Background: an optimization exercise with open tools, aiming at small area. Do not read the settings as production practice. Function was checked by simulation only, so behaviour that the tests miss may differ from the original. Not every run is shown, and edits may drop behaviour that the tests do not exercise.

==> design/flow/design.v <==
`timescale 1ns / 1ps
module counter(clk , rst , count
    );
    input clk,rst;
    output [6:0] count;
    reg [6:0] count;
    always@(posedge clk)
    begin
        if(rst)
        count <= 7'b1;
        else if(count<77)
        count <= count + 1;
    end
endmodule
`timescale 1ns / 1ps
module SIPO(a,b,clk,count
    );
    input [63:0] a;input clk;input [6:0] count;
    output [1599:0] b;
    reg [1599:0] c;
    assign b=c;
    always@(posedge clk)
    begin
     if(count<27)
     c<={a,c[1599:64]};
     else
     c<=c;      
    end
endmodule
`timescale 1ns / 1ps
module PISO(a,b,clk,count
    );
    input [1599:0] a;input clk; input [6:0] count;
    output  [63:0] b;reg [1599:0]c;
   assign b=c[1599:1536];
   always@(posedge clk)
   begin
        if(count ==52)
        c<=a;
      if(count<77&&count>52)
      begin
           c<={c[1535:0],64'd0};
      end  
   end
endmodule
module stringtostate (str,a00,a01,a02,a03,a04,a10,a11,a12,a13,a14,a20,a21,a22,a23,a24,a30,a31,a32,a33,a34,a40,a41,a42,a43,a44);
input [1599:0] str;
output [63:0]a00,a01,a02,a03,a04;
output [63:0]a10,a11,a12,a13,a14;
output [63:0]a20,a21,a22,a23,a24;
output [63:0]a30,a31,a32,a33,a34;
output [63:0]a40,a41,a42,a43,a44;
assign  a00[63:0]= str[63:0];
assign  a01[63:0]= str[383:320];
assign  a02[63:0]= str[703:640];
assign  a03[63:0]= str[1023:960];
assign  a04[63:0]= str[1343:1280];
assign  a10[63:0]= str[127:64];
assign  a11[63:0]= str[447:384];
assign  a12[63:0]= str[767:704];
assign  a13[63:0]= str[1087:1024];
assign  a14[63:0]= str[1407:1344];
assign  a20[63:0]= str[191:128];
assign  a21[63:0]= str[511:448];
assign  a22[63:0]= str[831:768];
assign  a23[63:0]= str[1151:1088];
assign  a24[63:0]= str[1471:1408];
assign  a30[63:0]= str[255:192];
assign  a31[63:0]= str[575:512];
assign  a32[63:0]= str[895:832];
assign  a33[63:0]= str[1215:1152];
assign  a34[63:0]= str[1535:1472];
assign  a40[63:0]= str[319:256];
assign  a41[63:0]= str[639:576];
assign  a42[63:0]= str[959:896];
assign  a43[63:0]= str[1279:1216];
assign  a44[63:0]= str[1599:1536];
endmodule
`timescale 1ns / 1ps
module statetostring(a00,a01,a02,a03,a04,a10,a11,a12,a13,a14,a20,a21,a22,a23,a24,a30,a31,a32,a33,a34,a40,a41,a42,a43,a44,str);
input [63:0]a00,a01,a02,a03,a04;
input [63:0]a10,a11,a12,a13,a14;
input [63:0]a20,a21,a22,a23,a24;
input [63:0]a30,a31,a32,a33,a34;
input [63:0]a40,a41,a42,a43,a44;
output [1599:0] str;
assign str[1599:0]={a00,a10,a20,a30,a40,a01,a11,a21,a31,a41,a02,a12,a22,a32,a42,a03,a13,a23,a33,a43,a04,a14,a24,a34,a44};
endmodule
`timescale 1ns / 1ps
module ROL(offset,a,b
    );
    input [31:0] offset;input [63:0]a;output [63:0]b;
    assign b= (a<<offset) ^ (a>>64-offset); 
endmodule
`timescale 1ns / 1ps
module theta(a00,a01,a02,a03,a04,a10,a11,a12,a13,a14,a20,a21,a22,a23,a24,a30,a31,a32,a33,a34,a40,a41,a42,a43,a44,
b00,b01,b02,b03,b04,b10,b11,b12,b13,b14,b20,b21,b22,b23,b24,b30,b31,b32,b33,b34,b40,b41,b42,b43,b44
    );
input [63:0]a00,a01,a02,a03,a04;
input [63:0]a10,a11,a12,a13,a14;
input [63:0]a20,a21,a22,a23,a24;
input [63:0]a30,a31,a32,a33,a34;
input [63:0]a40,a41,a42,a43,a44;
output [63:0]b00,b01,b02,b03,b04;
output [63:0]b10,b11,b12,b13,b14;
output [63:0]b20,b21,b22,b23,b24;
output [63:0]b30,b31,b32,b33,b34;
output [63:0]b40,b41,b42,b43,b44;
wire [63:0] C [4:0];
assign C[0]=a00^a01^a02^a03^a04;
assign C[1]=a10^a11^a12^a13^a14;
assign C[2]=a20^a21^a22^a23^a24;
assign C[3]=a30^a31^a32^a33^a34;
assign C[4]=a40^a41^a42^a43^a44;
wire [63:0] D [4:0];
wire [63:0] E [4:0];
  ROL A1 (1,C[0],E[0]);
  ROL A2 (1,C[1],E[1]);
  ROL A3 (1,C[2],E[2]);
  ROL A4 (1,C[3],E[3]);
  ROL A5 (1,C[4],E[4]);
assign D[0]=C[4]^E[1];
assign D[1]=C[0]^E[2];
assign D[2]=C[1]^E[3];
assign D[3]=C[2]^E[4];
assign D[4]=C[3]^E[0];
assign b00 = a00^D[0],b01=a01^D[0],b02=a02^D[0],b03=a03^D[0],b04=a04^D[0];
assign b10 = a10^D[1],b11=a11^D[1],b12=a12^D[1],b13=a13^D[1],b14=a14^D[1];
assign b20 = a20^D[2],b21=a21^D[2],b22=a22^D[2],b23=a23^D[2],b24=a24^D[2];
assign b30 = a30^D[3],b31=a31^D[3],b32=a32^D[3],b33=a33^D[3],b34=a34^D[3];
assign b40 = a40^D[4],b41=a41^D[4],b42=a42^D[4],b43=a43^D[4],b44=a44^D[4];
endmodule
`timescale 1ns / 1ps
module rhoo(a00,a01,a02,a03,a04,a10,a11,a12,a13,a14,a20,a21,a22,a23,a24,a30,a31,a32,a33,a34,a40,a41,a42,a43,a44,
b00,b01,b02,b03,b04,b10,b11,b12,b13,b14,b20,b21,b22,b23,b24,b30,b31,b32,b33,b34,b40,b41,b42,b43,b44
    );
input [63:0]a00,a01,a02,a03,a04;
input [63:0]a10,a11,a12,a13,a14;
input [63:0]a20,a21,a22,a23,a24;
input [63:0]a30,a31,a32,a33,a34;
input [63:0]a40,a41,a42,a43,a44;
output [63:0]b00,b01,b02,b03,b04;
output [63:0]b10,b11,b12,b13,b14;
output [63:0]b20,b21,b22,b23,b24;
output [63:0]b30,b31,b32,b33,b34;
output [63:0]b40,b41,b42,b43,b44;
    ROL A1 (0,a00,b00);
    ROL A2 (1,a10,b10);
    ROL A3 (3,a02,b02);
    ROL A4 (6,a21,b21);
    ROL A5 (10,a12,b12);
    ROL A6 (15,a23,b23);
    ROL A7 (21,a33,b33);
    ROL A8 (28,a30,b30);
    ROL A9 (36,a01,b01);
    ROL A10(45,a13,b13);
    ROL A11 (55,a31,b31);
    ROL A12 (2,a14,b14);
    ROL A13 (14,a44,b44);
    ROL A14 (27,a40,b40);
    ROL A15 (41,a03,b03);
    ROL A16 (56,a34,b34);
    ROL A17 (8,a43,b43);
    ROL A18 (25,a32,b32);
    ROL A19 (43,a22,b22);
    ROL A20 (62,a20,b20);
    ROL A21 (18,a04,b04);
    ROL A22 (39,a42,b42);
    ROL A23 (61,a24,b24);
    ROL A24 (20,a41,b41);
    ROL A25 (44,a11,b11);
endmodule
`timescale 1ns / 1ps
module pi(a00,a01,a02,a03,a04,a10,a11,a12,a13,a14,a20,a21,a22,a23,a24,a30,a31,a32,a33,a34,a40,a41,a42,a43,a44,
b00,b01,b02,b03,b04,b10,b11,b12,b13,b14,b20,b21,b22,b23,b24,b30,b31,b32,b33,b34,b40,b41,b42,b43,b44
    );
input [63:0]a00,a01,a02,a03,a04;
input [63:0]a10,a11,a12,a13,a14;
input [63:0]a20,a21,a22,a23,a24;
input [63:0]a30,a31,a32,a33,a34;
input [63:0]a40,a41,a42,a43,a44;
output [63:0]b00,b01,b02,b03,b04;
output [63:0]b10,b11,b12,b13,b14;
output [63:0]b20,b21,b22,b23,b24;
output [63:0]b30,b31,b32,b33,b34;
output [63:0]b40,b41,b42,b43,b44;
assign b00=a00,b01=a30,b02=a10,b03=a40,b04=a20;
assign b10=a11,b11=a41,b12=a21,b13=a01,b14=a31;
assign b20=a22,b21=a02,b22=a32,b23=a12,b24=a42;
assign b30=a33,b31=a13,b32=a43,b33=a23,b34=a03;
assign b40=a44,b41=a24,b42=a04,b43=a34,b44=a14;
endmodule
`timescale 1ns / 1ps
module Xita(a00,a01,a02,a03,a04,a10,a11,a12,a13,a14,a20,a21,a22,a23,a24,a30,a31,a32,a33,a34,a40,a41,a42,a43,a44,
b00,b01,b02,b03,b04,b10,b11,b12,b13,b14,b20,b21,b22,b23,b24,b30,b31,b32,b33,b34,b40,b41,b42,b43,b44
    );
input [63:0]a00,a01,a02,a03,a04;
input [63:0]a10,a11,a12,a13,a14;
input [63:0]a20,a21,a22,a23,a24;
input [63:0]a30,a31,a32,a33,a34;
input [63:0]a40,a41,a42,a43,a44;
output [63:0]b00,b01,b02,b03,b04;
output [63:0]b10,b11,b12,b13,b14;
output [63:0]b20,b21,b22,b23,b24;
output [63:0]b30,b31,b32,b33,b34;
output [63:0]b40,b41,b42,b43,b44;
assign b00 = a00^((~(a10))&a20),b10 = a10^((~(a20))&a30),b20 = a20^((~(a30))&a40),b30 = a30^((~(a40))&a00),b40 = a40^((~(a00))&a10);
assign b01 = a01^((~(a11))&a21),b11 = a11^((~(a21))&a31),b21 = a21^((~(a31))&a41),b31 = a31^((~(a41))&a01),b41 = a41^((~(a01))&a11);
assign b02 = a02^((~(a12))&a22),b12 = a12^((~(a22))&a32),b22 = a22^((~(a32))&a42),b32 = a32^((~(a42))&a02),b42 = a42^((~(a02))&a12);
assign b03 = a03^((~(a13))&a23),b13 = a13^((~(a23))&a33),b23 = a23^((~(a33))&a43),b33 = a33^((~(a43))&a03),b43 = a43^((~(a03))&a13);
assign b04 = a04^((~(a14))&a24),b14 = a14^((~(a24))&a34),b24 = a24^((~(a34))&a44),b34 = a34^((~(a44))&a04),b44 = a44^((~(a04))&a14);
endmodule
`timescale 1ns / 1ps
module thota(a00,a01,a02,a03,a04,a10,a11,a12,a13,a14,a20,a21,a22,a23,a24,a30,a31,a32,a33,a34,a40,a41,a42,a43,a44,
b00,b01,b02,b03,b04,b10,b11,b12,b13,b14,b20,b21,b22,b23,b24,b30,b31,b32,b33,b34,b40,b41,b42,b43,b44
,ir
    );
input [63:0]a00,a01,a02,a03,a04;
input [63:0]a10,a11,a12,a13,a14;
input [63:0]a20,a21,a22,a23,a24;
input [63:0]a30,a31,a32,a33,a34;
input [63:0]a40,a41,a42,a43,a44;
input [6:0]ir;
output [63:0]b00,b01,b02,b03,b04;
output [63:0]b10,b11,b12,b13,b14;
output [63:0]b20,b21,b22,b23,b24;
output [63:0]b30,b31,b32,b33,b34;
output [63:0]b40,b41,b42,b43,b44;
wire [63:0] rc;
assign rc= ir==0?64'h0000000000000001:ir==1?64'h0000000000008082:ir==2?64'h800000000000808a:
ir==3?64'h8000000080008000:ir==4?64'h000000000000808b:ir==5?64'h0000000080000001:
ir==6?64'h8000000080008081:ir==7?64'h8000000000008009:ir==8?64'h000000000000008a:ir==9?64'h0000000000000088
:ir==10?64'h0000000080008009:ir==11?64'h000000008000000a:ir==12?64'h000000008000808b:
ir==13?64'h800000000000008b:ir==14?64'h8000000000008089:ir==15?64'h8000000000008003:
ir==16?64'h8000000000008002:ir==17?64'h8000000000000080:ir==18?64'h000000000000800a:
ir==19?64'h800000008000000a:ir==20?64'h8000000080008081:ir==21?64'h8000000000008080:
ir==22?64'h0000000080000001:ir==23?64'h8000000080008008:0;
assign b00 = a00^rc,b01 = a01,b02 = a02,b03 = a03,b04 = a04;
assign b10 = a10,b11 = a11,b12 = a12,b13 = a13,b14 = a14;
assign b20 = a20,b21 = a21,b22 = a22,b23 = a23,b24 = a24;
assign b30 = a30,b31 = a31,b32 = a32,b33 = a33,b34 = a34;
assign b40 = a40,b41 = a41,b42 = a42,b43 = a43,b44 = a44;
endmodule
`timescale 1ns / 1ps
module round(a00,a01,a02,a03,a04,a10,a11,a12,a13,a14,a20,a21,a22,a23,a24,a30,a31,a32,a33,a34,a40,a41,a42,a43,a44,
b00,b01,b02,b03,b04,b10,b11,b12,b13,b14,b20,b21,b22,b23,b24,b30,b31,b32,b33,b34,b40,b41,b42,b43,b44
,ir
    );
input [6:0] ir;   
input [63:0]a00,a01,a02,a03,a04;
input [63:0]a10,a11,a12,a13,a14;
input [63:0]a20,a21,a22,a23,a24;
input [63:0]a30,a31,a32,a33,a34;
input [63:0]a40,a41,a42,a43,a44;
output [63:0]b00,b01,b02,b03,b04;
output [63:0]b10,b11,b12,b13,b14;
output [63:0]b20,b21,b22,b23,b24;
output [63:0]b30,b31,b32,b33,b34;
output [63:0]b40,b41,b42,b43,b44;
wire [63:0]c00,c01,c02,c03,c04;
wire [63:0]c10,c11,c12,c13,c14;
wire [63:0]c20,c21,c22,c23,c24;
wire [63:0]c30,c31,c32,c33,c34;
wire [63:0]c40,c41,c42,c43,c44;
wire [63:0]d00,d01,d02,d03,d04;
wire [63:0]d10,d11,d12,d13,d14;
wire [63:0]d20,d21,d22,d23,d24;
wire [63:0]d30,d31,d32,d33,d34;
wire [63:0]d40,d41,d42,d43,d44;
wire [63:0]e00,e01,e02,e03,e04;
wire [63:0]e10,e11,e12,e13,e14;
wire [63:0]e20,e21,e22,e23,e24;
wire [63:0]e30,e31,e32,e33,e34;
wire [63:0]e40,e41,e42,e43,e44;
wire [63:0]f00,f01,f02,f03,f04;
wire [63:0]f10,f11,f12,f13,f14;
wire [63:0]f20,f21,f22,f23,f24;
wire [63:0]f30,f31,f32,f33,f34;
wire [63:0]f40,f41,f42,f43,f44;
theta A1(a00,a01,a02,a03,a04,a10,a11,a12,a13,a14,a20,a21,a22,a23,a24,a30,a31,a32,a33,a34,a40,a41,a42,a43,a44
,c00,c01,c02,c03,c04,c10,c11,c12,c13,c14,c20,c21,c22,c23,c24,c30,c31,c32,c33,c34,c40,c41,c42,c43,c44);
rhoo A2(c00,c01,c02,c03,c04,c10,c11,c12,c13,c14,c20,c21,c22,c23,c24,c30,c31,c32,c33,c34,c40,c41,c42,c43,c44,
d00,d01,d02,d03,d04,d10,d11,d12,d13,d14,d20,d21,d22,d23,d24,d30,d31,d32,d33,d34,d40,d41,d42,d43,d44);
pi A3(d00,d01,d02,d03,d04,d10,d11,d12,d13,d14,d20,d21,d22,d23,d24,d30,d31,d32,d33,d34,d40,d41,d42,d43,d44,
e00,e01,e02,e03,e04,e10,e11,e12,e13,e14,e20,e21,e22,e23,e24,e30,e31,e32,e33,e34,e40,e41,e42,e43,e44);
Xita A4(e00,e01,e02,e03,e04,e10,e11,e12,e13,e14,e20,e21,e22,e23,e24,e30,e31,e32,e33,e34,e40,e41,e42,e43,e44,
f00,f01,f02,f03,f04,f10,f11,f12,f13,f14,f20,f21,f22,f23,f24,f30,f31,f32,f33,f34,f40,f41,f42,f43,f44);
thota A5(f00,f01,f02,f03,f04,f10,f11,f12,f13,f14,f20,f21,f22,f23,f24,f30,f31,f32,f33,f34,f40,f41,f42,f43,f44,
b00,b01,b02,b03,b04,b10,b11,b12,b13,b14,b20,b21,b22,b23,b24,b30,b31,b32,b33,b34,b40,b41,b42,b43,b44,ir-7'd28);
endmodule
`timescale 1ns / 1ps
module Keccakf(string1 ,string2 , count,clk);
input [1599:0]string1;input [6:0]count;input clk;
output [1599:0] string2;
wire [63:0]a00,a01,a02,a03,a04;
wire [63:0]a10,a11,a12,a13,a14;
wire [63:0]a20,a21,a22,a23,a24;
wire [63:0]a30,a31,a32,a33,a34;
wire [63:0]a40,a41,a42,a43,a44;
wire [63:0]d00,d01,d02,d03,d04;
wire [63:0]d10,d11,d12,d13,d14;
wire [63:0]d20,d21,d22,d23,d24;
wire [63:0]d30,d31,d32,d33,d34;
wire [63:0]d40,d41,d42,d43,d44;
reg [63:0]e00,e01,e02,e03,e04;
reg [63:0]e10,e11,e12,e13,e14;
reg [63:0]e20,e21,e22,e23,e24;
reg [63:0]e30,e31,e32,e33,e34;
reg [63:0]e40,e41,e42,e43,e44;
wire [63:0]c00,c01,c02,c03,c04;
wire [63:0]c10,c11,c12,c13,c14;
wire [63:0]c20,c21,c22,c23,c24;
wire [63:0]c30,c31,c32,c33,c34;
wire [63:0]c40,c41,c42,c43,c44;
assign d00=e00,d01=e01,d02=e02,d03=e03,d04=e04;
assign d10=e10,d11=e11,d12=e12,d13=e13,d14=e14;
assign d20=e20,d21=e21,d22=e22,d23=e23,d24=e24;
assign d30=e30,d31=e31,d32=e32,d33=e33,d34=e34;
assign d40=e40,d41=e41,d42=e42,d43=e43,d44=e44;
stringtostate S1 (string1,a00,a01,a02,a03,a04,a10,a11,a12,a13,a14,a20,a21,a22,a23,a24,a30,a31,a32,a33,a34,a40,a41,a42,a43,a44);
 round A2(d00,d01,d02,d03,d04,d10,d11,d12,d13,d14,d20,d21,d22,d23,d24,d30,d31,d32,d33,d34,d40,d41,d42,d43,d44,
 c00,c01,c02,c03,c04,c10,c11,c12,c13,c14,c20,c21,c22,c23,c24,c30,c31,c32,c33,c34,c40,c41,c42,c43,c44,count);
always@( posedge clk)
begin
        if(count ==27)
        begin
        e00<=a00;e01<=a01;e02<=a02;e03<=a03;e04<=a04;
        e10<=a10;e11<=a11;e12<=a12;e13<=a13;e14<=a14;
        e20<=a20;e21<=a21;e22<=a22;e23<=a23;e24<=a24;
        e30<=a30;e31<=a31;e32<=a32;e33<=a33;e34<=a34;
        e40<=a40;e41<=a41;e42<=a42;e43<=a43;e44<=a44;
        end
        if(count<52&&count>27)
        begin
           e00<=c00;e01<=c01;e02<=c02;e03<=c03;e04<=c04;
           e10<=c10;e11<=c11;e12<=c12;e13<=c13;e14<=c14;
           e20<=c20;e21<=c21;e22<=c22;e23<=c23;e24<=c24;
           e30<=c30;e31<=c31;e32<=c32;e33<=c33;e34<=c34;
           e40<=c40;e41<=c41;e42<=c42;e43<=c43;e44<=c44;
        end
end
statetostring O1 (d00,d01,d02,d03,d04,d10,d11,d12,d13,d14,d20,d21,d22,d23,d24,d30,d31,d32,d33,d34,d40,d41,d42,d43,d44,string2);
endmodule
`timescale 1ns / 1ps
module completekeccak(a,b,clk,rst
    );
    input [63:0]a;output [63:0] b;input clk;input rst;wire [6:0]count;wire[1599:0] keccakin;wire[1599:0] keccakout;
    counter C (clk,rst,count);
    SIPO s1 (a,keccakin,clk,count);
    Keccakf K1(keccakin,keccakout,count,clk);
    PISO P1(keccakout,b,clk,count);
endmodule
==> design/flow/run.sh <==
#!/bin/bash
# synth_recipe.tcl (not shown) runs the flow's synth.tcl, then flattens the netlist and writes it again
# the make line also repeats each setting of config.mk as NAME=value (left out here)
make -C /OpenROAD-flow-scripts/flow DESIGN_CONFIG=/design/flow/config.mk WORK_HOME=/design/flow/orfs CLKGATE_MAP_FILE= SYNTH_SCRIPT=/design/flow/synth_recipe.tcl finish
==> design/flow/config.mk <==
export PLATFORM = sky130hd
export DESIGN_NAME = completekeccak
export DESIGN_NICKNAME = completekeccak
export VERILOG_FILES = /design/flow/design.v
export SDC_FILE = /design/flow/constraint.sdc
export NUM_CORES = 4
export LEC_CHECK = 0
export CAP_MARGIN = 20
export CORE_MARGIN = 2
export CORE_UTILIZATION = 30
export PLACE_DENSITY = 0.45
export SLEW_MARGIN = 20
==> design/flow/constraint.sdc <==
create_clock -name core_clock -period 10.0 [get_ports {clk}]
set_input_delay 2.0000 -clock core_clock [delete_from_list [all_inputs] [get_ports {clk}]]
set_output_delay 2.0000 -clock core_clock [all_outputs]
set_load 0.01 [all_outputs]
Figure 1. Register map, names as in the netlist (run 1).
Scale bar: 200 um. Other sequential cells in the stronger grey, the rest of the logic in the fainter grey.
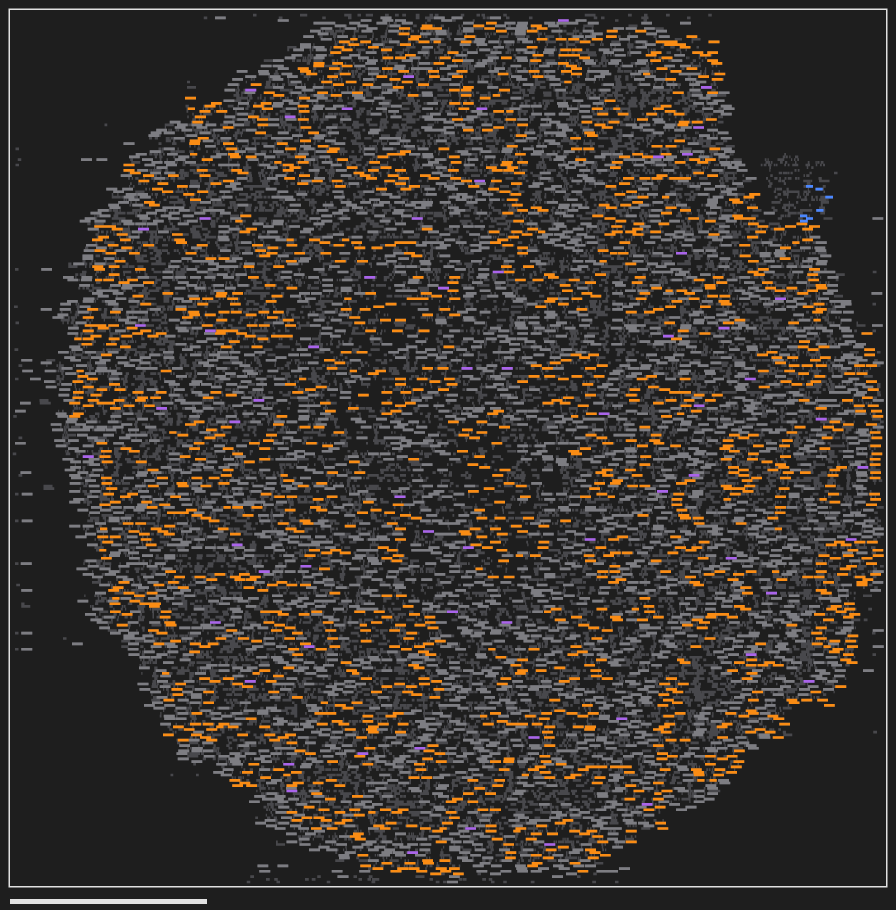
legend:
  purple:
    signal: K1.e30
    flops: 64
    where: widely spread
  orange:
    signal: P1.c
    flops: 1600
    where: widely spread
  blue:
    signal: C.count
    flops: 7
    where: top right
not coloured: 3136
sequential cell area: 144000 sq um
fraction of area in registers: 0.513
Layout Utilization: 0.357

Figure 2. Cell classes on the final placement (run 1).
Scale bar: 200 um.
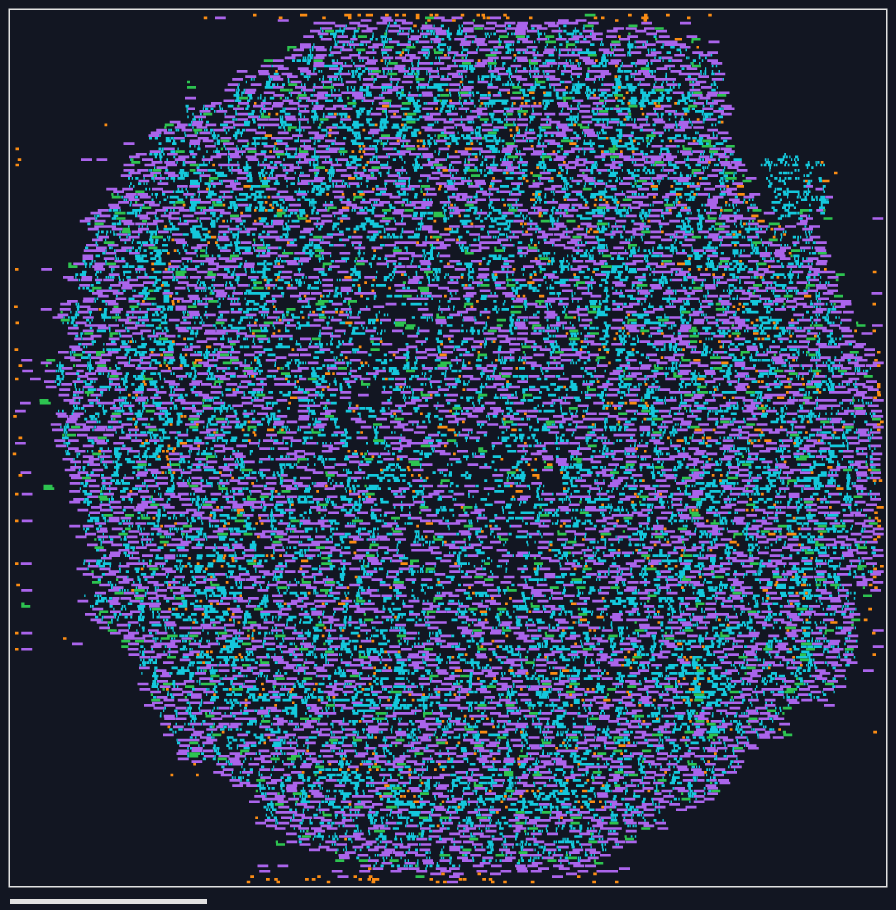
legend:
  orange:
    class: other buffers and delay cells
    cells: 1038
    share_of_their_area: 3.3%
  cyan:
    class: all other logic
    cells: 14107
    share_of_their_area: 36%
  purple:
    class: flops
    cells: 4807
    share_of_their_area: 54%
  green:
    class: clock drivers and dummy loads
    cells: 1071
    share_of_their_area: 7.0%
CORE AREA: 783000 sq um
Finished Cell Area: 280000 sq um
row count: 325

Figure 3. Clock network drawn from the DEF (run 1).
Scale bar: 200 um.
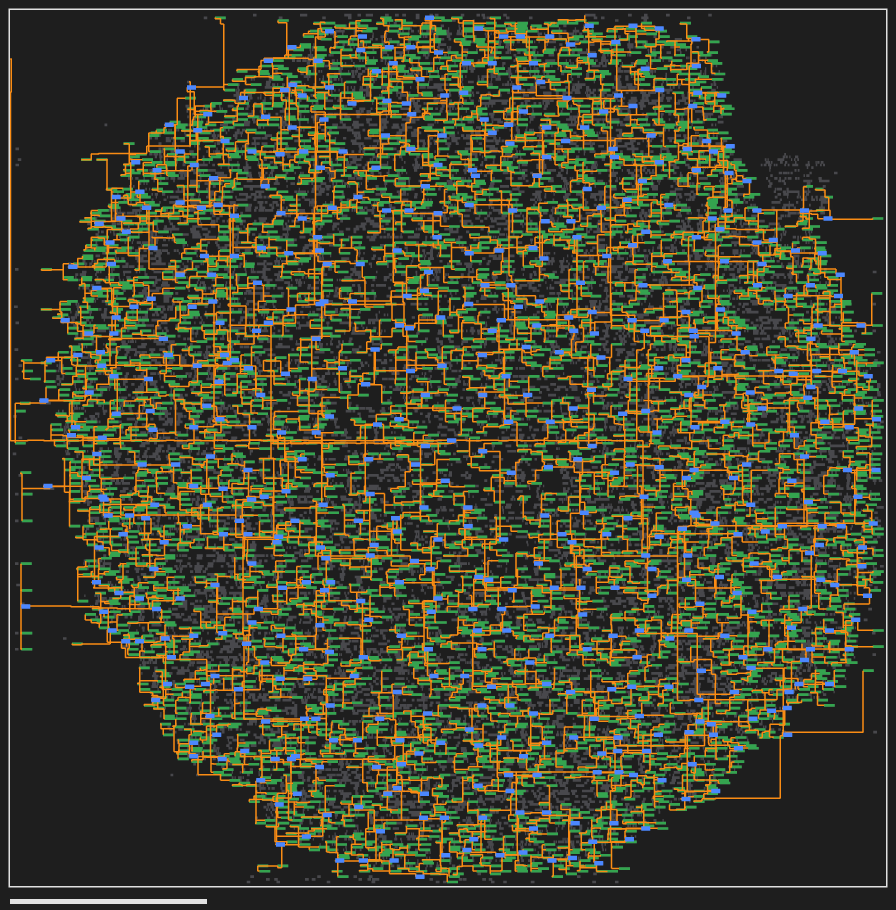
legend:
  blue:
    item: cells driving clock nets
    count: 593
  green:
    item: flip-flops
    count: 4807
  orange:
    item: clock wires
    length: 76.9 mm
flops lie: widely spread
Clk Latency, worst-skew pair: 1.16 ns
clk_skew: 0.0795 ns

==> results.yml, run 1 <==
global_route:
  grt_busiest_layer: "met2"
  use_met2: 0.429
  antenna_found_initial: 143
  grt_usage: 0.307
  grt_first_pass_wirelength_um: 1590000
  grt.met3_usage: 0.115
  overflow: 0
  grt_max_degree: 245
  use_met1: 0.386
  grt_pass1_vias: 148560
clock_network:
  hold_buffers: 0
  cts_setup_buffers: 0
  htreeDepth: 6
  cts-root-buf: "clkbuf_16"
  cts_made_buffers: 593
  cts_sinks: 4807
  clockBufferDepth: 4
  cts_tree: "yes"
  path_clk_slew_ns: 0.06
  ctsResizeCount: 0
timing:
  final-hold-violation-count: 0
  fin_crit_ns: 5.34
  fin_crit_sh: 0.534
  grt_setup_unrepaired: "false"
  worstMarginPinSlew_ns: 1.39
  slew_viol_final: 0
  slew_headroom: 0.0635
  setup_viol: 0
  max_freq_mhz: 187
  fin_setup_tns_ns: 0
synth:
  yosysSeqAreaShare: 0.609
  synth-xor-area-share: 0.197
  ys_async_sr_fraction: 0
  synth-seq-cells: 4807
  synth-edff-count: 4736
  synth_fa_ha_area_frac: 0.000212
  synth_area_sq_um: 236000
  synth_compound_area_frac: 0.0706
  ys_types: 61
  synth_mux_area_frac: 0.0000478
  syn-instance-count: 19873
  yosys_warnings: 5
  synth-simple-area-share: 0.106
  ys.flop_type: "edfxtp_1"
  synth.avg_cell_area_sq_um: 11.9
  syn-num-nets: 19943
  synth_top_family_by_area: "XOR/XNOR gates"
floorplanning:
  start_util: 0.301
  die_x_um: 891
  die_h_um: 891
  design.die.area_sq_um: 793000
  pin_count: 130
routing:
  vias: 163541
  dr.pass1.iters: 6
  vias_per_cell: 5.18
  final_antenna_net_count: 0
  drcViolationCount: 0
  drt_iter0_drc: 25250
  wl_per_cell_um: 39.8
  totalWireLength_um: 1260000
setup_path:
  start_kind: "register"
  crit_buf_inv: 5
  required_ns: 10.75
  cp_top_family: "buffers and inverters"
  worst-path-max-fanout: 76
  worstPathCellList: "nor2_1 -> o22a_4 -> buf_12 -> inv_8 -> buf_12 -> buf_4 -> buf_4"
  slowest_stage: "dfxtp_1"
  crit_arrival_ns: 6.09
  path_class: "register to register"
  cp-end-kind: "register"
  max_stage_delay_ns: 0.90
place:
  gp_congestion: 1.03
  dp.cells: 30412
  io_buffers: 129
  dpl.hpwl_um: 1020000
finish:
  stdcell_count: 31595
  area_growth_pct: 18.6
  layout_commonest_cell: "nand2_1"
  multiInputGateArea_sq_um: 95200
  nNetsFinal: 20617
  largestRegisters: "P1.c (1600), s1.c (1600)"
  layout_common_cells: "nand2_1 (5285), edfxtp_1 (4736), o21ai_0 (2829)"
  drive_gt1_frac: 0.141
  n_fill_cell: 77123
run_status:
  status: "finished clean"
run:
  maxCapViolations: 0
min_path:
  min_path_type: "register to register"
[run 1: cell type report]
cell class / count / share of cell area
Clock inverter: 308 / 0.0101
Clock buffer: 763 / 0.0566
Tap cell: 10464 / 0.0468
Antenna cell: 108 / 0.000966
Timing Repair Buffer: 1038 / 0.0318
Multi-Input combinational cell: 14100 / 0.340
Sequential cell: 4807 / 0.513
Inverter: 7 / 0.000121
[run 1: worst reg2reg max path: cells and delay by family (launching register included)]
family	cells	cell delay, ns
buf+inv	5	3.24
flops	1	0.90
compound gates	1	0.52
simple gates	1	0.28
[run 1: synth_stat cells, types with 4 or more instances]
cell      number  area (sq um)
xnor2_2      282          4590
buf_1         42           158
dfxtp_1       71          1420
o21ai_0     2835         14200
edfxtp_1    4736        142000
and2b_1       10          75.1
xnor2_1     2661         23300
nor2b_1      307          1920
nand2_1     5286         19800
xnor3_1      325          7320
clkbuf_1     803          3010
xor2_2        84          1370
nand4_1        4          25.0
o21ai_2        5          43.8
nor2_1       627          2350
buf_2         49           245
ha_1           4          50.1
nor2b_2       10          87.6
a22o_1        64           561
nor3_1         6          30.0
nand2b_1      78           488
buf_4         65           488
inv_1          7          26.3
o21ai_1      311          1560
nand3_1        5          25.0
a21oi_1       10          50.1
xor2_1      1136          9950
[run 1: routing by layer]
metal | share of wire | up-vias | wire [um]
met3 | 0.12 | 1456 | 148000
met1 | 0.38 | 84323 | 483000
met4 | 0.089 | 70 | 112000
met2 | 0.41 | 8245 | 513000
met5 | 0.00098 | - | 1230
li1 | - | 69447 | -
[run 1: worst paths after layout]
path / cells after the start / startpoint / endpoint / slack, ns
max reg2reg: 7 / C.count[2] / P1.c[504] / 4.66
max: 7 / C.count[2] / P1.c[504] / 4.66
min: 0 / s1.c[1378] / s1.c[1314] / 0.40
min reg2reg: 0 / s1.c[1378] / s1.c[1314] / 0.40
[run 1: logic make-up (layout without fill, tap and decap cells)]
logic type | Yosys count | after routing
multiplexers | 1 | 1
flip-flops | 4807 | 4807
buffers and inverters | 966 | 2116
AND/OR/NAND/NOR | 6351 | 6351
AO/OA/AOI/OAI | 3255 | 3255
other | 0 | 108
XOR/XNOR | 4489 | 4489
adder cells (fa/ha/maj) | 4 | 4
[run 1: stage by stage]
| stage | utilization | setup slack (ns) | hold WS [ns] | area (sq um) |
|---|---|---|---|---|
| floorplan | - | -28.77 | 0.426 | 236000 |
| global placement | 0.332 | 4.98 | 0.427 | 260000 |
| detailed placement | 0.333 | 4.90 | 0.431 | 261000 |
| CTS | 0.357 | 4.91 | 0.405 | 279000 |
| global route | 0.357 | 4.60 | 0.425 | 280000 |
| finish | 0.357 | 4.66 | 0.402 | 280000 |
==> run 2: changes to the inputs <==
==> design/flow/design.v (replaced) <==
module completekeccak(a, b, clk, rst);
  input [63:0] a;
  output [63:0] b;
  input clk;
  input rst;
  reg [6:0] cnt;
  reg [1599:0] s;
  always @(posedge clk)
    if (rst) cnt <= 7'd1;
    else if (cnt != 7'd76) cnt <= cnt + 7'd1;
  wire ld    = cnt <= 7'd26;
  wire rnd   = cnt >= 7'd27 && cnt <= 7'd50;
  wire hold  = cnt == 7'd76;
  reg [63:0] rc;
  always @* begin
    case (cnt)
      7'd27: rc = 64'h0000000000000001;  7'd28: rc = 64'h0000000000008082;
      7'd29: rc = 64'h800000000000808a;  7'd30: rc = 64'h8000000080008000;
      7'd31: rc = 64'h000000000000808b;  7'd32: rc = 64'h0000000080000001;
      7'd33: rc = 64'h8000000080008081;  7'd34: rc = 64'h8000000000008009;
      7'd35: rc = 64'h000000000000008a;  7'd36: rc = 64'h0000000000000088;
      7'd37: rc = 64'h0000000080008009;  7'd38: rc = 64'h000000008000000a;
      7'd39: rc = 64'h000000008000808b;  7'd40: rc = 64'h800000000000008b;
      7'd41: rc = 64'h8000000000008089;  7'd42: rc = 64'h8000000000008003;
      7'd43: rc = 64'h8000000000008002;  7'd44: rc = 64'h8000000000000080;
      7'd45: rc = 64'h000000000000800a;  7'd46: rc = 64'h800000008000000a;
      7'd47: rc = 64'h8000000080008081;  7'd48: rc = 64'h8000000000008080;
      7'd49: rc = 64'h0000000080000001;  7'd50: rc = 64'h8000000080008008;
      default: rc = 64'h0;
    endcase
  end
  function [63:0] rotl(input [63:0] x, input integer n);
    rotl = (n == 0) ? x : ((x << n) | (x >> (64 - n)));
  endfunction
  function integer rhoff(input integer i);
    case (i)
      0: rhoff = 0;   1: rhoff = 1;   2: rhoff = 62;  3: rhoff = 28;  4: rhoff = 27;
      5: rhoff = 36;  6: rhoff = 44;  7: rhoff = 6;   8: rhoff = 55;  9: rhoff = 20;
      10: rhoff = 3;  11: rhoff = 10; 12: rhoff = 43; 13: rhoff = 25; 14: rhoff = 39;
      15: rhoff = 41; 16: rhoff = 45; 17: rhoff = 15; 18: rhoff = 21; 19: rhoff = 8;
      20: rhoff = 18; 21: rhoff = 2;  22: rhoff = 61; 23: rhoff = 56; default: rhoff = 14;
    endcase
  endfunction
  reg [63:0] A [0:24];
  reg [63:0] B [0:24];
  reg [63:0] C [0:4];
  reg [63:0] D [0:4];
  reg [1599:0] r;
  integer x, y;
  always @* begin
    for (x = 0; x < 25; x = x + 1) A[x] = s[64*x +: 64];
    for (x = 0; x < 5; x = x + 1)
      C[x] = A[x] ^ A[x+5] ^ A[x+10] ^ A[x+15] ^ A[x+20];
    for (x = 0; x < 5; x = x + 1)
      D[x] = C[(x+4)%5] ^ rotl(C[(x+1)%5], 1);
    for (x = 0; x < 5; x = x + 1)
      for (y = 0; y < 5; y = y + 1)
        B[y + 5*((2*x+3*y)%5)] = rotl(A[x+5*y] ^ D[x], rhoff(x+5*y));
    for (x = 0; x < 5; x = x + 1)
      for (y = 0; y < 5; y = y + 1)
        r[64*(x+5*y) +: 64] = B[x+5*y] ^ (~B[(x+1)%5+5*y] & B[(x+2)%5+5*y]) ^ ((x+5*y == 0) ? rc : 64'h0);
  end
  always @(posedge clk) begin
    if (rnd) s <= r;
    else begin
      s[1535:0] <= s[1599:64];
      s[1599:1536] <= ld ? a : hold ? s[1599:1536] : s[63:0];
    end
  end
  assign b = s[64*23 +: 64];
endmodule
Figure 4. Clock network drawn from the DEF (run 2).
Scale bar: 200 um.
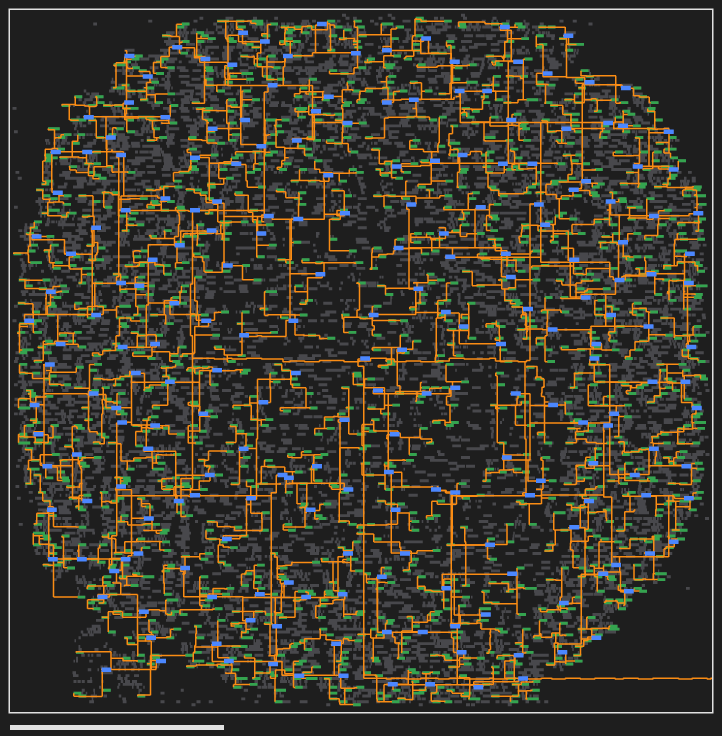
legend:
  green:
    item: flip-flops
    count: 1614
  blue:
    item: cells driving clock nets
    count: 224
  orange:
    item: clock wires
    length: 33.5 mm
routed clock nets: 225
flops lie: widely spread
clk_skew: 0.0751 ns
Clk Latency, worst-skew pair: 1.03 ns

Figure 5. Register map, names as in the netlist (run 2).
Scale bar: 200 um. Other sequential cells in the stronger grey, the rest of the logic in the fainter grey.
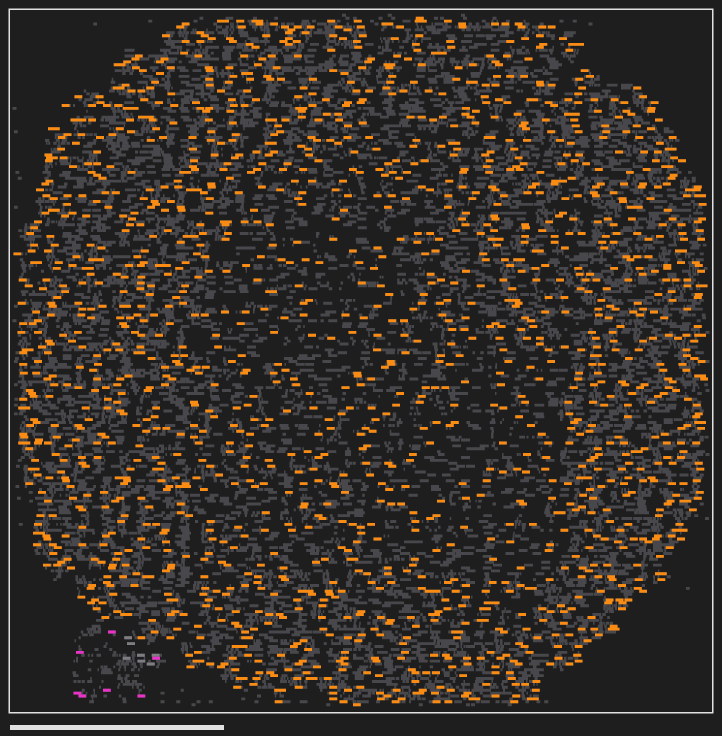
legend:
  magenta:
    signal: cnt
    flops: 7
    where: bottom left
  orange:
    signal: s
    flops: 1600
    where: widely spread
Layout Utilization: 0.339
fraction of area in registers: 0.229
sequential cell area: 33000 sq um

==> results.yml, run 2 <==
clock_network:
  ctsResizeCount: 0
  cts_tree: "yes"
  cts_setup_buffers: 0
  hold_buffers: 0
  cts_made_buffers: 224
synth:
  synth_most_common_cell: "xnor2_1"
  yosys_warnings: 5
  synth-edff-count: 64
  syn-instance-count: 11140
  yosys-top-cells-area: "xnor3_1 (32%), dfxtp_1 (24%), xnor2_1 (13%), nand2b_1 (6.8%), o21ai_1 (5.7%)"
  yosysTopAreaCell: "xnor3_1"
  synth-seq-cells: 1614
  synth.top_cell.area_share: 0.324
  ys_types: 44
timing:
  setup_viol: 0
  final-hold-violation-count: 0
  grt_setup_unrepaired: "false"
  fin_crit_sh: 0.454
  slew_headroom: 0.0857
  fin_crit_ns: 4.54
  worstMarginPinSlew_ns: 1.37
finish:
  layout_common_cells: "xnor2_1 (1854), xnor3_1 (1814), nand2_1 (1682)"
  largestRegisters: "s (1600), cnt (7)"
  stdcell_count: 17232
  drive_gt1_frac: 0.0816
  layout_commonest_cell: "xnor2_1"
  n_fill_cell: 42214
  nNetsFinal: 11372
place:
  dp.cells: 16734
  dpl.hpwl_um: 742000
  io_buffers: 129
global_route:
  overflow: 0
  grt_pass1_vias: 81327
  antenna_found_initial: 134
  grt_max_degree: 236
  grt_first_pass_wirelength_um: 1030000
setup_path:
  worst-path-max-fanout: 4
  cp-end-kind: "primary output"
  start_kind: "register"
  required_ns: 8.00
  crit_buf_inv: 1
  reg2reg_setup_slack_ns: 5.79
  r2r_cells: 7
  max_stage_delay_ns: 0.85
  slowest_stage: "dfxtp_1"
routing:
  vias_per_cell: 5.26
  wl_per_cell_um: 49.5
  drt_iter0_drc: 12860
  vias: 90612
  drcViolationCount: 0
  final_antenna_net_count: 0
min_path:
  min_to: "s[309]"
  min_path_type: "register to register"
  hold_depth: 2
  hold_path_startpoint: "s[373]"
floorplanning:
  die_x_um: 656
  start_util: 0.301
  pin_count: 130
run_status:
  status: "finished clean"
Figure 6. Cell classes on the final placement (run 2).
Scale bar: 200 um.
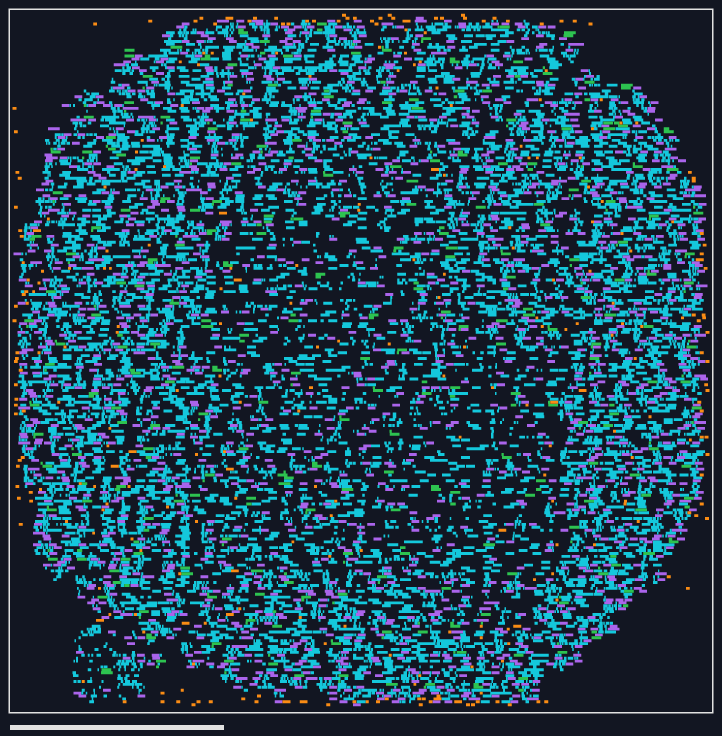
legend:
  orange:
    class: other buffers and delay cells
    cells: 301
    share_of_their_area: 2.0%
  purple:
    class: flops
    cells: 1614
    share_of_their_area: 24%
  green:
    class: clock drivers and dummy loads
    cells: 413
    share_of_their_area: 5.5%
  cyan:
    class: all other logic
    cells: 9156
    share_of_their_area: 68%
Finished Cell Area: 144000 sq um
CORE AREA: 424000 sq um
row count: 239

## run 2: area by class of cell
class                           count  area (sq um)  area share
Antenna cell                       85           213     0.00148
Clock buffer                      352          6680      0.0464
Clock inverter                     61           773     0.00538
Inverter                           10          40.0    0.000278
Multi-Input combinational cell   9146         93300       0.649
Sequential cell                  1614         33000       0.229
Tap cell                         5663          7090      0.0493
Timing Repair Buffer              301          2770      0.0193
## run 2: how the worst max path moves through the flow
stage / depth (start not counted) / to / startpoint / slack [ns]
after floorplan: 9 / register / rst / 6.41
after global placement: 6 / register / rst / 5.25
after detailed placement: 6 / register / rst / 5.47
after CTS: 1 / b[11] / s[1483] / 5.41
after global routing: 1 / b[11] / s[1483] / 5.52
final: 1 / b[11] / s[1483] / 5.46
## run 2: layer usage
layer | track usage | wire length, um
met2 | 0.534 | 341000
met1 | 0.491 | 345000
met3 | 0.127 | 87900
met5 | 0 | 253
met4 | 0.303 | 78800
## run 2: kinds of logic after synthesis
family / after synthesis / share of synthesized area
buffers and inverters: 380 / 0.0120
adders and majority gates: 9 / 0.000882
and+or+nand+nor: 3252 / 0.125
DFF: 1614 / 0.258
AOI/OAI and AO/OA: 1644 / 0.0650
xor gates and xnor gates: 4174 / 0.534
muxes: 67 / 0.00587
## run 2: per-stage QoR
step           setup slack (ns)  utilization  hold slack [ns]  cell area, sq um
6_report                   5.46        0.339            0.440            144000
5_1_grt                    5.52        0.339            0.473            144000
4_1_cts                    5.41        0.339            0.431            144000
3_5_place_dp               5.47        0.321            0.459            136000
3_3_place_gp               5.25        0.321            0.459            136000
2_1_floorplan              6.41            -            0.439            128000
## Run 3: files that changed since run 2, shown whole
==> design/flow/design.v <==
module kx2(input [63:0] a, input [63:0] b, output [63:0] y);
  assign y = a ^ b;
endmodule
module kxn2(input [63:0] a, input [63:0] b, output [63:0] y);
  assign y = ~(a ^ b);
endmodule
module knor(input [63:0] a, input [63:0] b, output [63:0] y);
  assign y = ~(a | b);
endmodule
module knand(input [63:0] a, input [63:0] b, output [63:0] y);
  assign y = ~(a & b);
endmodule
module kandn1(input a, input b, output y);
  assign y = a | ~b;
endmodule
module kandn(input [63:0] a, input [63:0] b, output [63:0] y);
  kandn1 u [63:0] (.a(a), .b(b), .y(y));
endmodule
module kmux1(input s, input ns, input p, input q, output y);
  assign y = ~((s | p) & (ns | q));
endmodule
module kmux(input s, input ns, input [63:0] p, input [63:0] q, output [63:0] y);
  kmux1 u [63:0] (.s(s), .ns(ns), .p(p), .q(q), .y(y));
endmodule
module kp241(input a, input s0, input s24, input ld, input rot, input hold, output y);
  assign y = ~((~a & ld) | (s0 & rot) | (s24 & hold));
endmodule
module kp24(input [63:0] a, input [63:0] s0, input [63:0] s24, input ld, input rot, input hold,
            output [63:0] y);
  kp241 u [63:0] (.a(a), .s0(s0), .s24(s24), .ld(ld), .rot(rot), .hold(hold), .y(y));
endmodule
module completekeccak(a, b, clk, rst);
  input [63:0] a;
  output [63:0] b;
  input clk;
  input rst;
  function integer rhoff(input integer i);
    case (i)
      0: rhoff = 0;   1: rhoff = 1;   2: rhoff = 62;  3: rhoff = 28;  4: rhoff = 27;
      5: rhoff = 36;  6: rhoff = 44;  7: rhoff = 6;   8: rhoff = 55;  9: rhoff = 20;
      10: rhoff = 3;  11: rhoff = 10; 12: rhoff = 43; 13: rhoff = 25; 14: rhoff = 39;
      15: rhoff = 41; 16: rhoff = 45; 17: rhoff = 15; 18: rhoff = 21; 19: rhoff = 8;
      20: rhoff = 18; 21: rhoff = 2;  22: rhoff = 61; 23: rhoff = 56; default: rhoff = 14;
    endcase
  endfunction
  function integer pol(input integer p);
    pol = (p % 2 == 0) ? 1 : 0;
  endfunction
  function integer kap(input integer x);
    kap = pol(x) ^ pol(x+5) ^ pol(x+10) ^ pol(x+15) ^ pol(x+20);
  endfunction
  function integer bet(input integer x);
    bet = x % 2;
  endfunction
  function integer pidx(input integer l);
    pidx = (l / 5) + 5 * ((2 * (l % 5) + 3 * (l / 5)) % 5);
  endfunction
  reg [6:0] cnt;
  always @(posedge clk)
    if (rst) cnt <= 7'd1;
    else if (cnt != 7'd76) cnt <= cnt + 7'd1;
  wire ld   = cnt <= 7'd26;
  wire rnd  = cnt >= 7'd27 && cnt <= 7'd50;
  wire hold = cnt == 7'd76;
  wire rot  = cnt >= 7'd51 && cnt <= 7'd75;
  wire nrnd = ~rnd;
  reg [63:0] rc;
  always @* begin
    case (cnt)
      7'd27: rc = 64'h0000000000000001;  7'd28: rc = 64'h0000000000008082;
      7'd29: rc = 64'h800000000000808a;  7'd30: rc = 64'h8000000080008000;
      7'd31: rc = 64'h000000000000808b;  7'd32: rc = 64'h0000000080000001;
      7'd33: rc = 64'h8000000080008081;  7'd34: rc = 64'h8000000000008009;
      7'd35: rc = 64'h000000000000008a;  7'd36: rc = 64'h0000000000000088;
      7'd37: rc = 64'h0000000080008009;  7'd38: rc = 64'h000000008000000a;
      7'd39: rc = 64'h000000008000808b;  7'd40: rc = 64'h800000000000008b;
      7'd41: rc = 64'h8000000000008089;  7'd42: rc = 64'h8000000000008003;
      7'd43: rc = 64'h8000000000008002;  7'd44: rc = 64'h8000000000000080;
      7'd45: rc = 64'h000000000000800a;  7'd46: rc = 64'h800000008000000a;
      7'd47: rc = 64'h8000000080008081;  7'd48: rc = 64'h8000000000008080;
      7'd49: rc = 64'h0000000080000001;  7'd50: rc = 64'h8000000080008008;
      default: rc = 64'h0;
    endcase
  end
  reg  [1599:0] s;       
  wire [1599:0] nx;      
  always @(posedge clk) s <= nx;
  assign b = s[64*23 +: 64];
  wire [63:0] c01 [0:4], c23 [0:4], c03 [0:4], ch [0:4], dh [0:4];
  wire [1599:0] ap;      
  wire [1599:0] bb;      
  wire [1599:0] q;       
  wire [1599:0] pp;      
  genvar x, l;
  generate
    for (x = 0; x < 5; x = x + 1) begin : col
      kx2 u0 (.a(s[64*x +: 64]),      .b(s[64*(x+5) +: 64]),  .y(c01[x]));
      kx2 u1 (.a(s[64*(x+10) +: 64]), .b(s[64*(x+15) +: 64]), .y(c23[x]));
      kx2 u2 (.a(c01[x]),             .b(c23[x]),             .y(c03[x]));
      kx2 u3 (.a(c03[x]),             .b(s[64*(x+20) +: 64]), .y(ch[x]));
    end
    for (x = 0; x < 5; x = x + 1) begin : dcol
      kx2 u (.a(ch[(x+4)%5]), .b({ch[(x+1)%5][62:0], ch[(x+1)%5][63]}), .y(dh[x]));
    end
    for (l = 0; l < 25; l = l + 1) begin : lane
      if ((pol(l) ^ kap((l%5+4)%5) ^ kap((l%5+1)%5) ^ bet(pidx(l)%5)) == 1) begin : n
        kxn2 u (.a(s[64*l +: 64]), .b(dh[l%5]), .y(ap[64*l +: 64]));
      end else begin : p
        kx2 u (.a(s[64*l +: 64]), .b(dh[l%5]), .y(ap[64*l +: 64]));
      end
      if (rhoff(l) == 0) begin : r0
        assign bb[64*pidx(l) +: 64] = ap[64*l +: 64];
      end else begin : r
        assign bb[64*pidx(l) +: 64] = {ap[64*l +: 64-rhoff(l)], ap[64*l+64-rhoff(l) +: rhoff(l)]};
      end
    end
    for (l = 0; l < 25; l = l + 1) begin : chi
      localparam integer X = l % 5, Y = l / 5;
      localparam integer B1 = (X+1)%5 + 5*Y, B2 = (X+2)%5 + 5*Y;
      localparam integer P1 = bet((X+1)%5), P2 = bet((X+2)%5);
      localparam integer TINV = (P1 == 0 && P2 == 1) ? 0 : 1;
      wire [63:0] t, o;
      if (P1 == 0 && P2 == 1) begin : tn
        knor u (.a(bb[64*B1 +: 64]), .b(bb[64*B2 +: 64]), .y(t));
      end else if (P1 == 1 && P2 == 0) begin : ta
        knand u (.a(bb[64*B1 +: 64]), .b(bb[64*B2 +: 64]), .y(t));
      end else if (P1 == 0) begin : tb
        kandn u (.a(bb[64*B1 +: 64]), .b(bb[64*B2 +: 64]), .y(t));
      end else begin : tc
        kandn u (.a(bb[64*B2 +: 64]), .b(bb[64*B1 +: 64]), .y(t));
      end
      if ((bet(X) ^ TINV ^ pol(l) ^ 1) == 1) begin : n
        kxn2 u (.a(bb[64*l +: 64]), .b(t), .y(o));
      end else begin : p
        kx2 u (.a(bb[64*l +: 64]), .b(t), .y(o));
      end
      if (l == 0) begin : i
        assign q[64*l +: 64] = o ^ rc;
      end else begin : ni
        assign q[64*l +: 64] = o;
      end
    end
    for (l = 0; l < 24; l = l + 1) begin : sh
      assign pp[64*l +: 64] = s[64*(l+1) +: 64];
    end
  endgenerate
  kp24 u24 (.a(a), .s0(s[0 +: 64]), .s24(s[64*24 +: 64]), .ld(ld), .rot(rot), .hold(hold),
            .y(pp[64*24 +: 64]));
  kmux um [24:0] (.s(rnd), .ns(nrnd), .p(pp), .q(q), .y(nx));
endmodule
==> design/flow/config.mk <==
export PLATFORM = sky130hd
export DESIGN_NAME = completekeccak
export DESIGN_NICKNAME = completekeccak
export VERILOG_FILES = /design/flow/design.v
export SDC_FILE = /design/flow/constraint.sdc
export NUM_CORES = 4
export LEC_CHECK = 0
export CAP_MARGIN = 30
export CORE_MARGIN = 2
export CORE_UTILIZATION = 50
export CTS_BUF_LIST = sky130_fd_sc_hd__clkbuf_16
export CTS_CLUSTER_DIAMETER = 100
export CTS_CLUSTER_SIZE = 20
export PLACE_DENSITY = 0.6
export SLEW_MARGIN = 30
export SYNTH_HIERARCHICAL = 1
export SYNTH_MINIMUM_KEEP_SIZE = 0
Figure 7. Register map, names as in the netlist (run 3).
Scale bar: 100 um. Other sequential cells in the stronger grey, the rest of the logic in the fainter grey.
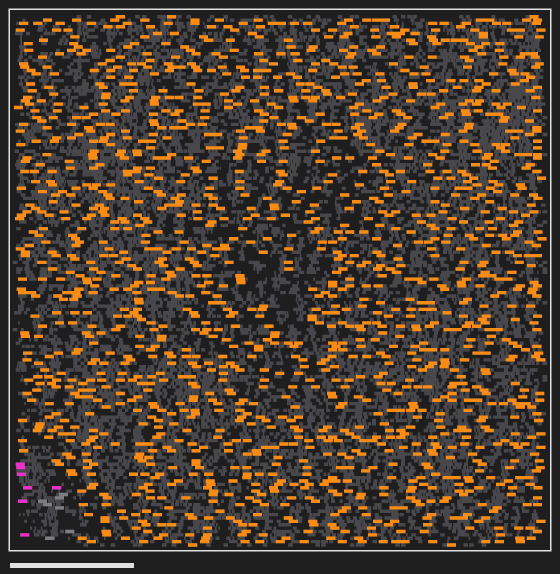
Layout Utilization: 0.572
sequential cell area: 32300 sq um

Figure 8. Met1 routing (run 3).
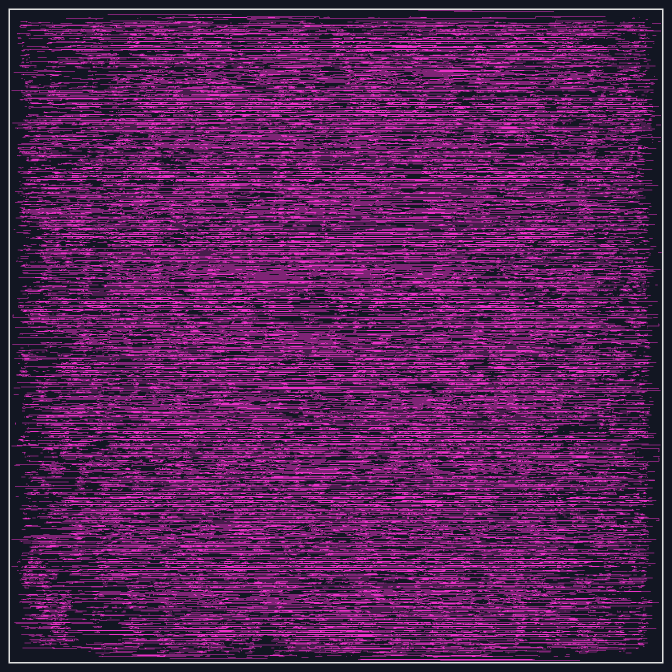
longest straight run: 187 um
share of all routed wire: 33%
main direction: horizontal
nets with wire on the layer: 10107
wire length on this layer: 190 mm
via count: 85759
met1 Use GR: 0.622
Post-Route WL: 584000 um

==> results.yml, run 3 <==
synth:
  ys.flop_type: "dfxtp_1"
  yosys-top-cells-area: "dfxtp_1 (35%), xor2_1 (34%), xnor2_1 (11%), o22ai_1 (11%), nand2_1 (2.6%)"
  ys_async_sr_fraction: 0
  synth.top_cell.area_share: 0.345
  synth.avg_cell_area_sq_um: 9.39
  synth_most_common_cell: "xor2_1"
  synth_area_sq_um: 93500
  synth-edff-count: 0
  syn-instance-count: 9962
  synth-seq-cells: 1614
  yosys-top-cells-count: "xor2_1 (3649), dfxtp_1 (1614), o22ai_1 (1600), xnor2_1 (1162), nand2_1 (656)"
  ys_types: 43
  syn-num-nets: 10037
  yosysSeqAreaShare: 0.345
  yosysTopAreaCell: "dfxtp_1"
  yosys_warnings: 7
clock_network:
  hold_buffers: 0
  cts_made_buffers: 92
  ctsResizeCount: 0
  cts_sinks: 1614
  cts_tree: "yes"
  cts_setup_buffers: 0
  htreeDepth: 3
  clockBufferDepth: 3
  clk_latency_ns: 0.84
  path_clk_slew_ns: 0.10
  cts-root-buf: "clkbuf_16"
setup_path:
  required_ns: 10.62
  path_class: "register to register"
  crit_arrival_ns: 5.09
  start_kind: "register"
  slowest_stage: "nor2_4"
  worst-path-max-fanout: 204
  max_stage_delay_ns: 0.77
  cp-end-kind: "register"
  worstPathCellList: "ha_1 -> nor3_1 -> nor3_1 -> a21oi_1 -> nor2_4 -> buf_12 -> buf_12 -> o22ai_1"
global_route:
  grt_pass1_vias: 77023
  overflow: 0
  grt_max_degree: 217
  grt_first_pass_wirelength_um: 741000
  grt_usage: 0.589
  antenna_found_initial: 39
routing:
  wl_per_cell_um: 45.3
  dr.pass1.iters: 10
  drt_iter0_drc: 15471
  vias_per_cell: 6.64
  final_antenna_net_count: 0
  drcViolationCount: 0
finish:
  largestRegisters: "s (1600), cnt (7)"
  fin_area_sq_um: 106000
  drive_gt1_frac: 0.0734
  layout_common_cells: "xor2_1 (3320), dfxtp_1 (1614), o22ai_1 (1600)"
  area_growth_pct: 13.5
  regMostFlops: "s"
  largest_reg_flops: 1600
  layout_commonest_cell: "xor2_1"
  nNetsFinal: 10439
timing:
  fin_setup_tns_ns: 0
  worstMarginPinSlew_ns: 1.44
  fin_crit_ns: 4.47
  slew_headroom: 0.0411
  final-hold-violation-count: 0
  clock_skew_ns: 0.0344
  grt_setup_unrepaired: "false"
  max_freq_mhz: 224
  setup_viol: 0
  slew_viol_final: 0
  fin_crit_sh: 0.447
floorplanning:
  design.die.area_sq_um: 191000
  pin_count: 130
  start_util: 0.504
  die_h_um: 437
  die_x_um: 437
min_path:
  min_path_type: "register to register"
run:
  maxCapViolations: 0
place:
  gp_congestion: 1.25
  dpl.hpwl_um: 489000
  place_area_sq_um: 102000
  io_buffers: 129
run_status:
  status: "finished clean"
Figure 9. Cell classes on the final placement (run 3).
Scale bar: 100 um.
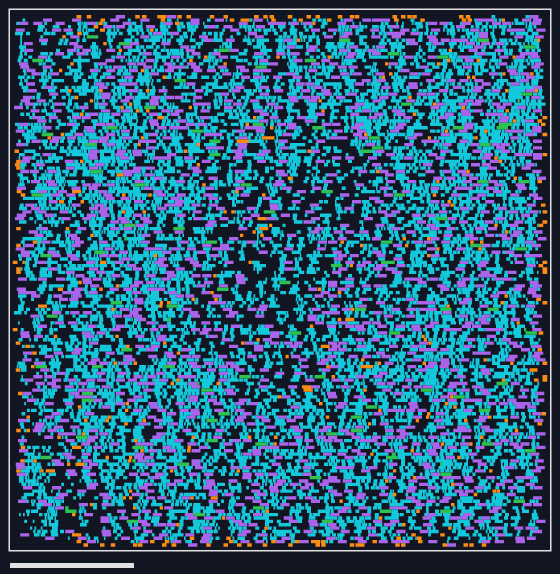
legend:
  cyan:
    class: all other logic
    cells: 8270
    share_of_their_area: 63%
  orange:
    class: other buffers and delay cells
    cells: 386
    share_of_their_area: 3.3%
  purple:
    class: flops
    cells: 1614
    share_of_their_area: 31%
  green:
    class: clock drivers and dummy loads
    cells: 109
    share_of_their_area: 2.5%
row count: 158
CORE AREA: 186000 sq um

run 3: changes by cell type after synthesis, moves of 285 or more:
cell,before,now
xor2_1,76,3649
clkbuf_1,288,3
o22ai_1,2,1600
nand2b_1,1395,329
nand2_1,1682,656
nor2_1,84,655
xnor3_1,1838,0
xnor2_1,1854,1162
o21ai_1,1465,0
run 3: per-module statistics from Yosys (local to each module, per instance), excerpt:
module	flops+latches	copies in the design	cells inside
kandn1	0	320	1
kmux1	0	1600	1
knand	0	10	64
knor	0	10	64
kp241	0	64	2
kx2	0	57	64
run 3: path summary, 6_finish.rpt:
check / start / endpoint / slack (ns) / cells past startpoint
worst max-delay path: cnt[1] / s[1399] / 5.53 / 8
worst min register to register: s[578] / s[514] / 0.52 / 1
worst max register to register: cnt[1] / s[1399] / 5.53 / 8
worst min-delay path: s[578] / s[514] / 0.52 / 1
run 3: metrics by stage:
step / utilization / hold slack (ns) / setup slack [ns] / cells
2_1_floorplan: - / 0.495 / -8.47 / 9962
3_3_place_gp: 0.542 / 0.505 / 5.71 / 12744
3_5_place_dp: 0.551 / 0.511 / 5.80 / 12745
4_1_cts: 0.564 / 0.516 / 5.73 / 12854
5_1_grt: 0.572 / 0.540 / 5.48 / 12864
6_report: 0.572 / 0.521 / 5.53 / 12910
run 3: cells by family (layout without fill, tap and decap cells):
| group | count (synthesis) | after routing | share of synthesized area |
|---|---|---|---|
| AOI/OAI and AO/OA | 1701 | 1701 | 0.117 |
| and+or+nand+nor | 1670 | 1670 | 0.0767 |
| buffers and inverters | 153 | 570 | 0.00907 |
| adders and majority gates | 9 | 9 | 0.00120 |
| DFF | 1614 | 1614 | 0.345 |
| xor gates and xnor gates | 4813 | 4813 | 0.451 |
| muxes | 2 | 2 | 0.000214 |
| other | 0 | 51 | 0 |
run 3: final cells by class:
| type | instances | area, sq um |
|---|---|---|
| Clock buffer | 97 | 2430 |
| Timing Repair Buffer | 386 | 3450 |
| Tap cell | 2480 | 3100 |
| Antenna cell | 51 | 128 |
| Clock inverter | 12 | 120 |
| Fill cell | 16617 | 79400 |
| Multi-Input combinational cell | 8195 | 64400 |
| Sequential cell | 1614 | 32300 |
| Inverter | 75 | 284 |
run 3: worst max-delay path, delay by kind of cell (launching register included):
family,cells,cell delay (ns)
AND/OR/NAND/NOR,3,1.03
AO/OA/AOI/OAI,2,0.32
adder cells (fa/ha/maj),1,0.43
flip-flops,1,0.54
buffers and inverters,2,1.25
run 3: layer usage:
layer,up-vias,global-route usage,wire length (um)
met5,-,0.0748,2770
met4,48,0.598,75300
met3,2112,0.392,104000
met2,7390,0.747,212000
met1,42037,0.622,190000
li1,34172,-,-
==> run 4: changes to the inputs <==
--- a/design/flow/config.mk
+++ b/design/flow/config.mk
@@ -8,9 +8,9 @@
 export CAP_MARGIN = 30
 export CORE_MARGIN = 2
-export CORE_UTILIZATION = 50
+export CORE_UTILIZATION = 40
 export CTS_BUF_LIST = sky130_fd_sc_hd__clkbuf_16
 export CTS_CLUSTER_DIAMETER = 100
 export CTS_CLUSTER_SIZE = 20
-export PLACE_DENSITY = 0.6
+export PLACE_DENSITY = 0.5
 export SLEW_MARGIN = 30
 export SYNTH_HIERARCHICAL = 1
Figure 10. Clock network drawn from the DEF (run 4).
Scale bar: 100 um.
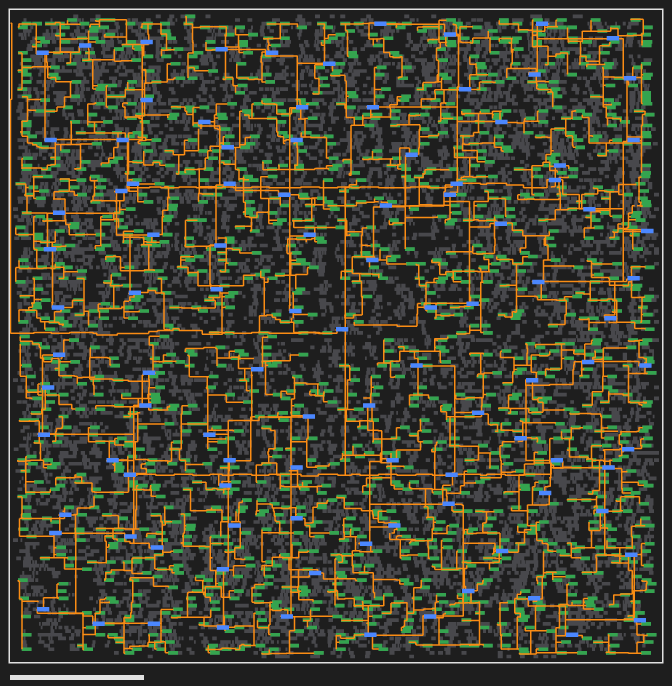
legend:
  orange:
    item: clock wires
    length: 23.6 mm
  green:
    item: flip-flops
    count: 1614
  blue:
    item: cells driving clock nets
    count: 103
routed clock nets: 104
flops lie: widely spread
clk_skew: 0.0577 ns
Clk Latency, worst-skew pair: 0.86 ns

Figure 11. Met1 routing (run 4).
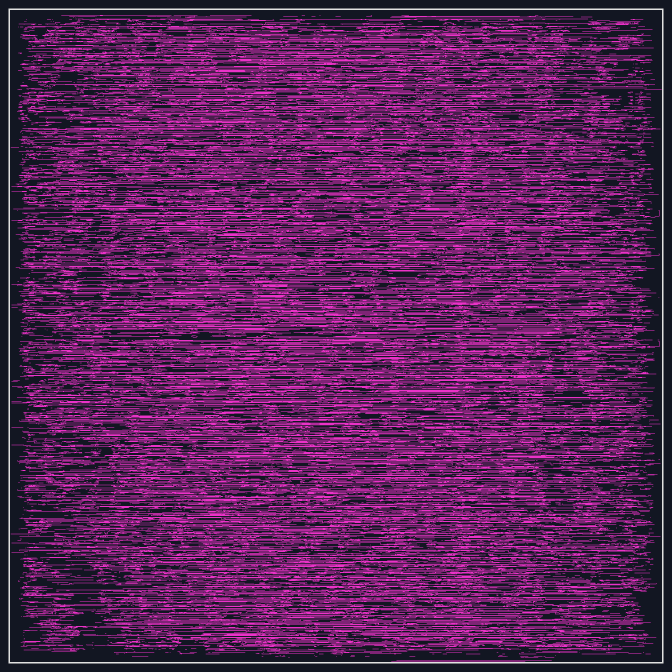
longest straight run: 221 um
share of all routed wire: 36%
nets with wire on the layer: 10152
main direction: horizontal
wire length on this layer: 229 mm
via count: 84025
Post-Route WL: 632000 um

==> results.yml, run 4 <==
finish:
  layout_commonest_cell: "xor2_1"
  regMostFlops: "s"
  area_growth_pct: 16.1
  nNetsFinal: 10498
  layout_common_cells: "xor2_1 (3253), dfxtp_1 (1614), o22ai_1 (1600)"
synth:
  ys_types: 43
  yosysTopAreaCell: "dfxtp_1"
  synth-seq-cells: 1614
  synth.top_cell.area_share: 0.345
  syn-num-nets: 10037
  synth-edff-count: 0
  ys_async_sr_fraction: 0
  yosys-top-cells-area: "dfxtp_1 (35%), xor2_1 (34%), xnor2_1 (11%), o22ai_1 (11%), nand2_1 (2.6%)"
  synth_most_common_cell: "xor2_1"
  ys.flop_type: "dfxtp_1"
  synth_area_sq_um: 93500
  yosysSeqAreaShare: 0.345
  synth.avg_cell_area_sq_um: 9.39
timing:
  final-hold-violation-count: 0
  fin_crit_sh: 0.444
  worst_slack_ns: 5.56
  fin_setup_tns_ns: 0
  slew_viol_final: 0
  slew_headroom: 0.100
  max_freq_mhz: 225
global_route:
  grt_busiest_layer: "met2"
  grt_usage: 0.515
  use_met1: 0.600
  grt.met3_usage: 0.238
  overflow: 0
  antenna_found_initial: 52
  grt_first_pass_wirelength_um: 790000
  grt_max_degree: 199
  use_met2: 0.676
routing:
  drt_iter0_drc: 13994
  wl_per_cell_um: 46.6
  vias_per_cell: 6.19
  dr.pass1.iters: 9
  drcViolationCount: 0
  final_antenna_net_count: 0
setup_path:
  path_class: "register to primary output"
  cp-end-kind: "primary output"
  required_ns: 8.00
  start_kind: "register"
  crit_buf_inv: 1
  worst-path-max-fanout: 4
  cp_top_family: "flip-flops"
min_path:
  min_path_type: "register to register"
floorplanning:
  pin_count: 130
  die_x_um: 488
  start_util: 0.402
  design.die.area_sq_um: 238000
  rows: 177
clock_network:
  cts_tree: "yes"
  ctsResizeCount: 0
  cts_setup_buffers: 0
  htreeDepth: 3
  path_clk_slew_ns: 0.10
place:
  dp_slack_ns: 5.69
  dp.cells: 13361
run:
  maxCapViolations: 0
run_status:
  status: "finished clean"
Figure 12. Register map, names as in the netlist (run 4).
Scale bar: 100 um. Other sequential cells in the stronger grey, the rest of the logic in the fainter grey.
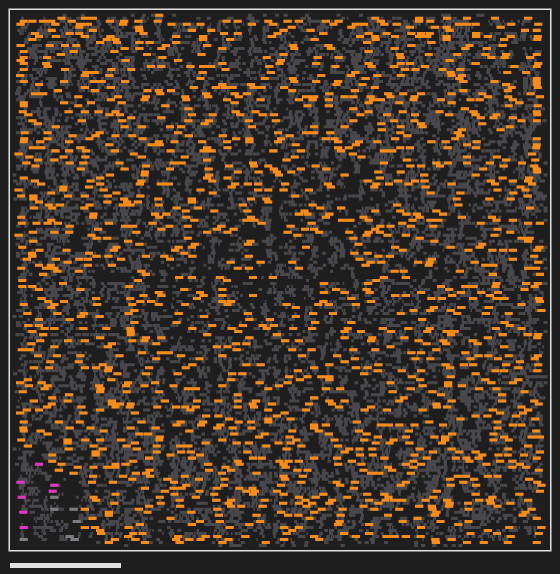
legend:
  magenta:
    signal: cnt
    flops: 7
    where: bottom left
  orange:
    signal: s
    flops: 1600
    where: widely spread
not coloured: 7
Layout Utilization: 0.467
fraction of area in registers: 0.298

## run 4: cell counts after synthesis
No cell type changed its count.
## run 4: stage by stage
step                instance area (sq um)  hold WS (ns)
finish                             109000         0.510
global route                       108000         0.519
CTS                                108000         0.516
detailed placement                 104000         0.515
global placement                   102000         0.508
floorplan                           93600         0.495
## run 4: path summary, 6_finish.rpt
path	from	end	slack [ns]	cells past startpoint
setup reg to reg	s[232]	s[1219]	5.62	8
hold reg to reg	s[824]	s[760]	0.51	1
setup / recovery	s[1504]	b[32]	5.56	1
hold / removal	s[824]	s[760]	0.51	1
## run 4: modules after synthesis, one instance, submodules excluded, a selection
| module | flops+latches | cells inside | times used | area (sq um) |
|---|---|---|---|---|
| completekeccak | 1614 | 1834 | 1 | 33800 |
| kx2 | 0 | 64 | 57 | 561 |
| kxn2 | 0 | 64 | 18 | 561 |
| knand | 0 | 64 | 10 | 240 |
| knor | 0 | 64 | 10 | 240 |
| kp241 | 0 | 2 | 64 | 13.8 |
| kandn1 | 0 | 1 | 320 | 6.26 |
| kmux1 | 0 | 1 | 1600 | 6.26 |
## run 4: kinds of logic after synthesis
logic type / Yosys count / share of synthesized area
compound gates: 1701 / 0.117
flops: 1614 / 0.345
mux: 2 / 0.000214
simple gates: 1670 / 0.0767
fa+ha+maj: 9 / 0.00120
xor+xnor: 4813 / 0.451
buf+inv: 153 / 0.00907
## run 4: cell type report
class                   count  area, sq um
repair buffers            434         3780
clock buffers             107         2680
clock inverters            50          493
diodes                     48          120
inverters                  75          284
fillers                 22472       124000
multi-input cells        8195        65100
flip-flops and latches   1614        32300
well taps                3043         3810
## run 4: layer usage
metal / wire, um / up-vias
met1: 229000 / 42168
met4: 76800 / 18
met2: 237000 / 6111
li1: - / 34294
met5: 122 / -
met3: 88800 / 1434
==> run 5: changes to the inputs <==
==> design/flow/flow/run.sh (new file) <==
#!/bin/bash
set -euo pipefail
bash standard.sh 'BUFFER_PORTS_ARGS=-buffer_cell sky130_fd_sc_hd__buf_1' finish > flow_make.log 2>&1
==> design/flow/standard.sh (new file) <==
#!/bin/bash
# synth_recipe.tcl (not shown) runs the flow's synth.tcl, then flattens the netlist and writes it again
# the make line also repeats each setting of config.mk as NAME=value (left out here)
make -C /OpenROAD-flow-scripts/flow DESIGN_CONFIG=/design/flow/config.mk WORK_HOME=/design/flow/orfs CLKGATE_MAP_FILE= SYNTH_SCRIPT=/design/flow/synth_recipe.tcl "${@:-finish}"
--- a/design/flow/config.mk
+++ b/design/flow/config.mk
@@ -8,9 +8,9 @@
 export CAP_MARGIN = 30
 export CORE_MARGIN = 2
-export CORE_UTILIZATION = 40
+export CORE_UTILIZATION = 57
 export CTS_BUF_LIST = sky130_fd_sc_hd__clkbuf_16
 export CTS_CLUSTER_DIAMETER = 100
 export CTS_CLUSTER_SIZE = 20
-export PLACE_DENSITY = 0.5
+export PLACE_DENSITY = 0.67
 export SLEW_MARGIN = 30
 export SYNTH_HIERARCHICAL = 1
removed: design/flow/run.sh
Figure 13. Met1 routing (run 5).
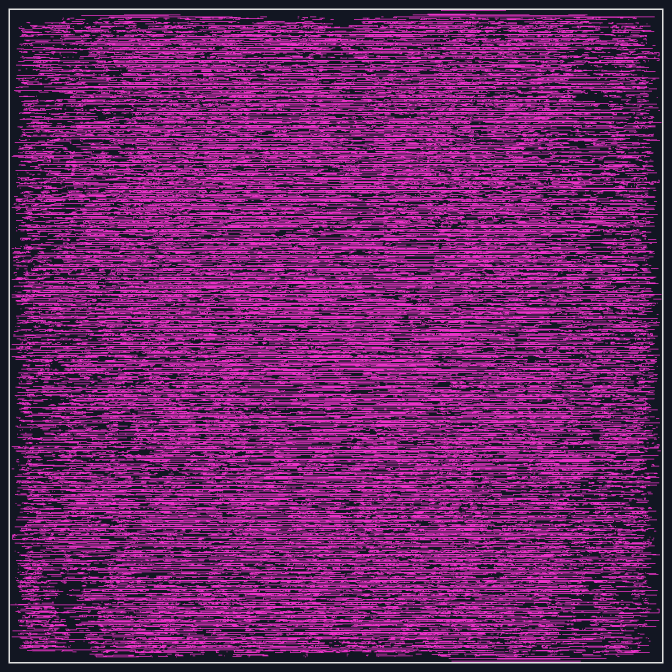
wire length on this layer: 174 mm
longest straight run: 208 um
share of all routed wire: 31%
main direction: horizontal
via count: 87605
met1 Use GR: 0.662
Post-Route WL: 564000 um

Figure 14. Clock network drawn from the DEF (run 5).
Scale bar: 100 um.
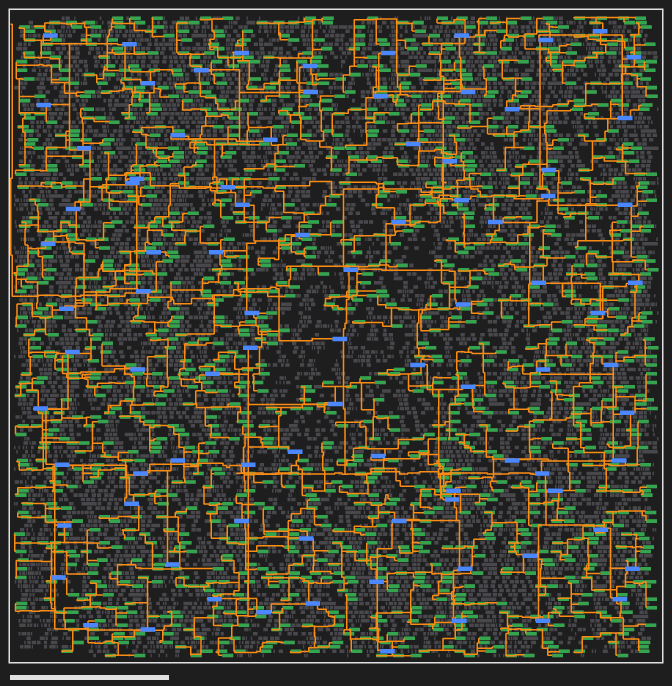
Clk Latency, worst-skew pair: 0.81 ns
clk_skew: 0.0366 ns

==> results.yml, run 5 <==
run_status:
  status: "finished clean"
clock_network:
  path_clk_slew_ns: 0.10
  cts-root-buf: "clkbuf_16"
  clockBufferDepth: 3
  cts_tree: "yes"
  ctsResizeCount: 0
  cts_sinks: 1614
  htreeDepth: 3
  cts_setup_buffers: 0
  cts_made_buffers: 90
  hold_buffers: 0
routing:
  vias_per_cell: 6.97
  drt_iter0_drc: 18603
  met2WireLength_um: 200000
  final_antenna_net_count: 0
  top_layer: "met5"
  dr.pass1.iters: 33
  met1Wirelength_um: 174000
  drcViolationCount: 0
  wl_per_cell_um: 44.9
  route.met3.wl_um: 107000
floorplanning:
  pin_count: 130
  die_h_um: 409
  start_util: 0.574
  design.die.area_sq_um: 167000
  die_x_um: 409
finish:
  layout_common_cells: "xor2_1 (3379), dfxtp_1 (1614), o22ai_1 (1600)"
  nNetsFinal: 10435
  regMostFlops: "s"
  layout_commonest_cell: "xor2_1"
  area_growth_pct: 11.1
  largest_reg_flops: 1600
  drive_gt1_frac: 0.0668
  n_fill_cell: 14021
  largestRegisters: "s (1600), cnt (7)"
setup_path:
  crit_arrival_ns: 5.11
  reg2reg_setup_slack_ns: 5.53
  start_kind: "register"
  worst-path-max-fanout: 5
  cp-end-kind: "register"
  path_class: "register to register"
  required_ns: 10.64
place:
  dpl.hpwl_um: 471000
  io_buffers: 129
  gp_congestion: 1.31
global_route:
  grt_first_pass_wirelength_um: 722000
  grt_usage: 0.645
  antenna_found_initial: 25
  grt_pass1_vias: 77761
  overflow: 0
  grt_max_degree: 220
min_path:
  min_path_type: "register to register"
synth:
  ys_types: 43
  synth.avg_cell_area_sq_um: 9.39
  synth_area_sq_um: 93500
  syn-instance-count: 9962
  synth-seq-cells: 1614
  yosysSeqAreaShare: 0.345
  yosys-top-cells-area: "dfxtp_1 (35%), xor2_1 (34%), xnor2_1 (11%), o22ai_1 (11%), nand2_1 (2.6%)"
  ys_async_sr_fraction: 0
  synth-edff-count: 0
  syn-num-nets: 10037
  yosys-top-cells-count: "xor2_1 (3649), dfxtp_1 (1614), o22ai_1 (1600), xnor2_1 (1162), nand2_1 (656)"
  synth_most_common_cell: "xor2_1"
  ys.flop_type: "dfxtp_1"
  yosysTopAreaCell: "dfxtp_1"
  synth.top_cell.area_share: 0.345
  yosys_warnings: 7
timing:
  fin_setup_tns_ns: 0
  max_freq_mhz: 224
  slew_viol_final: 0
  grt_setup_unrepaired: "false"
  setup_viol: 0
  worstMarginPinSlew_ns: 1.37
  whs_ns: 0.527
  slew_headroom: 0.0865
  final-hold-violation-count: 0
  fin_crit_sh: 0.447
  fin_crit_ns: 4.47
run:
  maxCapViolations: 0
Figure 15. Cell classes on the final placement (run 5).
Scale bar: 100 um.
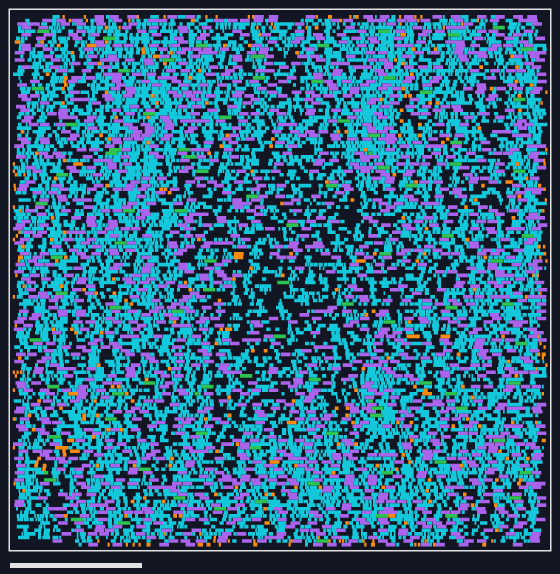
legend:
  purple:
    class: flops
    cells: 1614
    share_of_their_area: 32%
  green:
    class: clock drivers and dummy loads
    cells: 95
    share_of_their_area: 2.3%
  orange:
    class: other buffers and delay cells
    cells: 384
    share_of_their_area: 2.6%
  cyan:
    class: all other logic
    cells: 8270
    share_of_their_area: 63%
CORE AREA: 163000 sq um
Finished Cell Area: 104000 sq um
row count: 148
Layout Utilization: 0.638

[run 5: per-module statistics from Yosys (local to each module, per instance), a selection]
module	cells	flip-flops and latches	times used
kx2	64	0	57
kxn2	64	0	18
knor	64	0	10
knand	64	0	10
kp241	2	0	64
kandn1	1	0	320
completekeccak	1834	1614	1
kmux1	1	0	1600
[run 5: final cells by class]
cell class / instances / area (sq um) / area share
clock inverters: 4 / 35.0 / 0.000337
multi-input cells: 8195 / 63600 / 0.612
inverters: 75 / 283 / 0.00272
well taps: 2175 / 2720 / 0.0262
repair buffers: 384 / 2580 / 0.0248
diodes: 27 / 67.6 / 0.000650
clock buffers: 91 / 2280 / 0.0219
flip-flops and latches: 1614 / 32300 / 0.311
[run 5: logic make-up (layout without fill, tap and decap cells)]
kind of cell               count (synthesis)  in the layout  synth area share
and+or+nand+nor                         1670           1670            0.0767
DFF                                     1614           1614             0.345
xor gates and xnor gates                4813           4813             0.451
adders and majority gates                  9              9           0.00120
buffers and inverters                    153            554           0.00907
other                                      0             27                 0
AOI/OAI and AO/OA                       1701           1701             0.117
muxes                                      2              2          0.000214
[run 5: worst max-delay path, cell delays in order, from the launching register on]
cell and delay [ns]:
dfxtp_1 0.63, xor2_1 0.21, xor2_1 0.20, xor2_1 0.59, xor2_1 0.70, xor2_1 0.82
nor2_1 0.12, xnor2_1 0.84, o22ai_1 0.19
[run 5: metrics by stage]
stage                     setup slack [ns]  area [sq um]  instances   util
after global routing                  5.44        104000      12541  0.637
after global placement                5.89         99000      12440  0.608
after floorplan                      -8.47         93600       9962      -
after detailed placement              5.77        100000      12440  0.616
after CTS                             5.75        103000      12535  0.630
final                                 5.53        104000      12565  0.638
[run 5: worst paths after layout]
| path | end | start | cells after the start |
|---|---|---|---|
| worst min-delay path | s[1324] | s[1388] | 1 |
| worst min register to register | s[1324] | s[1388] | 1 |
| worst max-delay path | s[1031] | s[508] | 8 |
| worst max register to register | s[1031] | s[508] | 8 |
[run 5: metal layers]
metal	GRT usage	vias up
met2	0.817	8601
met4	0.674	50
li1	-	34180
met3	0.446	2797
met5	0.112	-
met1	0.662	41977
==> run 6: changes to the inputs <==
--- a/design/flow/config.mk
+++ b/design/flow/config.mk
@@ -8,9 +8,9 @@
 export CAP_MARGIN = 30
 export CORE_MARGIN = 2
-export CORE_UTILIZATION = 57
+export CORE_UTILIZATION = 50
 export CTS_BUF_LIST = sky130_fd_sc_hd__clkbuf_16
 export CTS_CLUSTER_DIAMETER = 100
 export CTS_CLUSTER_SIZE = 20
-export PLACE_DENSITY = 0.67
+export PLACE_DENSITY = 0.6
 export SLEW_MARGIN = 30
 export SYNTH_HIERARCHICAL = 1
Figure 16. Register map, names as in the netlist (run 6).
Scale bar: 100 um. Other sequential cells in the stronger grey, the rest of the logic in the fainter grey.
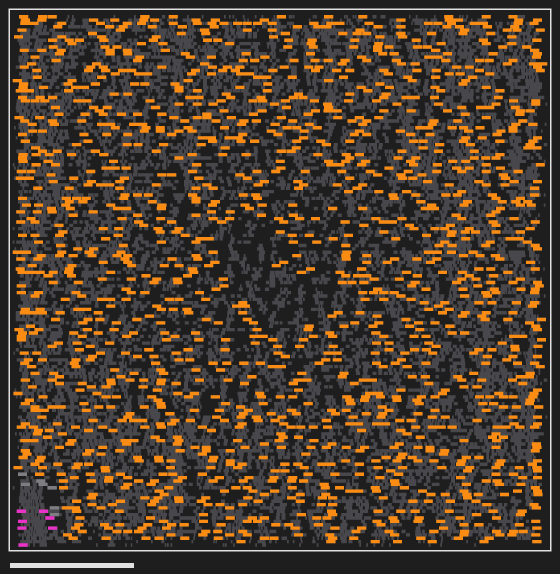
legend:
  magenta:
    signal: cnt
    flops: 7
    where: bottom left
  orange:
    signal: s
    flops: 1600
    where: widely spread
not coloured: 7
fraction of area in registers: 0.308
Layout Utilization: 0.564

Figure 17. Met1 routing (run 6).
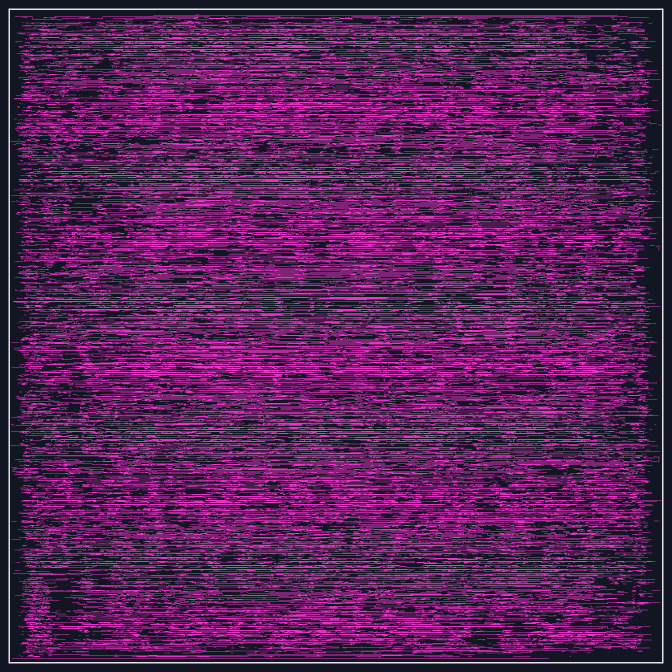
Post-Route WL: 585000 um
met1 Use GR: 0.625
via count: 84676

==> results.yml, run 6 <==
finish:
  regMostFlops: "s"
  largestRegisters: "s (1600), cnt (7)"
  nNetsFinal: 10448
  layout_commonest_cell: "xor2_1"
  largest_reg_flops: 1600
  area_growth_pct: 12.0
  layout_common_cells: "xor2_1 (3370), dfxtp_1 (1614), o22ai_1 (1600)"
  drive_gt1_frac: 0.0685
run:
  maxCapViolations: 0
clock_network:
  ctsResizeCount: 0
  clockBufferDepth: 3
  path_clk_slew_ns: 0.09
  cts-root-buf: "clkbuf_16"
  cts_made_buffers: 92
  hold_buffers: 0
  cts_sinks: 1614
  htreeDepth: 3
  cts_tree: "yes"
  cts_setup_buffers: 0
synth:
  synth-simple-area-share: 0.0767
  synth_compound_area_frac: 0.117
  synth.avg_cell_area_sq_um: 9.39
  synth-edff-count: 0
  syn-num-nets: 10037
  yosys_warnings: 7
  yosys-top-cells-area: "dfxtp_1 (35%), xor2_1 (34%), xnor2_1 (11%), o22ai_1 (11%), nand2_1 (2.6%)"
  synth_area_sq_um: 93500
  ys_types: 43
  yosysTopAreaCell: "dfxtp_1"
  synth.top_cell.area_share: 0.345
  ys_async_sr_fraction: 0
  syn-instance-count: 9962
  synth_mux_area_frac: 0.000214
  synth-seq-cells: 1614
  yosys-top-cells-count: "xor2_1 (3649), dfxtp_1 (1614), o22ai_1 (1600), xnor2_1 (1162), nand2_1 (656)"
  synth_most_common_cell: "xor2_1"
  synth_top_family_by_area: "XOR/XNOR gates"
  yosysSeqAreaShare: 0.345
  synth_fa_ha_area_frac: 0.00120
  ys.flop_type: "dfxtp_1"
  synth-xor-area-share: 0.451
setup_path:
  cp-end-kind: "register"
  start_kind: "register"
  timing.rr.start: "s[850]"
  reg2reg_setup_slack_ns: 5.61
  crit_arrival_ns: 5.04
  r2r_cells: 8
  required_ns: 10.65
  path_class: "register to register"
  r2r-end: "s[1197]"
  worst-path-max-fanout: 5
place:
  gp_congestion: 1.25
  io_buffers: 129
  dpl.hpwl_um: 495000
  dp_slack_ns: 5.86
timing:
  max_freq_mhz: 228
  grt_setup_unrepaired: "false"
  final-hold-violation-count: 0
  fin_setup_tns_ns: 0
  fin_crit_ns: 4.39
  worst_slack_ns: 5.61
  setup_viol: 0
  worstMarginPinSlew_ns: 1.40
  slew_headroom: 0.0592
  fin_crit_sh: 0.439
  slew_viol_final: 0
min_path:
  min_to: "s[1090]"
  min_path_type: "register to register"
  hold_depth: 1
  hold_path_startpoint: "s[1154]"
floorplanning:
  design.die.area_sq_um: 191000
  die_x_um: 437
  rows: 158
  core-area_sq_um: 186000
  pin_count: 130
  die_h_um: 437
  start_util: 0.504
run_status:
  status: "finished clean"
routing:
  final_antenna_net_count: 0
  drt_iter0_drc: 15048
  vias_per_cell: 6.56
  dr.pass1.iters: 9
  drcViolationCount: 0
  wl_per_cell_um: 45.3
global_route:
  grt_max_degree: 204
  grt_first_pass_wirelength_um: 735000
  grt_pass1_vias: 76227
  grt_usage: 0.588
  overflow: 0
  antenna_found_initial: 39
Figure 18. Clock network drawn from the DEF (run 6).
Scale bar: 100 um.
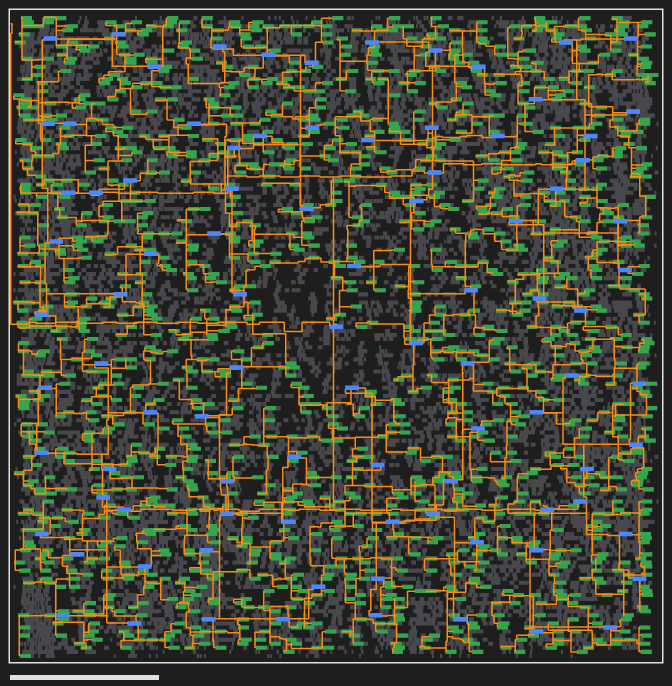
clk_skew: 0.0452 ns
Clk Latency, worst-skew pair: 0.83 ns

-- run 6: cell counts after synthesis --
Identical to the previous run, type by type.
-- run 6: worst max-delay path by stage --
stage	start	endpoint	cells after the start
global placement	cnt[0]	s[1317]	8
global route	cnt[0]	s[673]	9
CTS	cnt[0]	s[934]	8
finish	s[850]	s[1197]	8
detailed placement	cnt[0]	s[677]	8
floorplan	cnt[0]	s[0]	7
-- run 6: final cells by class --
class	instances	area (sq um)
clock buffers	95	2380
flip-flops and latches	1614	32300
multi-input cells	8195	63800
clock inverters	10	72.6
fillers	16759	80900
repair buffers	395	2680
inverters	75	284
diodes	44	110
well taps	2480	3100
-- run 6: logic make-up after synthesis --
kind of cell	count (synthesis)
AOI/OAI and AO/OA	1701
xor gates and xnor gates	4813
adders and majority gates	9
buffers and inverters	153
DFF	1614
muxes	2
and+or+nand+nor	1670
-- run 6: per-module statistics from Yosys (local to each module, per instance), a selection --
module | cell area [sq um] | cells | flops+latches | times used
completekeccak | 33800 | 1834 | 1614 | 1
kandn1 | 6.26 | 1 | 0 | 320
kmux1 | 6.26 | 1 | 0 | 1600
knand | 240 | 64 | 0 | 10
knor | 240 | 64 | 0 | 10
kp241 | 13.8 | 2 | 0 | 64
kx2 | 561 | 64 | 0 | 57
kxn2 | 561 | 64 | 0 | 18
-- run 6: per-stage QoR --
step,instance area (sq um),cells,utilization,hold slack [ns]
detailed placement,101000,12757,0.546,0.512
floorplan,93600,9962,-,0.495
CTS,104000,12862,0.559,0.514
global placement,99900,12756,0.538,0.505
global route,105000,12869,0.564,0.539
finish,105000,12908,0.564,0.519
-- run 6: critical path: stages, from the launching register on --
cell and delay [ns]:
dfxtp_1 0.53, xor2_1 0.21, xor2_1 0.18, xor2_1 0.71, xor2_1 0.69, xor2_1 1.00
nand2b_1 0.15, xor2_1 0.53, o22ai_1 0.20
-- run 6: metal layers --
metal  wire length, um  vias up  global-route usage
met5              1810        -             0.00781
met4             77100       26               0.611
met3            100000     1881               0.366
met2            214000     6932               0.758
met1            192000    41649               0.625
li1                  -    34188                   -
==> run 7: changes to the inputs <==
--- a/design/flow/config.mk
+++ b/design/flow/config.mk
@@ -6,12 +6,12 @@
 export NUM_CORES = 4
 export LEC_CHECK = 0
-export CAP_MARGIN = 30
+export CAP_MARGIN = 28
 export CORE_MARGIN = 2
-export CORE_UTILIZATION = 50
+export CORE_UTILIZATION = 68
 export CTS_BUF_LIST = sky130_fd_sc_hd__clkbuf_16
 export CTS_CLUSTER_DIAMETER = 100
 export CTS_CLUSTER_SIZE = 20
-export PLACE_DENSITY = 0.6
-export SLEW_MARGIN = 30
+export PLACE_DENSITY = 0.78
+export SLEW_MARGIN = 28
 export SYNTH_HIERARCHICAL = 1
 export SYNTH_MINIMUM_KEEP_SIZE = 0
==> results.yml, run 7 <==
synth:
  yosys_warnings: 7
  ys_types: 43
  synth_most_common_cell: "xor2_1"
  yosysSeqAreaShare: 0.345
  yosys-top-cells-area: "dfxtp_1 (35%), xor2_1 (34%), xnor2_1 (11%), o22ai_1 (11%), nand2_1 (2.6%)"
  ys_async_sr_fraction: 0
  ys.flop_type: "dfxtp_1"
  syn-instance-count: 9962
  yosys-top-cells-count: "xor2_1 (3649), dfxtp_1 (1614), o22ai_1 (1600), xnor2_1 (1162), nand2_1 (656)"
  synth-edff-count: 0
  synth_area_sq_um: 93500
  yosysTopAreaCell: "dfxtp_1"
  synth.top_cell.area_share: 0.345
  synth.avg_cell_area_sq_um: 9.39
  synth-seq-cells: 1614
  syn-num-nets: 10037
floorplanning:
  start_util: 0.683
  rows: 136
  pin_count: 130
  die_h_um: 375
  die_x_um: 375
clock_network:
  hold_buffers: 0
  cts_sinks: 1614
  cts_made_buffers: 90
  htreeDepth: 3
  cts-root-buf: "clkbuf_16"
  ctsResizeCount: 0
  cts_setup_buffers: 0
  clockBufferDepth: 3
run_status:
  status: "aborted with a tool error"
  error: "[ERROR GRT-0116] Global routing finished with congestion. Check the congestion regions in the DRC Viewer."
  stop_stage: "5_1_grt"
global_route:
  overflow: 1296
  grt_pass1_vias: 91235
  grt_usage: 0.804
  grt_max_degree: 221
  grt_first_pass_wirelength_um: 820000
place:
  gp_congestion: 1.44
  io_buffers: 129
  dpl.hpwl_um: 423000
## run 7: modules after synthesis, one instance, submodules excluded, excerpt
module | flops+latches | copies in the design | cell area [sq um] | cells
knor | 0 | 10 | 240 | 64
kmux1 | 0 | 1600 | 6.26 | 1
knand | 0 | 10 | 240 | 64
kxn2 | 0 | 18 | 561 | 64
kandn1 | 0 | 320 | 6.26 | 1
kx2 | 0 | 57 | 561 | 64
## run 7: layer usage
| metal | global-route usage | overflow |
|---|---|---|
| met3 | 0.692 | 14 |
| met4 | 0.704 | 513 |
| met5 | 0.385 | 3 |
| met2 | 0.934 | 754 |
| met1 | 0.841 | 12 |
## run 7: logic make-up after synthesis
group / synth area share
simple gates: 0.0767
fa+ha+maj: 0.00120
mux: 0.000214
compound gates: 0.117
flops: 0.345
xor+xnor: 0.451
buf+inv: 0.00907
## run 7: how the worst max path moves through the flow
stage / startpoint / to / slack, ns / cells after the start
4_1_cts: cnt[0] / s[1465] / 5.92 / 9
3_5_place_dp: cnt[0] / s[14] / 5.95 / 9
3_3_place_gp: cnt[0] / s[1549] / 6.05 / 10
2_1_floorplan: cnt[0] / s[0] / -8.47 / 7
## run 7: per-stage QoR
| stage | area [sq um] | setup WS [ns] | utilization | std cells |
|---|---|---|---|---|
| 2_1_floorplan | 93600 | -8.47 | - | 9962 |
| 3_3_place_gp | 97600 | 6.05 | 0.713 | 12009 |
| 3_5_place_dp | 98300 | 5.95 | 0.718 | 12009 |
| 4_1_cts | 101000 | 5.92 | 0.735 | 12106 |
==> run 8: changes to the inputs <==
--- a/design/flow/design.v
+++ b/design/flow/design.v
@@ -65,22 +65,69 @@
   wire rot  = cnt >= 7'd51 && cnt <= 7'd75;
   wire nrnd = ~rnd;
-  reg [63:0] rc;
-  always @* begin
-    case (cnt)
-      7'd27: rc = 64'h0000000000000001;  7'd28: rc = 64'h0000000000008082;
-      7'd29: rc = 64'h800000000000808a;  7'd30: rc = 64'h8000000080008000;
-      7'd31: rc = 64'h000000000000808b;  7'd32: rc = 64'h0000000080000001;
-      7'd33: rc = 64'h8000000080008081;  7'd34: rc = 64'h8000000000008009;
-      7'd35: rc = 64'h000000000000008a;  7'd36: rc = 64'h0000000000000088;
-      7'd37: rc = 64'h0000000080008009;  7'd38: rc = 64'h000000008000000a;
-      7'd39: rc = 64'h000000008000808b;  7'd40: rc = 64'h800000000000008b;
-      7'd41: rc = 64'h8000000000008089;  7'd42: rc = 64'h8000000000008003;
-      7'd43: rc = 64'h8000000000008002;  7'd44: rc = 64'h8000000000000080;
-      7'd45: rc = 64'h000000000000800a;  7'd46: rc = 64'h800000008000000a;
-      7'd47: rc = 64'h8000000080008081;  7'd48: rc = 64'h8000000000008080;
-      7'd49: rc = 64'h0000000080000001;  7'd50: rc = 64'h8000000080008008;
-      default: rc = 64'h0;
-    endcase
-  end
+  wire [63:0] rc;
+  assign rc[0] = (cnt == 7'd27) | (cnt == 7'd31) | (cnt == 7'd32) | (cnt == 7'd33) | (cnt == 7'd34) | (cnt == 7'd37) | (cnt == 7'd39) | (cnt == 7'd40) | (cnt == 7'd41) | (cnt == 7'd42) | (cnt == 7'd47) | (cnt == 7'd49);
+  assign rc[1] = (cnt == 7'd28) | (cnt == 7'd29) | (cnt == 7'd31) | (cnt == 7'd35) | (cnt == 7'd38) | (cnt == 7'd39) | (cnt == 7'd40) | (cnt == 7'd42) | (cnt == 7'd43) | (cnt == 7'd45) | (cnt == 7'd46);
+  assign rc[2] = 1'b0;
+  assign rc[3] = (cnt == 7'd29) | (cnt == 7'd31) | (cnt == 7'd34) | (cnt == 7'd35) | (cnt == 7'd36) | (cnt == 7'd37) | (cnt == 7'd38) | (cnt == 7'd39) | (cnt == 7'd40) | (cnt == 7'd41) | (cnt == 7'd45) | (cnt == 7'd46) | (cnt == 7'd50);
+  assign rc[4] = 1'b0;
+  assign rc[5] = 1'b0;
+  assign rc[6] = 1'b0;
+  assign rc[7] = (cnt == 7'd28) | (cnt == 7'd29) | (cnt == 7'd31) | (cnt == 7'd33) | (cnt == 7'd35) | (cnt == 7'd36) | (cnt == 7'd39) | (cnt == 7'd40) | (cnt == 7'd41) | (cnt == 7'd44) | (cnt == 7'd47) | (cnt == 7'd48);
+  assign rc[8] = 1'b0;
+  assign rc[9] = 1'b0;
+  assign rc[10] = 1'b0;
+  assign rc[11] = 1'b0;
+  assign rc[12] = 1'b0;
+  assign rc[13] = 1'b0;
+  assign rc[14] = 1'b0;
+  assign rc[15] = (cnt == 7'd28) | (cnt == 7'd29) | (cnt == 7'd30) | (cnt == 7'd31) | (cnt == 7'd33) | (cnt == 7'd34) | (cnt == 7'd37) | (cnt == 7'd39) | (cnt == 7'd41) | (cnt == 7'd42) | (cnt == 7'd43) | (cnt == 7'd45) | (cnt == 7'd47) | (cnt == 7'd48) | (cnt == 7'd50);
+  assign rc[16] = 1'b0;
+  assign rc[17] = 1'b0;
+  assign rc[18] = 1'b0;
+  assign rc[19] = 1'b0;
+  assign rc[20] = 1'b0;
+  assign rc[21] = 1'b0;
+  assign rc[22] = 1'b0;
+  assign rc[23] = 1'b0;
+  assign rc[24] = 1'b0;
+  assign rc[25] = 1'b0;
+  assign rc[26] = 1'b0;
+  assign rc[27] = 1'b0;
+  assign rc[28] = 1'b0;
+  assign rc[29] = 1'b0;
+  assign rc[30] = 1'b0;
+  assign rc[31] = (cnt == 7'd30) | (cnt == 7'd32) | (cnt == 7'd33) | (cnt == 7'd37) | (cnt == 7'd38) | (cnt == 7'd39) | (cnt == 7'd46) | (cnt == 7'd47) | (cnt == 7'd49) | (cnt == 7'd50);
+  assign rc[32] = 1'b0;
+  assign rc[33] = 1'b0;
+  assign rc[34] = 1'b0;
+  assign rc[35] = 1'b0;
+  assign rc[36] = 1'b0;
+  assign rc[37] = 1'b0;
+  assign rc[38] = 1'b0;
+  assign rc[39] = 1'b0;
+  assign rc[40] = 1'b0;
+  assign rc[41] = 1'b0;
+  assign rc[42] = 1'b0;
+  assign rc[43] = 1'b0;
+  assign rc[44] = 1'b0;
+  assign rc[45] = 1'b0;
+  assign rc[46] = 1'b0;
+  assign rc[47] = 1'b0;
+  assign rc[48] = 1'b0;
+  assign rc[49] = 1'b0;
+  assign rc[50] = 1'b0;
+  assign rc[51] = 1'b0;
+  assign rc[52] = 1'b0;
+  assign rc[53] = 1'b0;
+  assign rc[54] = 1'b0;
+  assign rc[55] = 1'b0;
+  assign rc[56] = 1'b0;
+  assign rc[57] = 1'b0;
+  assign rc[58] = 1'b0;
+  assign rc[59] = 1'b0;
+  assign rc[60] = 1'b0;
+  assign rc[61] = 1'b0;
+  assign rc[62] = 1'b0;
+  assign rc[63] = (cnt == 7'd29) | (cnt == 7'd30) | (cnt == 7'd33) | (cnt == 7'd34) | (cnt == 7'd40) | (cnt == 7'd41) | (cnt == 7'd42) | (cnt == 7'd43) | (cnt == 7'd44) | (cnt == 7'd46) | (cnt == 7'd47) | (cnt == 7'd48) | (cnt == 7'd50);
   reg  [1599:0] s;       
   wire [1599:0] nx;      
==> design/flow/config.mk (replaced) <==
export PLATFORM = sky130hd
export DESIGN_NAME = completekeccak
export DESIGN_NICKNAME = completekeccak
export VERILOG_FILES = /design/flow/design.v
export SDC_FILE = /design/flow/constraint.sdc
export NUM_CORES = 4
export LEC_CHECK = 0
export CAP_MARGIN = 30
export CORE_MARGIN = 2
export CORE_UTILIZATION = 50
export CTS_BUF_LIST = sky130_fd_sc_hd__clkbuf_16
export CTS_CLUSTER_DIAMETER = 100
export CTS_CLUSTER_SIZE = 20
export PLACE_DENSITY = 0.6
export SLEW_MARGIN = 30
export SYNTH_HIERARCHICAL = 1
export SYNTH_MINIMUM_KEEP_SIZE = 0
Figure 19. Met1 routing (run 8).
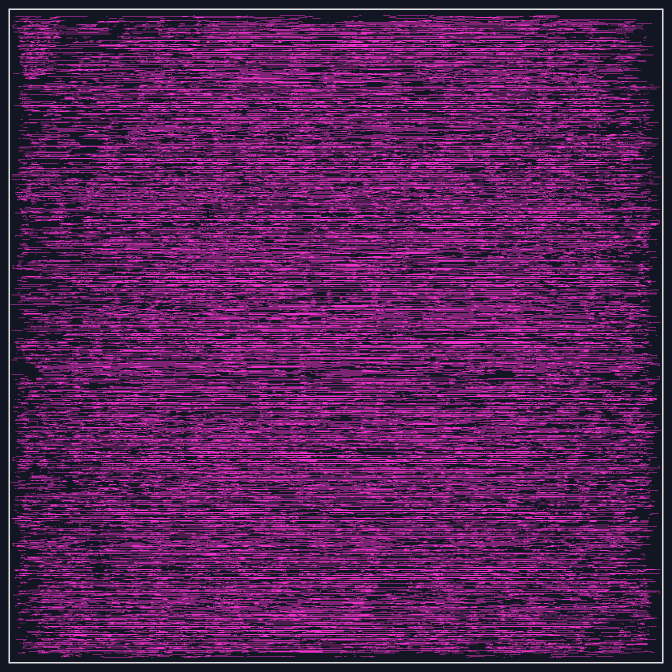
wire length on this layer: 193 mm
share of all routed wire: 33%
Post-Route WL: 589000 um
met1 Use GR: 0.636
via count: 85399

Figure 20. Cell classes on the final placement (run 8).
Scale bar: 100 um.
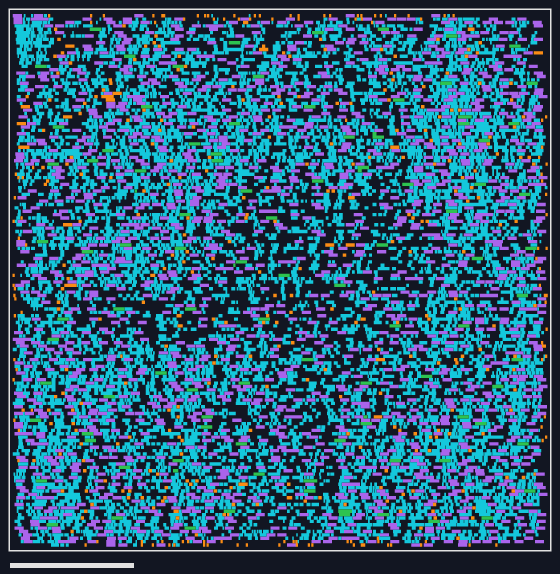
legend:
  green:
    class: clock drivers and dummy loads
    cells: 102
    share_of_their_area: 2.4%
  orange:
    class: other buffers and delay cells
    cells: 428
    share_of_their_area: 2.9%
  cyan:
    class: all other logic
    cells: 8244
    share_of_their_area: 63%
  purple:
    class: flops
    cells: 1607
    share_of_their_area: 32%
row count: 158
Layout Utilization: 0.566
Finished Cell Area: 105000 sq um
fraction of area in registers: 0.306

==> results.yml, run 8 <==
run_status:
  status: "finished clean"
synth:
  yosys-top-cells-area: "dfxtp_1 (35%), xor2_1 (34%), xnor2_1 (11%), o22ai_1 (11%), nand2_1 (2.6%)"
  ys.flop_type: "dfxtp_1"
  yosys-top-cells-count: "xor2_1 (3652), dfxtp_1 (1607), o22ai_1 (1604), xnor2_1 (1160)"
  synth-seq-cells: 1607
  syn-instance-count: 9926
  syn-num-nets: 9996
  yosysTopAreaCell: "dfxtp_1"
  yosysSeqAreaShare: 0.345
  ys_types: 44
  synth_most_common_cell: "xor2_1"
  synth.avg_cell_area_sq_um: 9.39
  ys_async_sr_fraction: 0
  yosys_warnings: 7
  synth_area_sq_um: 93200
  synth.top_cell.area_share: 0.345
timing:
  slew_viol_final: 0
  setup_viol: 0
  fin_crit_sh: 0.437
  fin_crit_ns: 4.37
  grt_setup_unrepaired: "false"
  worstMarginPinSlew_ns: 1.26
  fin_setup_tns_ns: 0
  max_freq_mhz: 229
  final-hold-violation-count: 0
  slew_headroom: 0.155
setup_path:
  required_ns: 10.65
  crit_arrival_ns: 5.02
  path_class: "register to register"
  timing.rr.start: "s[1224]"
  r2r-end: "s[1004]"
  slowest_stage: "xor2_1"
  crit_buf_inv: 0
  start_kind: "register"
  crit_top_cell: "xor2_1"
  worst-path-max-fanout: 5
  critPathLaunch: "s[1224]"
  reg2reg_setup_slack_ns: 5.63
  worstPathCellList: "xor2_1 -> xor2_1 -> xor2_1 -> xor2_1 -> xor2_1 -> nand2_1 -> xor2_1 -> o22ai_1"
  critical_path_depth: 8
  r2r_cells: 8
  cp-end-kind: "register"
  max_stage_delay_ns: 0.93
  worstSetupEndpoint: "s[1004]"
  cp_top_family: "XOR/XNOR gates"
finish:
  nNetsFinal: 10442
  drive_gt1_frac: 0.0757
  layout_commonest_cell: "xor2_1"
  largestRegisters: "s (1600), cnt (7)"
  area_growth_pct: 12.6
  regMostFlops: "s"
  largest_reg_flops: 1600
  layout_common_cells: "xor2_1 (3342), dfxtp_1 (1607), o22ai_1 (1604)"
place:
  place_area_sq_um: 102000
  io_buffers: 129
  gp_congestion: 1.24
  dpl.hpwl_um: 498000
global_route:
  grt_max_degree: 198
  grt_first_pass_wirelength_um: 747000
  overflow: 0
  grt_usage: 0.596
  antenna_found_initial: 41
routing:
  dr.pass1.iters: 10
  vias_per_cell: 6.61
  wl_per_cell_um: 45.6
  drcViolationCount: 0
  drt_iter0_drc: 15072
  final_antenna_net_count: 0
floorplanning:
  die_h_um: 436
  design.die.area_sq_um: 190000
  core-area_sq_um: 185000
  die_x_um: 436
  pin_count: 130
  start_util: 0.503
clock_network:
  cts_sinks: 1607
  cts_made_buffers: 91
  clockBufferDepth: 3
  path_clk_slew_ns: 0.10
  ctsResizeCount: 0
  hold_buffers: 0
  htreeDepth: 3
  clk_latency_ns: 0.83
  cts_setup_buffers: 0
  cts_tree: "yes"
  cts-root-buf: "clkbuf_16"
min_path:
  min_path_type: "register to register"
  hold_path_startpoint: "s[443]"
run:
  maxCapViolations: 0
Figure 21. Clock network drawn from the DEF (run 8).
Scale bar: 100 um.
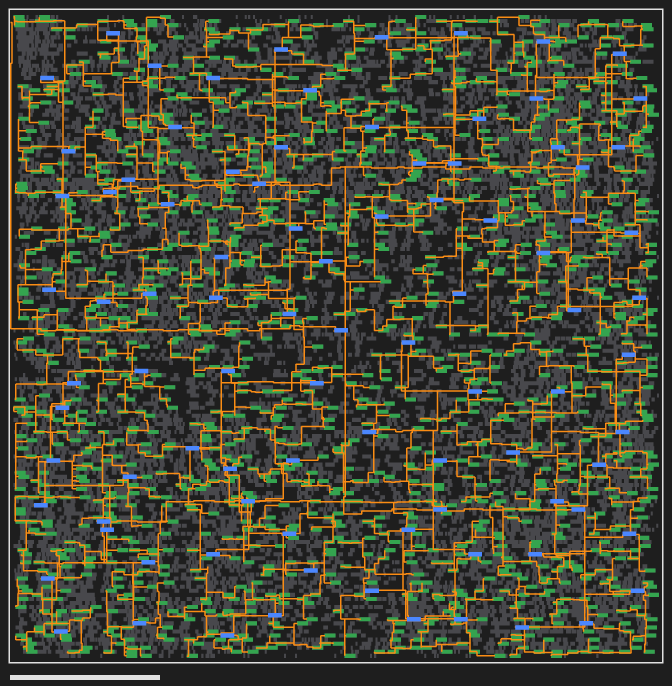
clk_skew: 0.0374 ns

==> run 8: through the flow <==
step	hold WS [ns]	instances	worst slack (ns)
after detailed placement	0.512	12757	6.07
final	0.529	12910	5.63
after floorplan	0.495	9926	-8.75
after global placement	0.504	12753	5.99
after CTS	0.515	12859	6.00
after global routing	0.542	12870	5.72
==> run 8: area by class of cell <==
cell class / instances / area [sq um]
fill: 17105 / 80400
multi-input combinational: 8173 / 63900
sequential: 1607 / 32200
tap: 2480 / 3100
timing repair buffer: 428 / 2980
clock buffer: 93 / 2330
inverter: 71 / 268
clock inverter: 9 / 136
antenna: 49 / 123
==> run 8: per-layer routing <==
metal  track usage  part of all wire  up-vias
li1              -                 -    34163
met1         0.636              0.33    41725
met2         0.754              0.36     7413
met3         0.386              0.18     2072
met4         0.615              0.13       26
met5        0.0517            0.0029        -
==> run 8: worst reg2reg max path: stages (launching register included) <==
cell,delay (ns)
dfxtp_1,0.66
xor2_1,0.24
xor2_1,0.18
xor2_1,0.56
xor2_1,0.82
xor2_1,0.93
nand2_1,0.19
xor2_1,0.43
o22ai_1,0.18
==> run 8: logic make-up after synthesis <==
| kind of cell | share of synthesized area |
|---|---|
| buffers and inverters | 0.00874 |
| DFF | 0.345 |
| and+or+nand+nor | 0.0762 |
| xor gates and xnor gates | 0.452 |
| AOI/OAI and AO/OA | 0.117 |
| adders and majority gates | 0.000537 |
==> run 8: worst min-delay path by stage <==
stage,to,slack [ns],cells after the start
5_1_grt,s[478],0.54,1
4_1_cts,s[629],0.51,1
2_1_floorplan,s[576],0.49,1
6_report,s[379],0.53,1
3_5_place_dp,s[12],0.51,1
3_3_place_gp,s[184],0.50,1
==> run 8: modules after synthesis (local to each module, per instance), a selection <==
module,cells,times used
completekeccak,1798,1
kx2,64,57
kxn2,64,18
knor,64,10
kp241,2,64
kandn1,1,320
kmux1,1,1600
==> run 9: changes to the inputs <==
--- a/design/flow/config.mk
+++ b/design/flow/config.mk
@@ -8,9 +8,9 @@
 export CAP_MARGIN = 30
 export CORE_MARGIN = 2
-export CORE_UTILIZATION = 50
+export CORE_UTILIZATION = 54
 export CTS_BUF_LIST = sky130_fd_sc_hd__clkbuf_16
 export CTS_CLUSTER_DIAMETER = 100
 export CTS_CLUSTER_SIZE = 20
-export PLACE_DENSITY = 0.6
+export PLACE_DENSITY = 0.64
 export SLEW_MARGIN = 30
 export SYNTH_HIERARCHICAL = 1
Figure 22. Clock network drawn from the DEF (run 9).
Scale bar: 100 um.
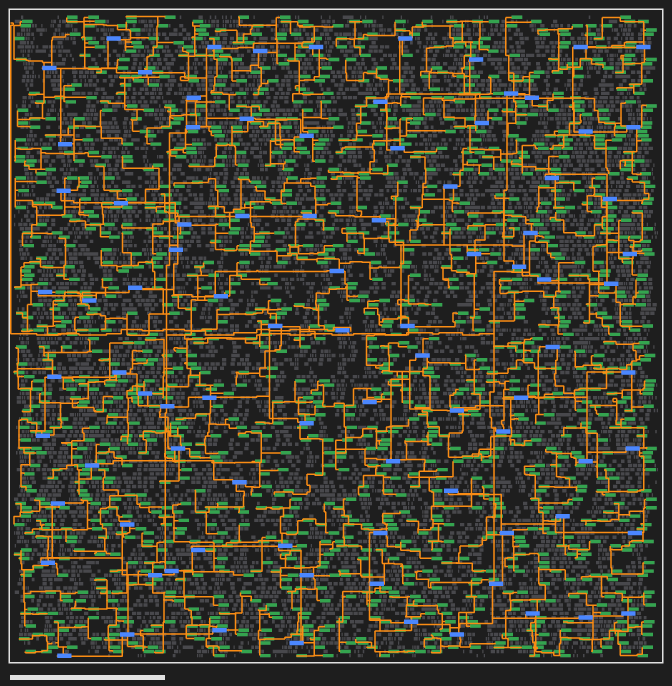
legend:
  orange:
    item: clock wires
    length: 20.9 mm
  green:
    item: flip-flops
    count: 1607
  blue:
    item: cells driving clock nets
    count: 90
flops lie: widely spread
routed clock nets: 91
Clk Latency, worst-skew pair: 0.82 ns
clk_skew: 0.0508 ns

Figure 23. Met1 routing (run 9).
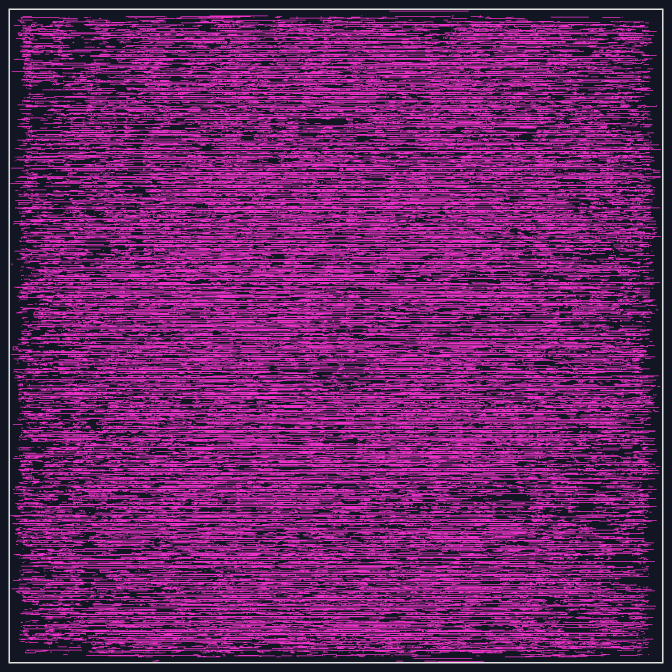
main direction: horizontal
share of all routed wire: 32%
wire length on this layer: 180 mm
nets with wire on the layer: 10060
met1 Use GR: 0.636
via count: 85553
Post-Route WL: 563000 um

==> results.yml, run 9 <==
synth:
  synth_top_family_by_area: "XOR/XNOR gates"
  synth_most_common_cell: "xor2_1"
  synth-edff-count: 0
  synth.avg_cell_area_sq_um: 9.39
  yosys-top-cells-count: "xor2_1 (3652), dfxtp_1 (1607), o22ai_1 (1604), xnor2_1 (1160)"
  ys_async_sr_fraction: 0
  ys.flop_type: "dfxtp_1"
  synth-seq-cells: 1607
  synth-xor-area-share: 0.452
  synth-simple-area-share: 0.0762
  yosys-top-cells-area: "dfxtp_1 (35%), xor2_1 (34%), xnor2_1 (11%), o22ai_1 (11%), nand2_1 (2.6%)"
  yosysTopAreaCell: "dfxtp_1"
  synth_area_sq_um: 93200
  ys_types: 44
  synth.top_cell.area_share: 0.345
  yosysSeqAreaShare: 0.345
  yosys_warnings: 7
  synth_fa_ha_area_frac: 0.000537
  syn-num-nets: 9996
  syn-instance-count: 9926
  synth_mux_area_frac: 0
  synth_compound_area_frac: 0.117
place:
  place_area_sq_um: 101000
  dp_slack_ns: 5.72
  io_buffers: 129
  gp_congestion: 1.29
  dpl.hpwl_um: 475000
floorplanning:
  die_x_um: 420
  die_h_um: 420
  design.die.area_sq_um: 176000
  rows: 152
  core-area_sq_um: 172000
  start_util: 0.543
  pin_count: 130
finish:
  largestRegisters: "s (1600), cnt (7)"
  layout_commonest_cell: "xor2_1"
  fin_area_sq_um: 104000
  largest_reg_flops: 1600
  regMostFlops: "s"
  layout_common_cells: "xor2_1 (3374), dfxtp_1 (1607), o22ai_1 (1604)"
  area_growth_pct: 11.6
  nNetsFinal: 10414
  drive_gt1_frac: 0.0697
clock_network:
  path_clk_slew_ns: 0.09
  cts_tree: "yes"
  cts_sinks: 1607
  htreeDepth: 3
  cts_made_buffers: 90
  ctsResizeCount: 0
  clockBufferDepth: 3
  cts-root-buf: "clkbuf_16"
  cts_setup_buffers: 0
  hold_buffers: 0
routing:
  dr.pass1.iters: 10
  vias_per_cell: 6.73
  drcViolationCount: 0
  wl_per_cell_um: 44.3
  final_antenna_net_count: 0
  drt_iter0_drc: 16332
setup_path:
  path_class: "register to register"
  required_ns: 10.64
  worstPathCellList: "ha_1 -> nor3_1 -> nor3_1 -> a21oi_1 -> or2_4 -> buf_12 -> buf_12 -> buf_12 -> o22ai_1"
  crit_arrival_ns: 5.22
  slowest_stage: "buf_12"
  cp-end-kind: "register"
  critPathLaunch: "cnt[1]"
  crit_buf_inv: 3
  timing.rr.start: "cnt[1]"
  cp_top_family: "buffers and inverters"
  reg2reg_setup_slack_ns: 5.42
  worst-path-max-fanout: 182
  max_stage_delay_ns: 0.65
  r2r-end: "s[1432]"
  crit_top_cell: "buf_12"
  start_kind: "register"
  r2r_cells: 9
timing:
  fin_crit_ns: 4.58
  slew_viol_final: 0
  worstMarginPinSlew_ns: 1.35
  grt_setup_unrepaired: "false"
  max_freq_mhz: 218
  fin_setup_tns_ns: 0
  worst_slack_ns: 5.42
  fin_crit_sh: 0.458
  final-hold-violation-count: 0
  setup_viol: 0
  slew_headroom: 0.0982
run_status:
  status: "finished clean"
min_path:
  min_path_type: "register to register"
  hold_depth: 1
  hold_path_startpoint: "s[811]"
  min_to: "s[747]"
global_route:
  grt_first_pass_wirelength_um: 717000
  grt_max_degree: 232
  antenna_found_initial: 33
  grt_usage: 0.618
  overflow: 0
  grt_pass1_vias: 76649
run:
  maxCapViolations: 0
Figure 24. Register map, names as in the netlist (run 9).
Scale bar: 100 um. Other cells in grey.
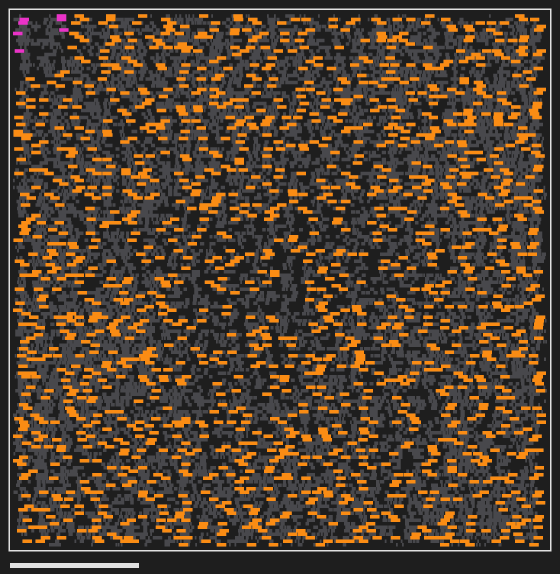
fraction of area in registers: 0.309
sequential cell area: 32200 sq um
Layout Utilization: 0.607

==> run 9: cells by family (layout without fill, tap and decap cells) <==
logic type                 Yosys count  in the layout
AOI/OAI and AO/OA                 1704           1704
xor gates and xnor gates          4812           4812
adders and majority gates            4              4
buffers and inverters              146            571
DFF                               1607           1607
other                                0             42
and+or+nand+nor                   1653           1653
==> run 9: layout make-up <==
type | instances | area, sq um
Tap cell | 2310 | 2890
Fill cell | 15057 | 67500
Timing Repair Buffer | 401 | 2740
Multi-Input combinational cell | 8173 | 63500
Antenna cell | 42 | 105
Clock buffer | 95 | 2380
Sequential cell | 1607 | 32200
Clock inverter | 4 | 26.3
Inverter | 71 | 268
==> run 9: worst max path at each step <==
stage | slack (ns) | depth (start not counted) | to
after floorplan | -8.75 | 8 | s[0]
after global placement | 5.82 | 9 | s[180]
after detailed placement | 5.72 | 9 | s[243]
after CTS | 5.72 | 9 | s[280]
after global routing | 5.32 | 9 | s[1049]
final | 5.42 | 9 | s[1432]
==> run 9: metal layers <==
| metal | up-vias | track usage | wire, um |
|---|---|---|---|
| li1 | 34126 | - | - |
| met1 | 41622 | 0.636 | 180000 |
| met2 | 7499 | 0.779 | 201000 |
| met3 | 2262 | 0.429 | 105000 |
| met4 | 44 | 0.641 | 74600 |
| met5 | - | 0.117 | 3090 |
==> run 9: per-module statistics from Yosys (local to each module, per instance), excerpt <==
module,times used,flip-flops and latches
kp241,64,0
kandn1,320,0
knand,10,0
kx2,57,0
kmux1,1600,0
kxn2,18,0
completekeccak,1,1607
knor,10,0
==> run 9: metrics by stage <==
step	hold WS (ns)	instances
3_5_place_dp	0.512	12558
4_1_cts	0.523	12657
2_1_floorplan	0.495	9926
5_1_grt	0.538	12662
3_3_place_gp	0.505	12556
6_report	0.516	12703

## Gallery

Cell classes on the final placement.
Scale bar: 100 um.
shot_01.png
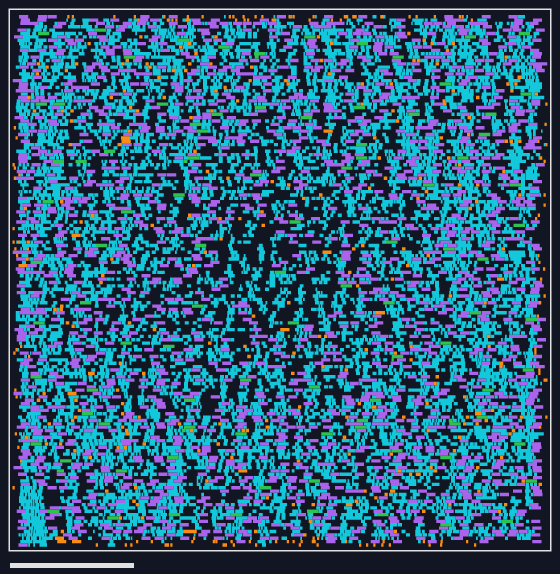
shot_02.png
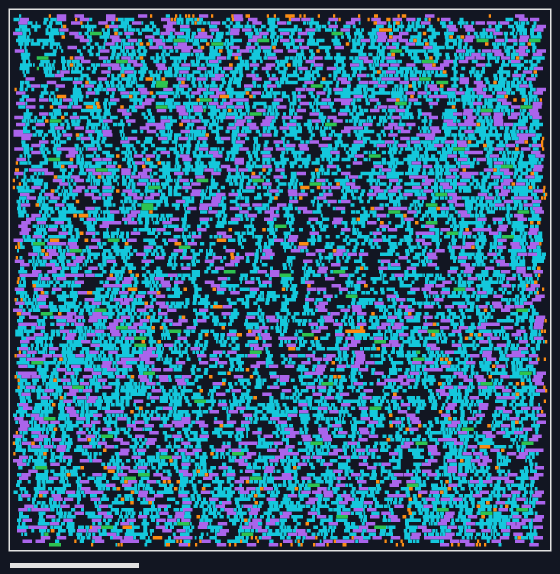
shot_03.png
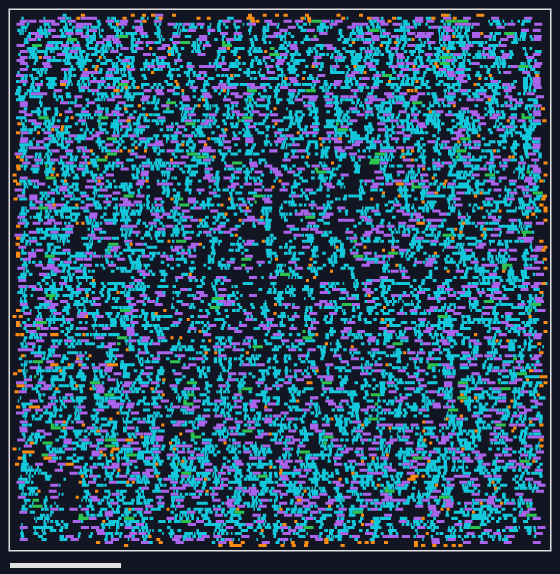
shot_03.png comes from run 4.
shot_02.png comes from run 9.
shot_01.png comes from run 6.
The one with the lowest utilization is shot_03.png.

[afterwards: timing with drivers on the ports]
The flow's constraints put no driver on any port. The routed layouts listed below were extracted and timed again, unchanged, in two steps.
Step 1 assumes that a clkbuf_16 drives the clock port and a buf_2 every other input.
Step 2, shift: input delay + t, output delay - t, t = (earliest + latest rising clock arrival at the registers) / 2. This alone moves slack from input paths to output paths.
Slacks: ideal ports / drivers / drivers and shift; pairs: ideal ports / drivers.
run | shift t [ns] | slack for setup (ns) | worst hold slack (ns) | clock arrival spread, ns | worst data-port slew with drivers (ns)
run 1 | 1.262 | 4.656 / 4.656 / 4.656 | 0.402 / 0.402 / 0.402 | 0.081 / 0.080 | 0.10
run 2 | 1.119 | 5.465 / 5.337 / 5.298 | 0.440 / 0.440 / 0.440 | 0.075 / 0.075 | 0.15
run 3 | 0.926 | 5.531 / 5.531 / 5.531 | 0.521 / 0.521 / 0.521 | 0.036 / 0.037 | 0.12
run 4 | 0.926 | 5.558 / 5.459 / 5.623 | 0.510 / 0.510 / 0.510 | 0.058 / 0.059 | 0.08
run 5 | 0.892 | 5.529 / 5.529 / 5.529 | 0.527 / 0.527 / 0.527 | 0.036 / 0.036 | 0.08
run 6 | 0.913 | 5.607 / 5.607 / 5.607 | 0.519 / 0.519 / 0.519 | 0.046 / 0.046 | 0.05
run 8 | 0.917 | 5.632 / 5.632 / 5.632 | 0.529 / 0.529 / 0.529 | 0.038 / 0.037 | 0.07
run 9 | 0.903 | 5.417 / 5.417 / 5.417 | 0.516 / 0.516 / 0.516 | 0.052 / 0.053 | 0.06
After both steps setup and hold are still met in every run listed. For run 2, which loses most, drivers alone change the setup slack by -0.128 ns; drivers and shift together by -0.167 ns.
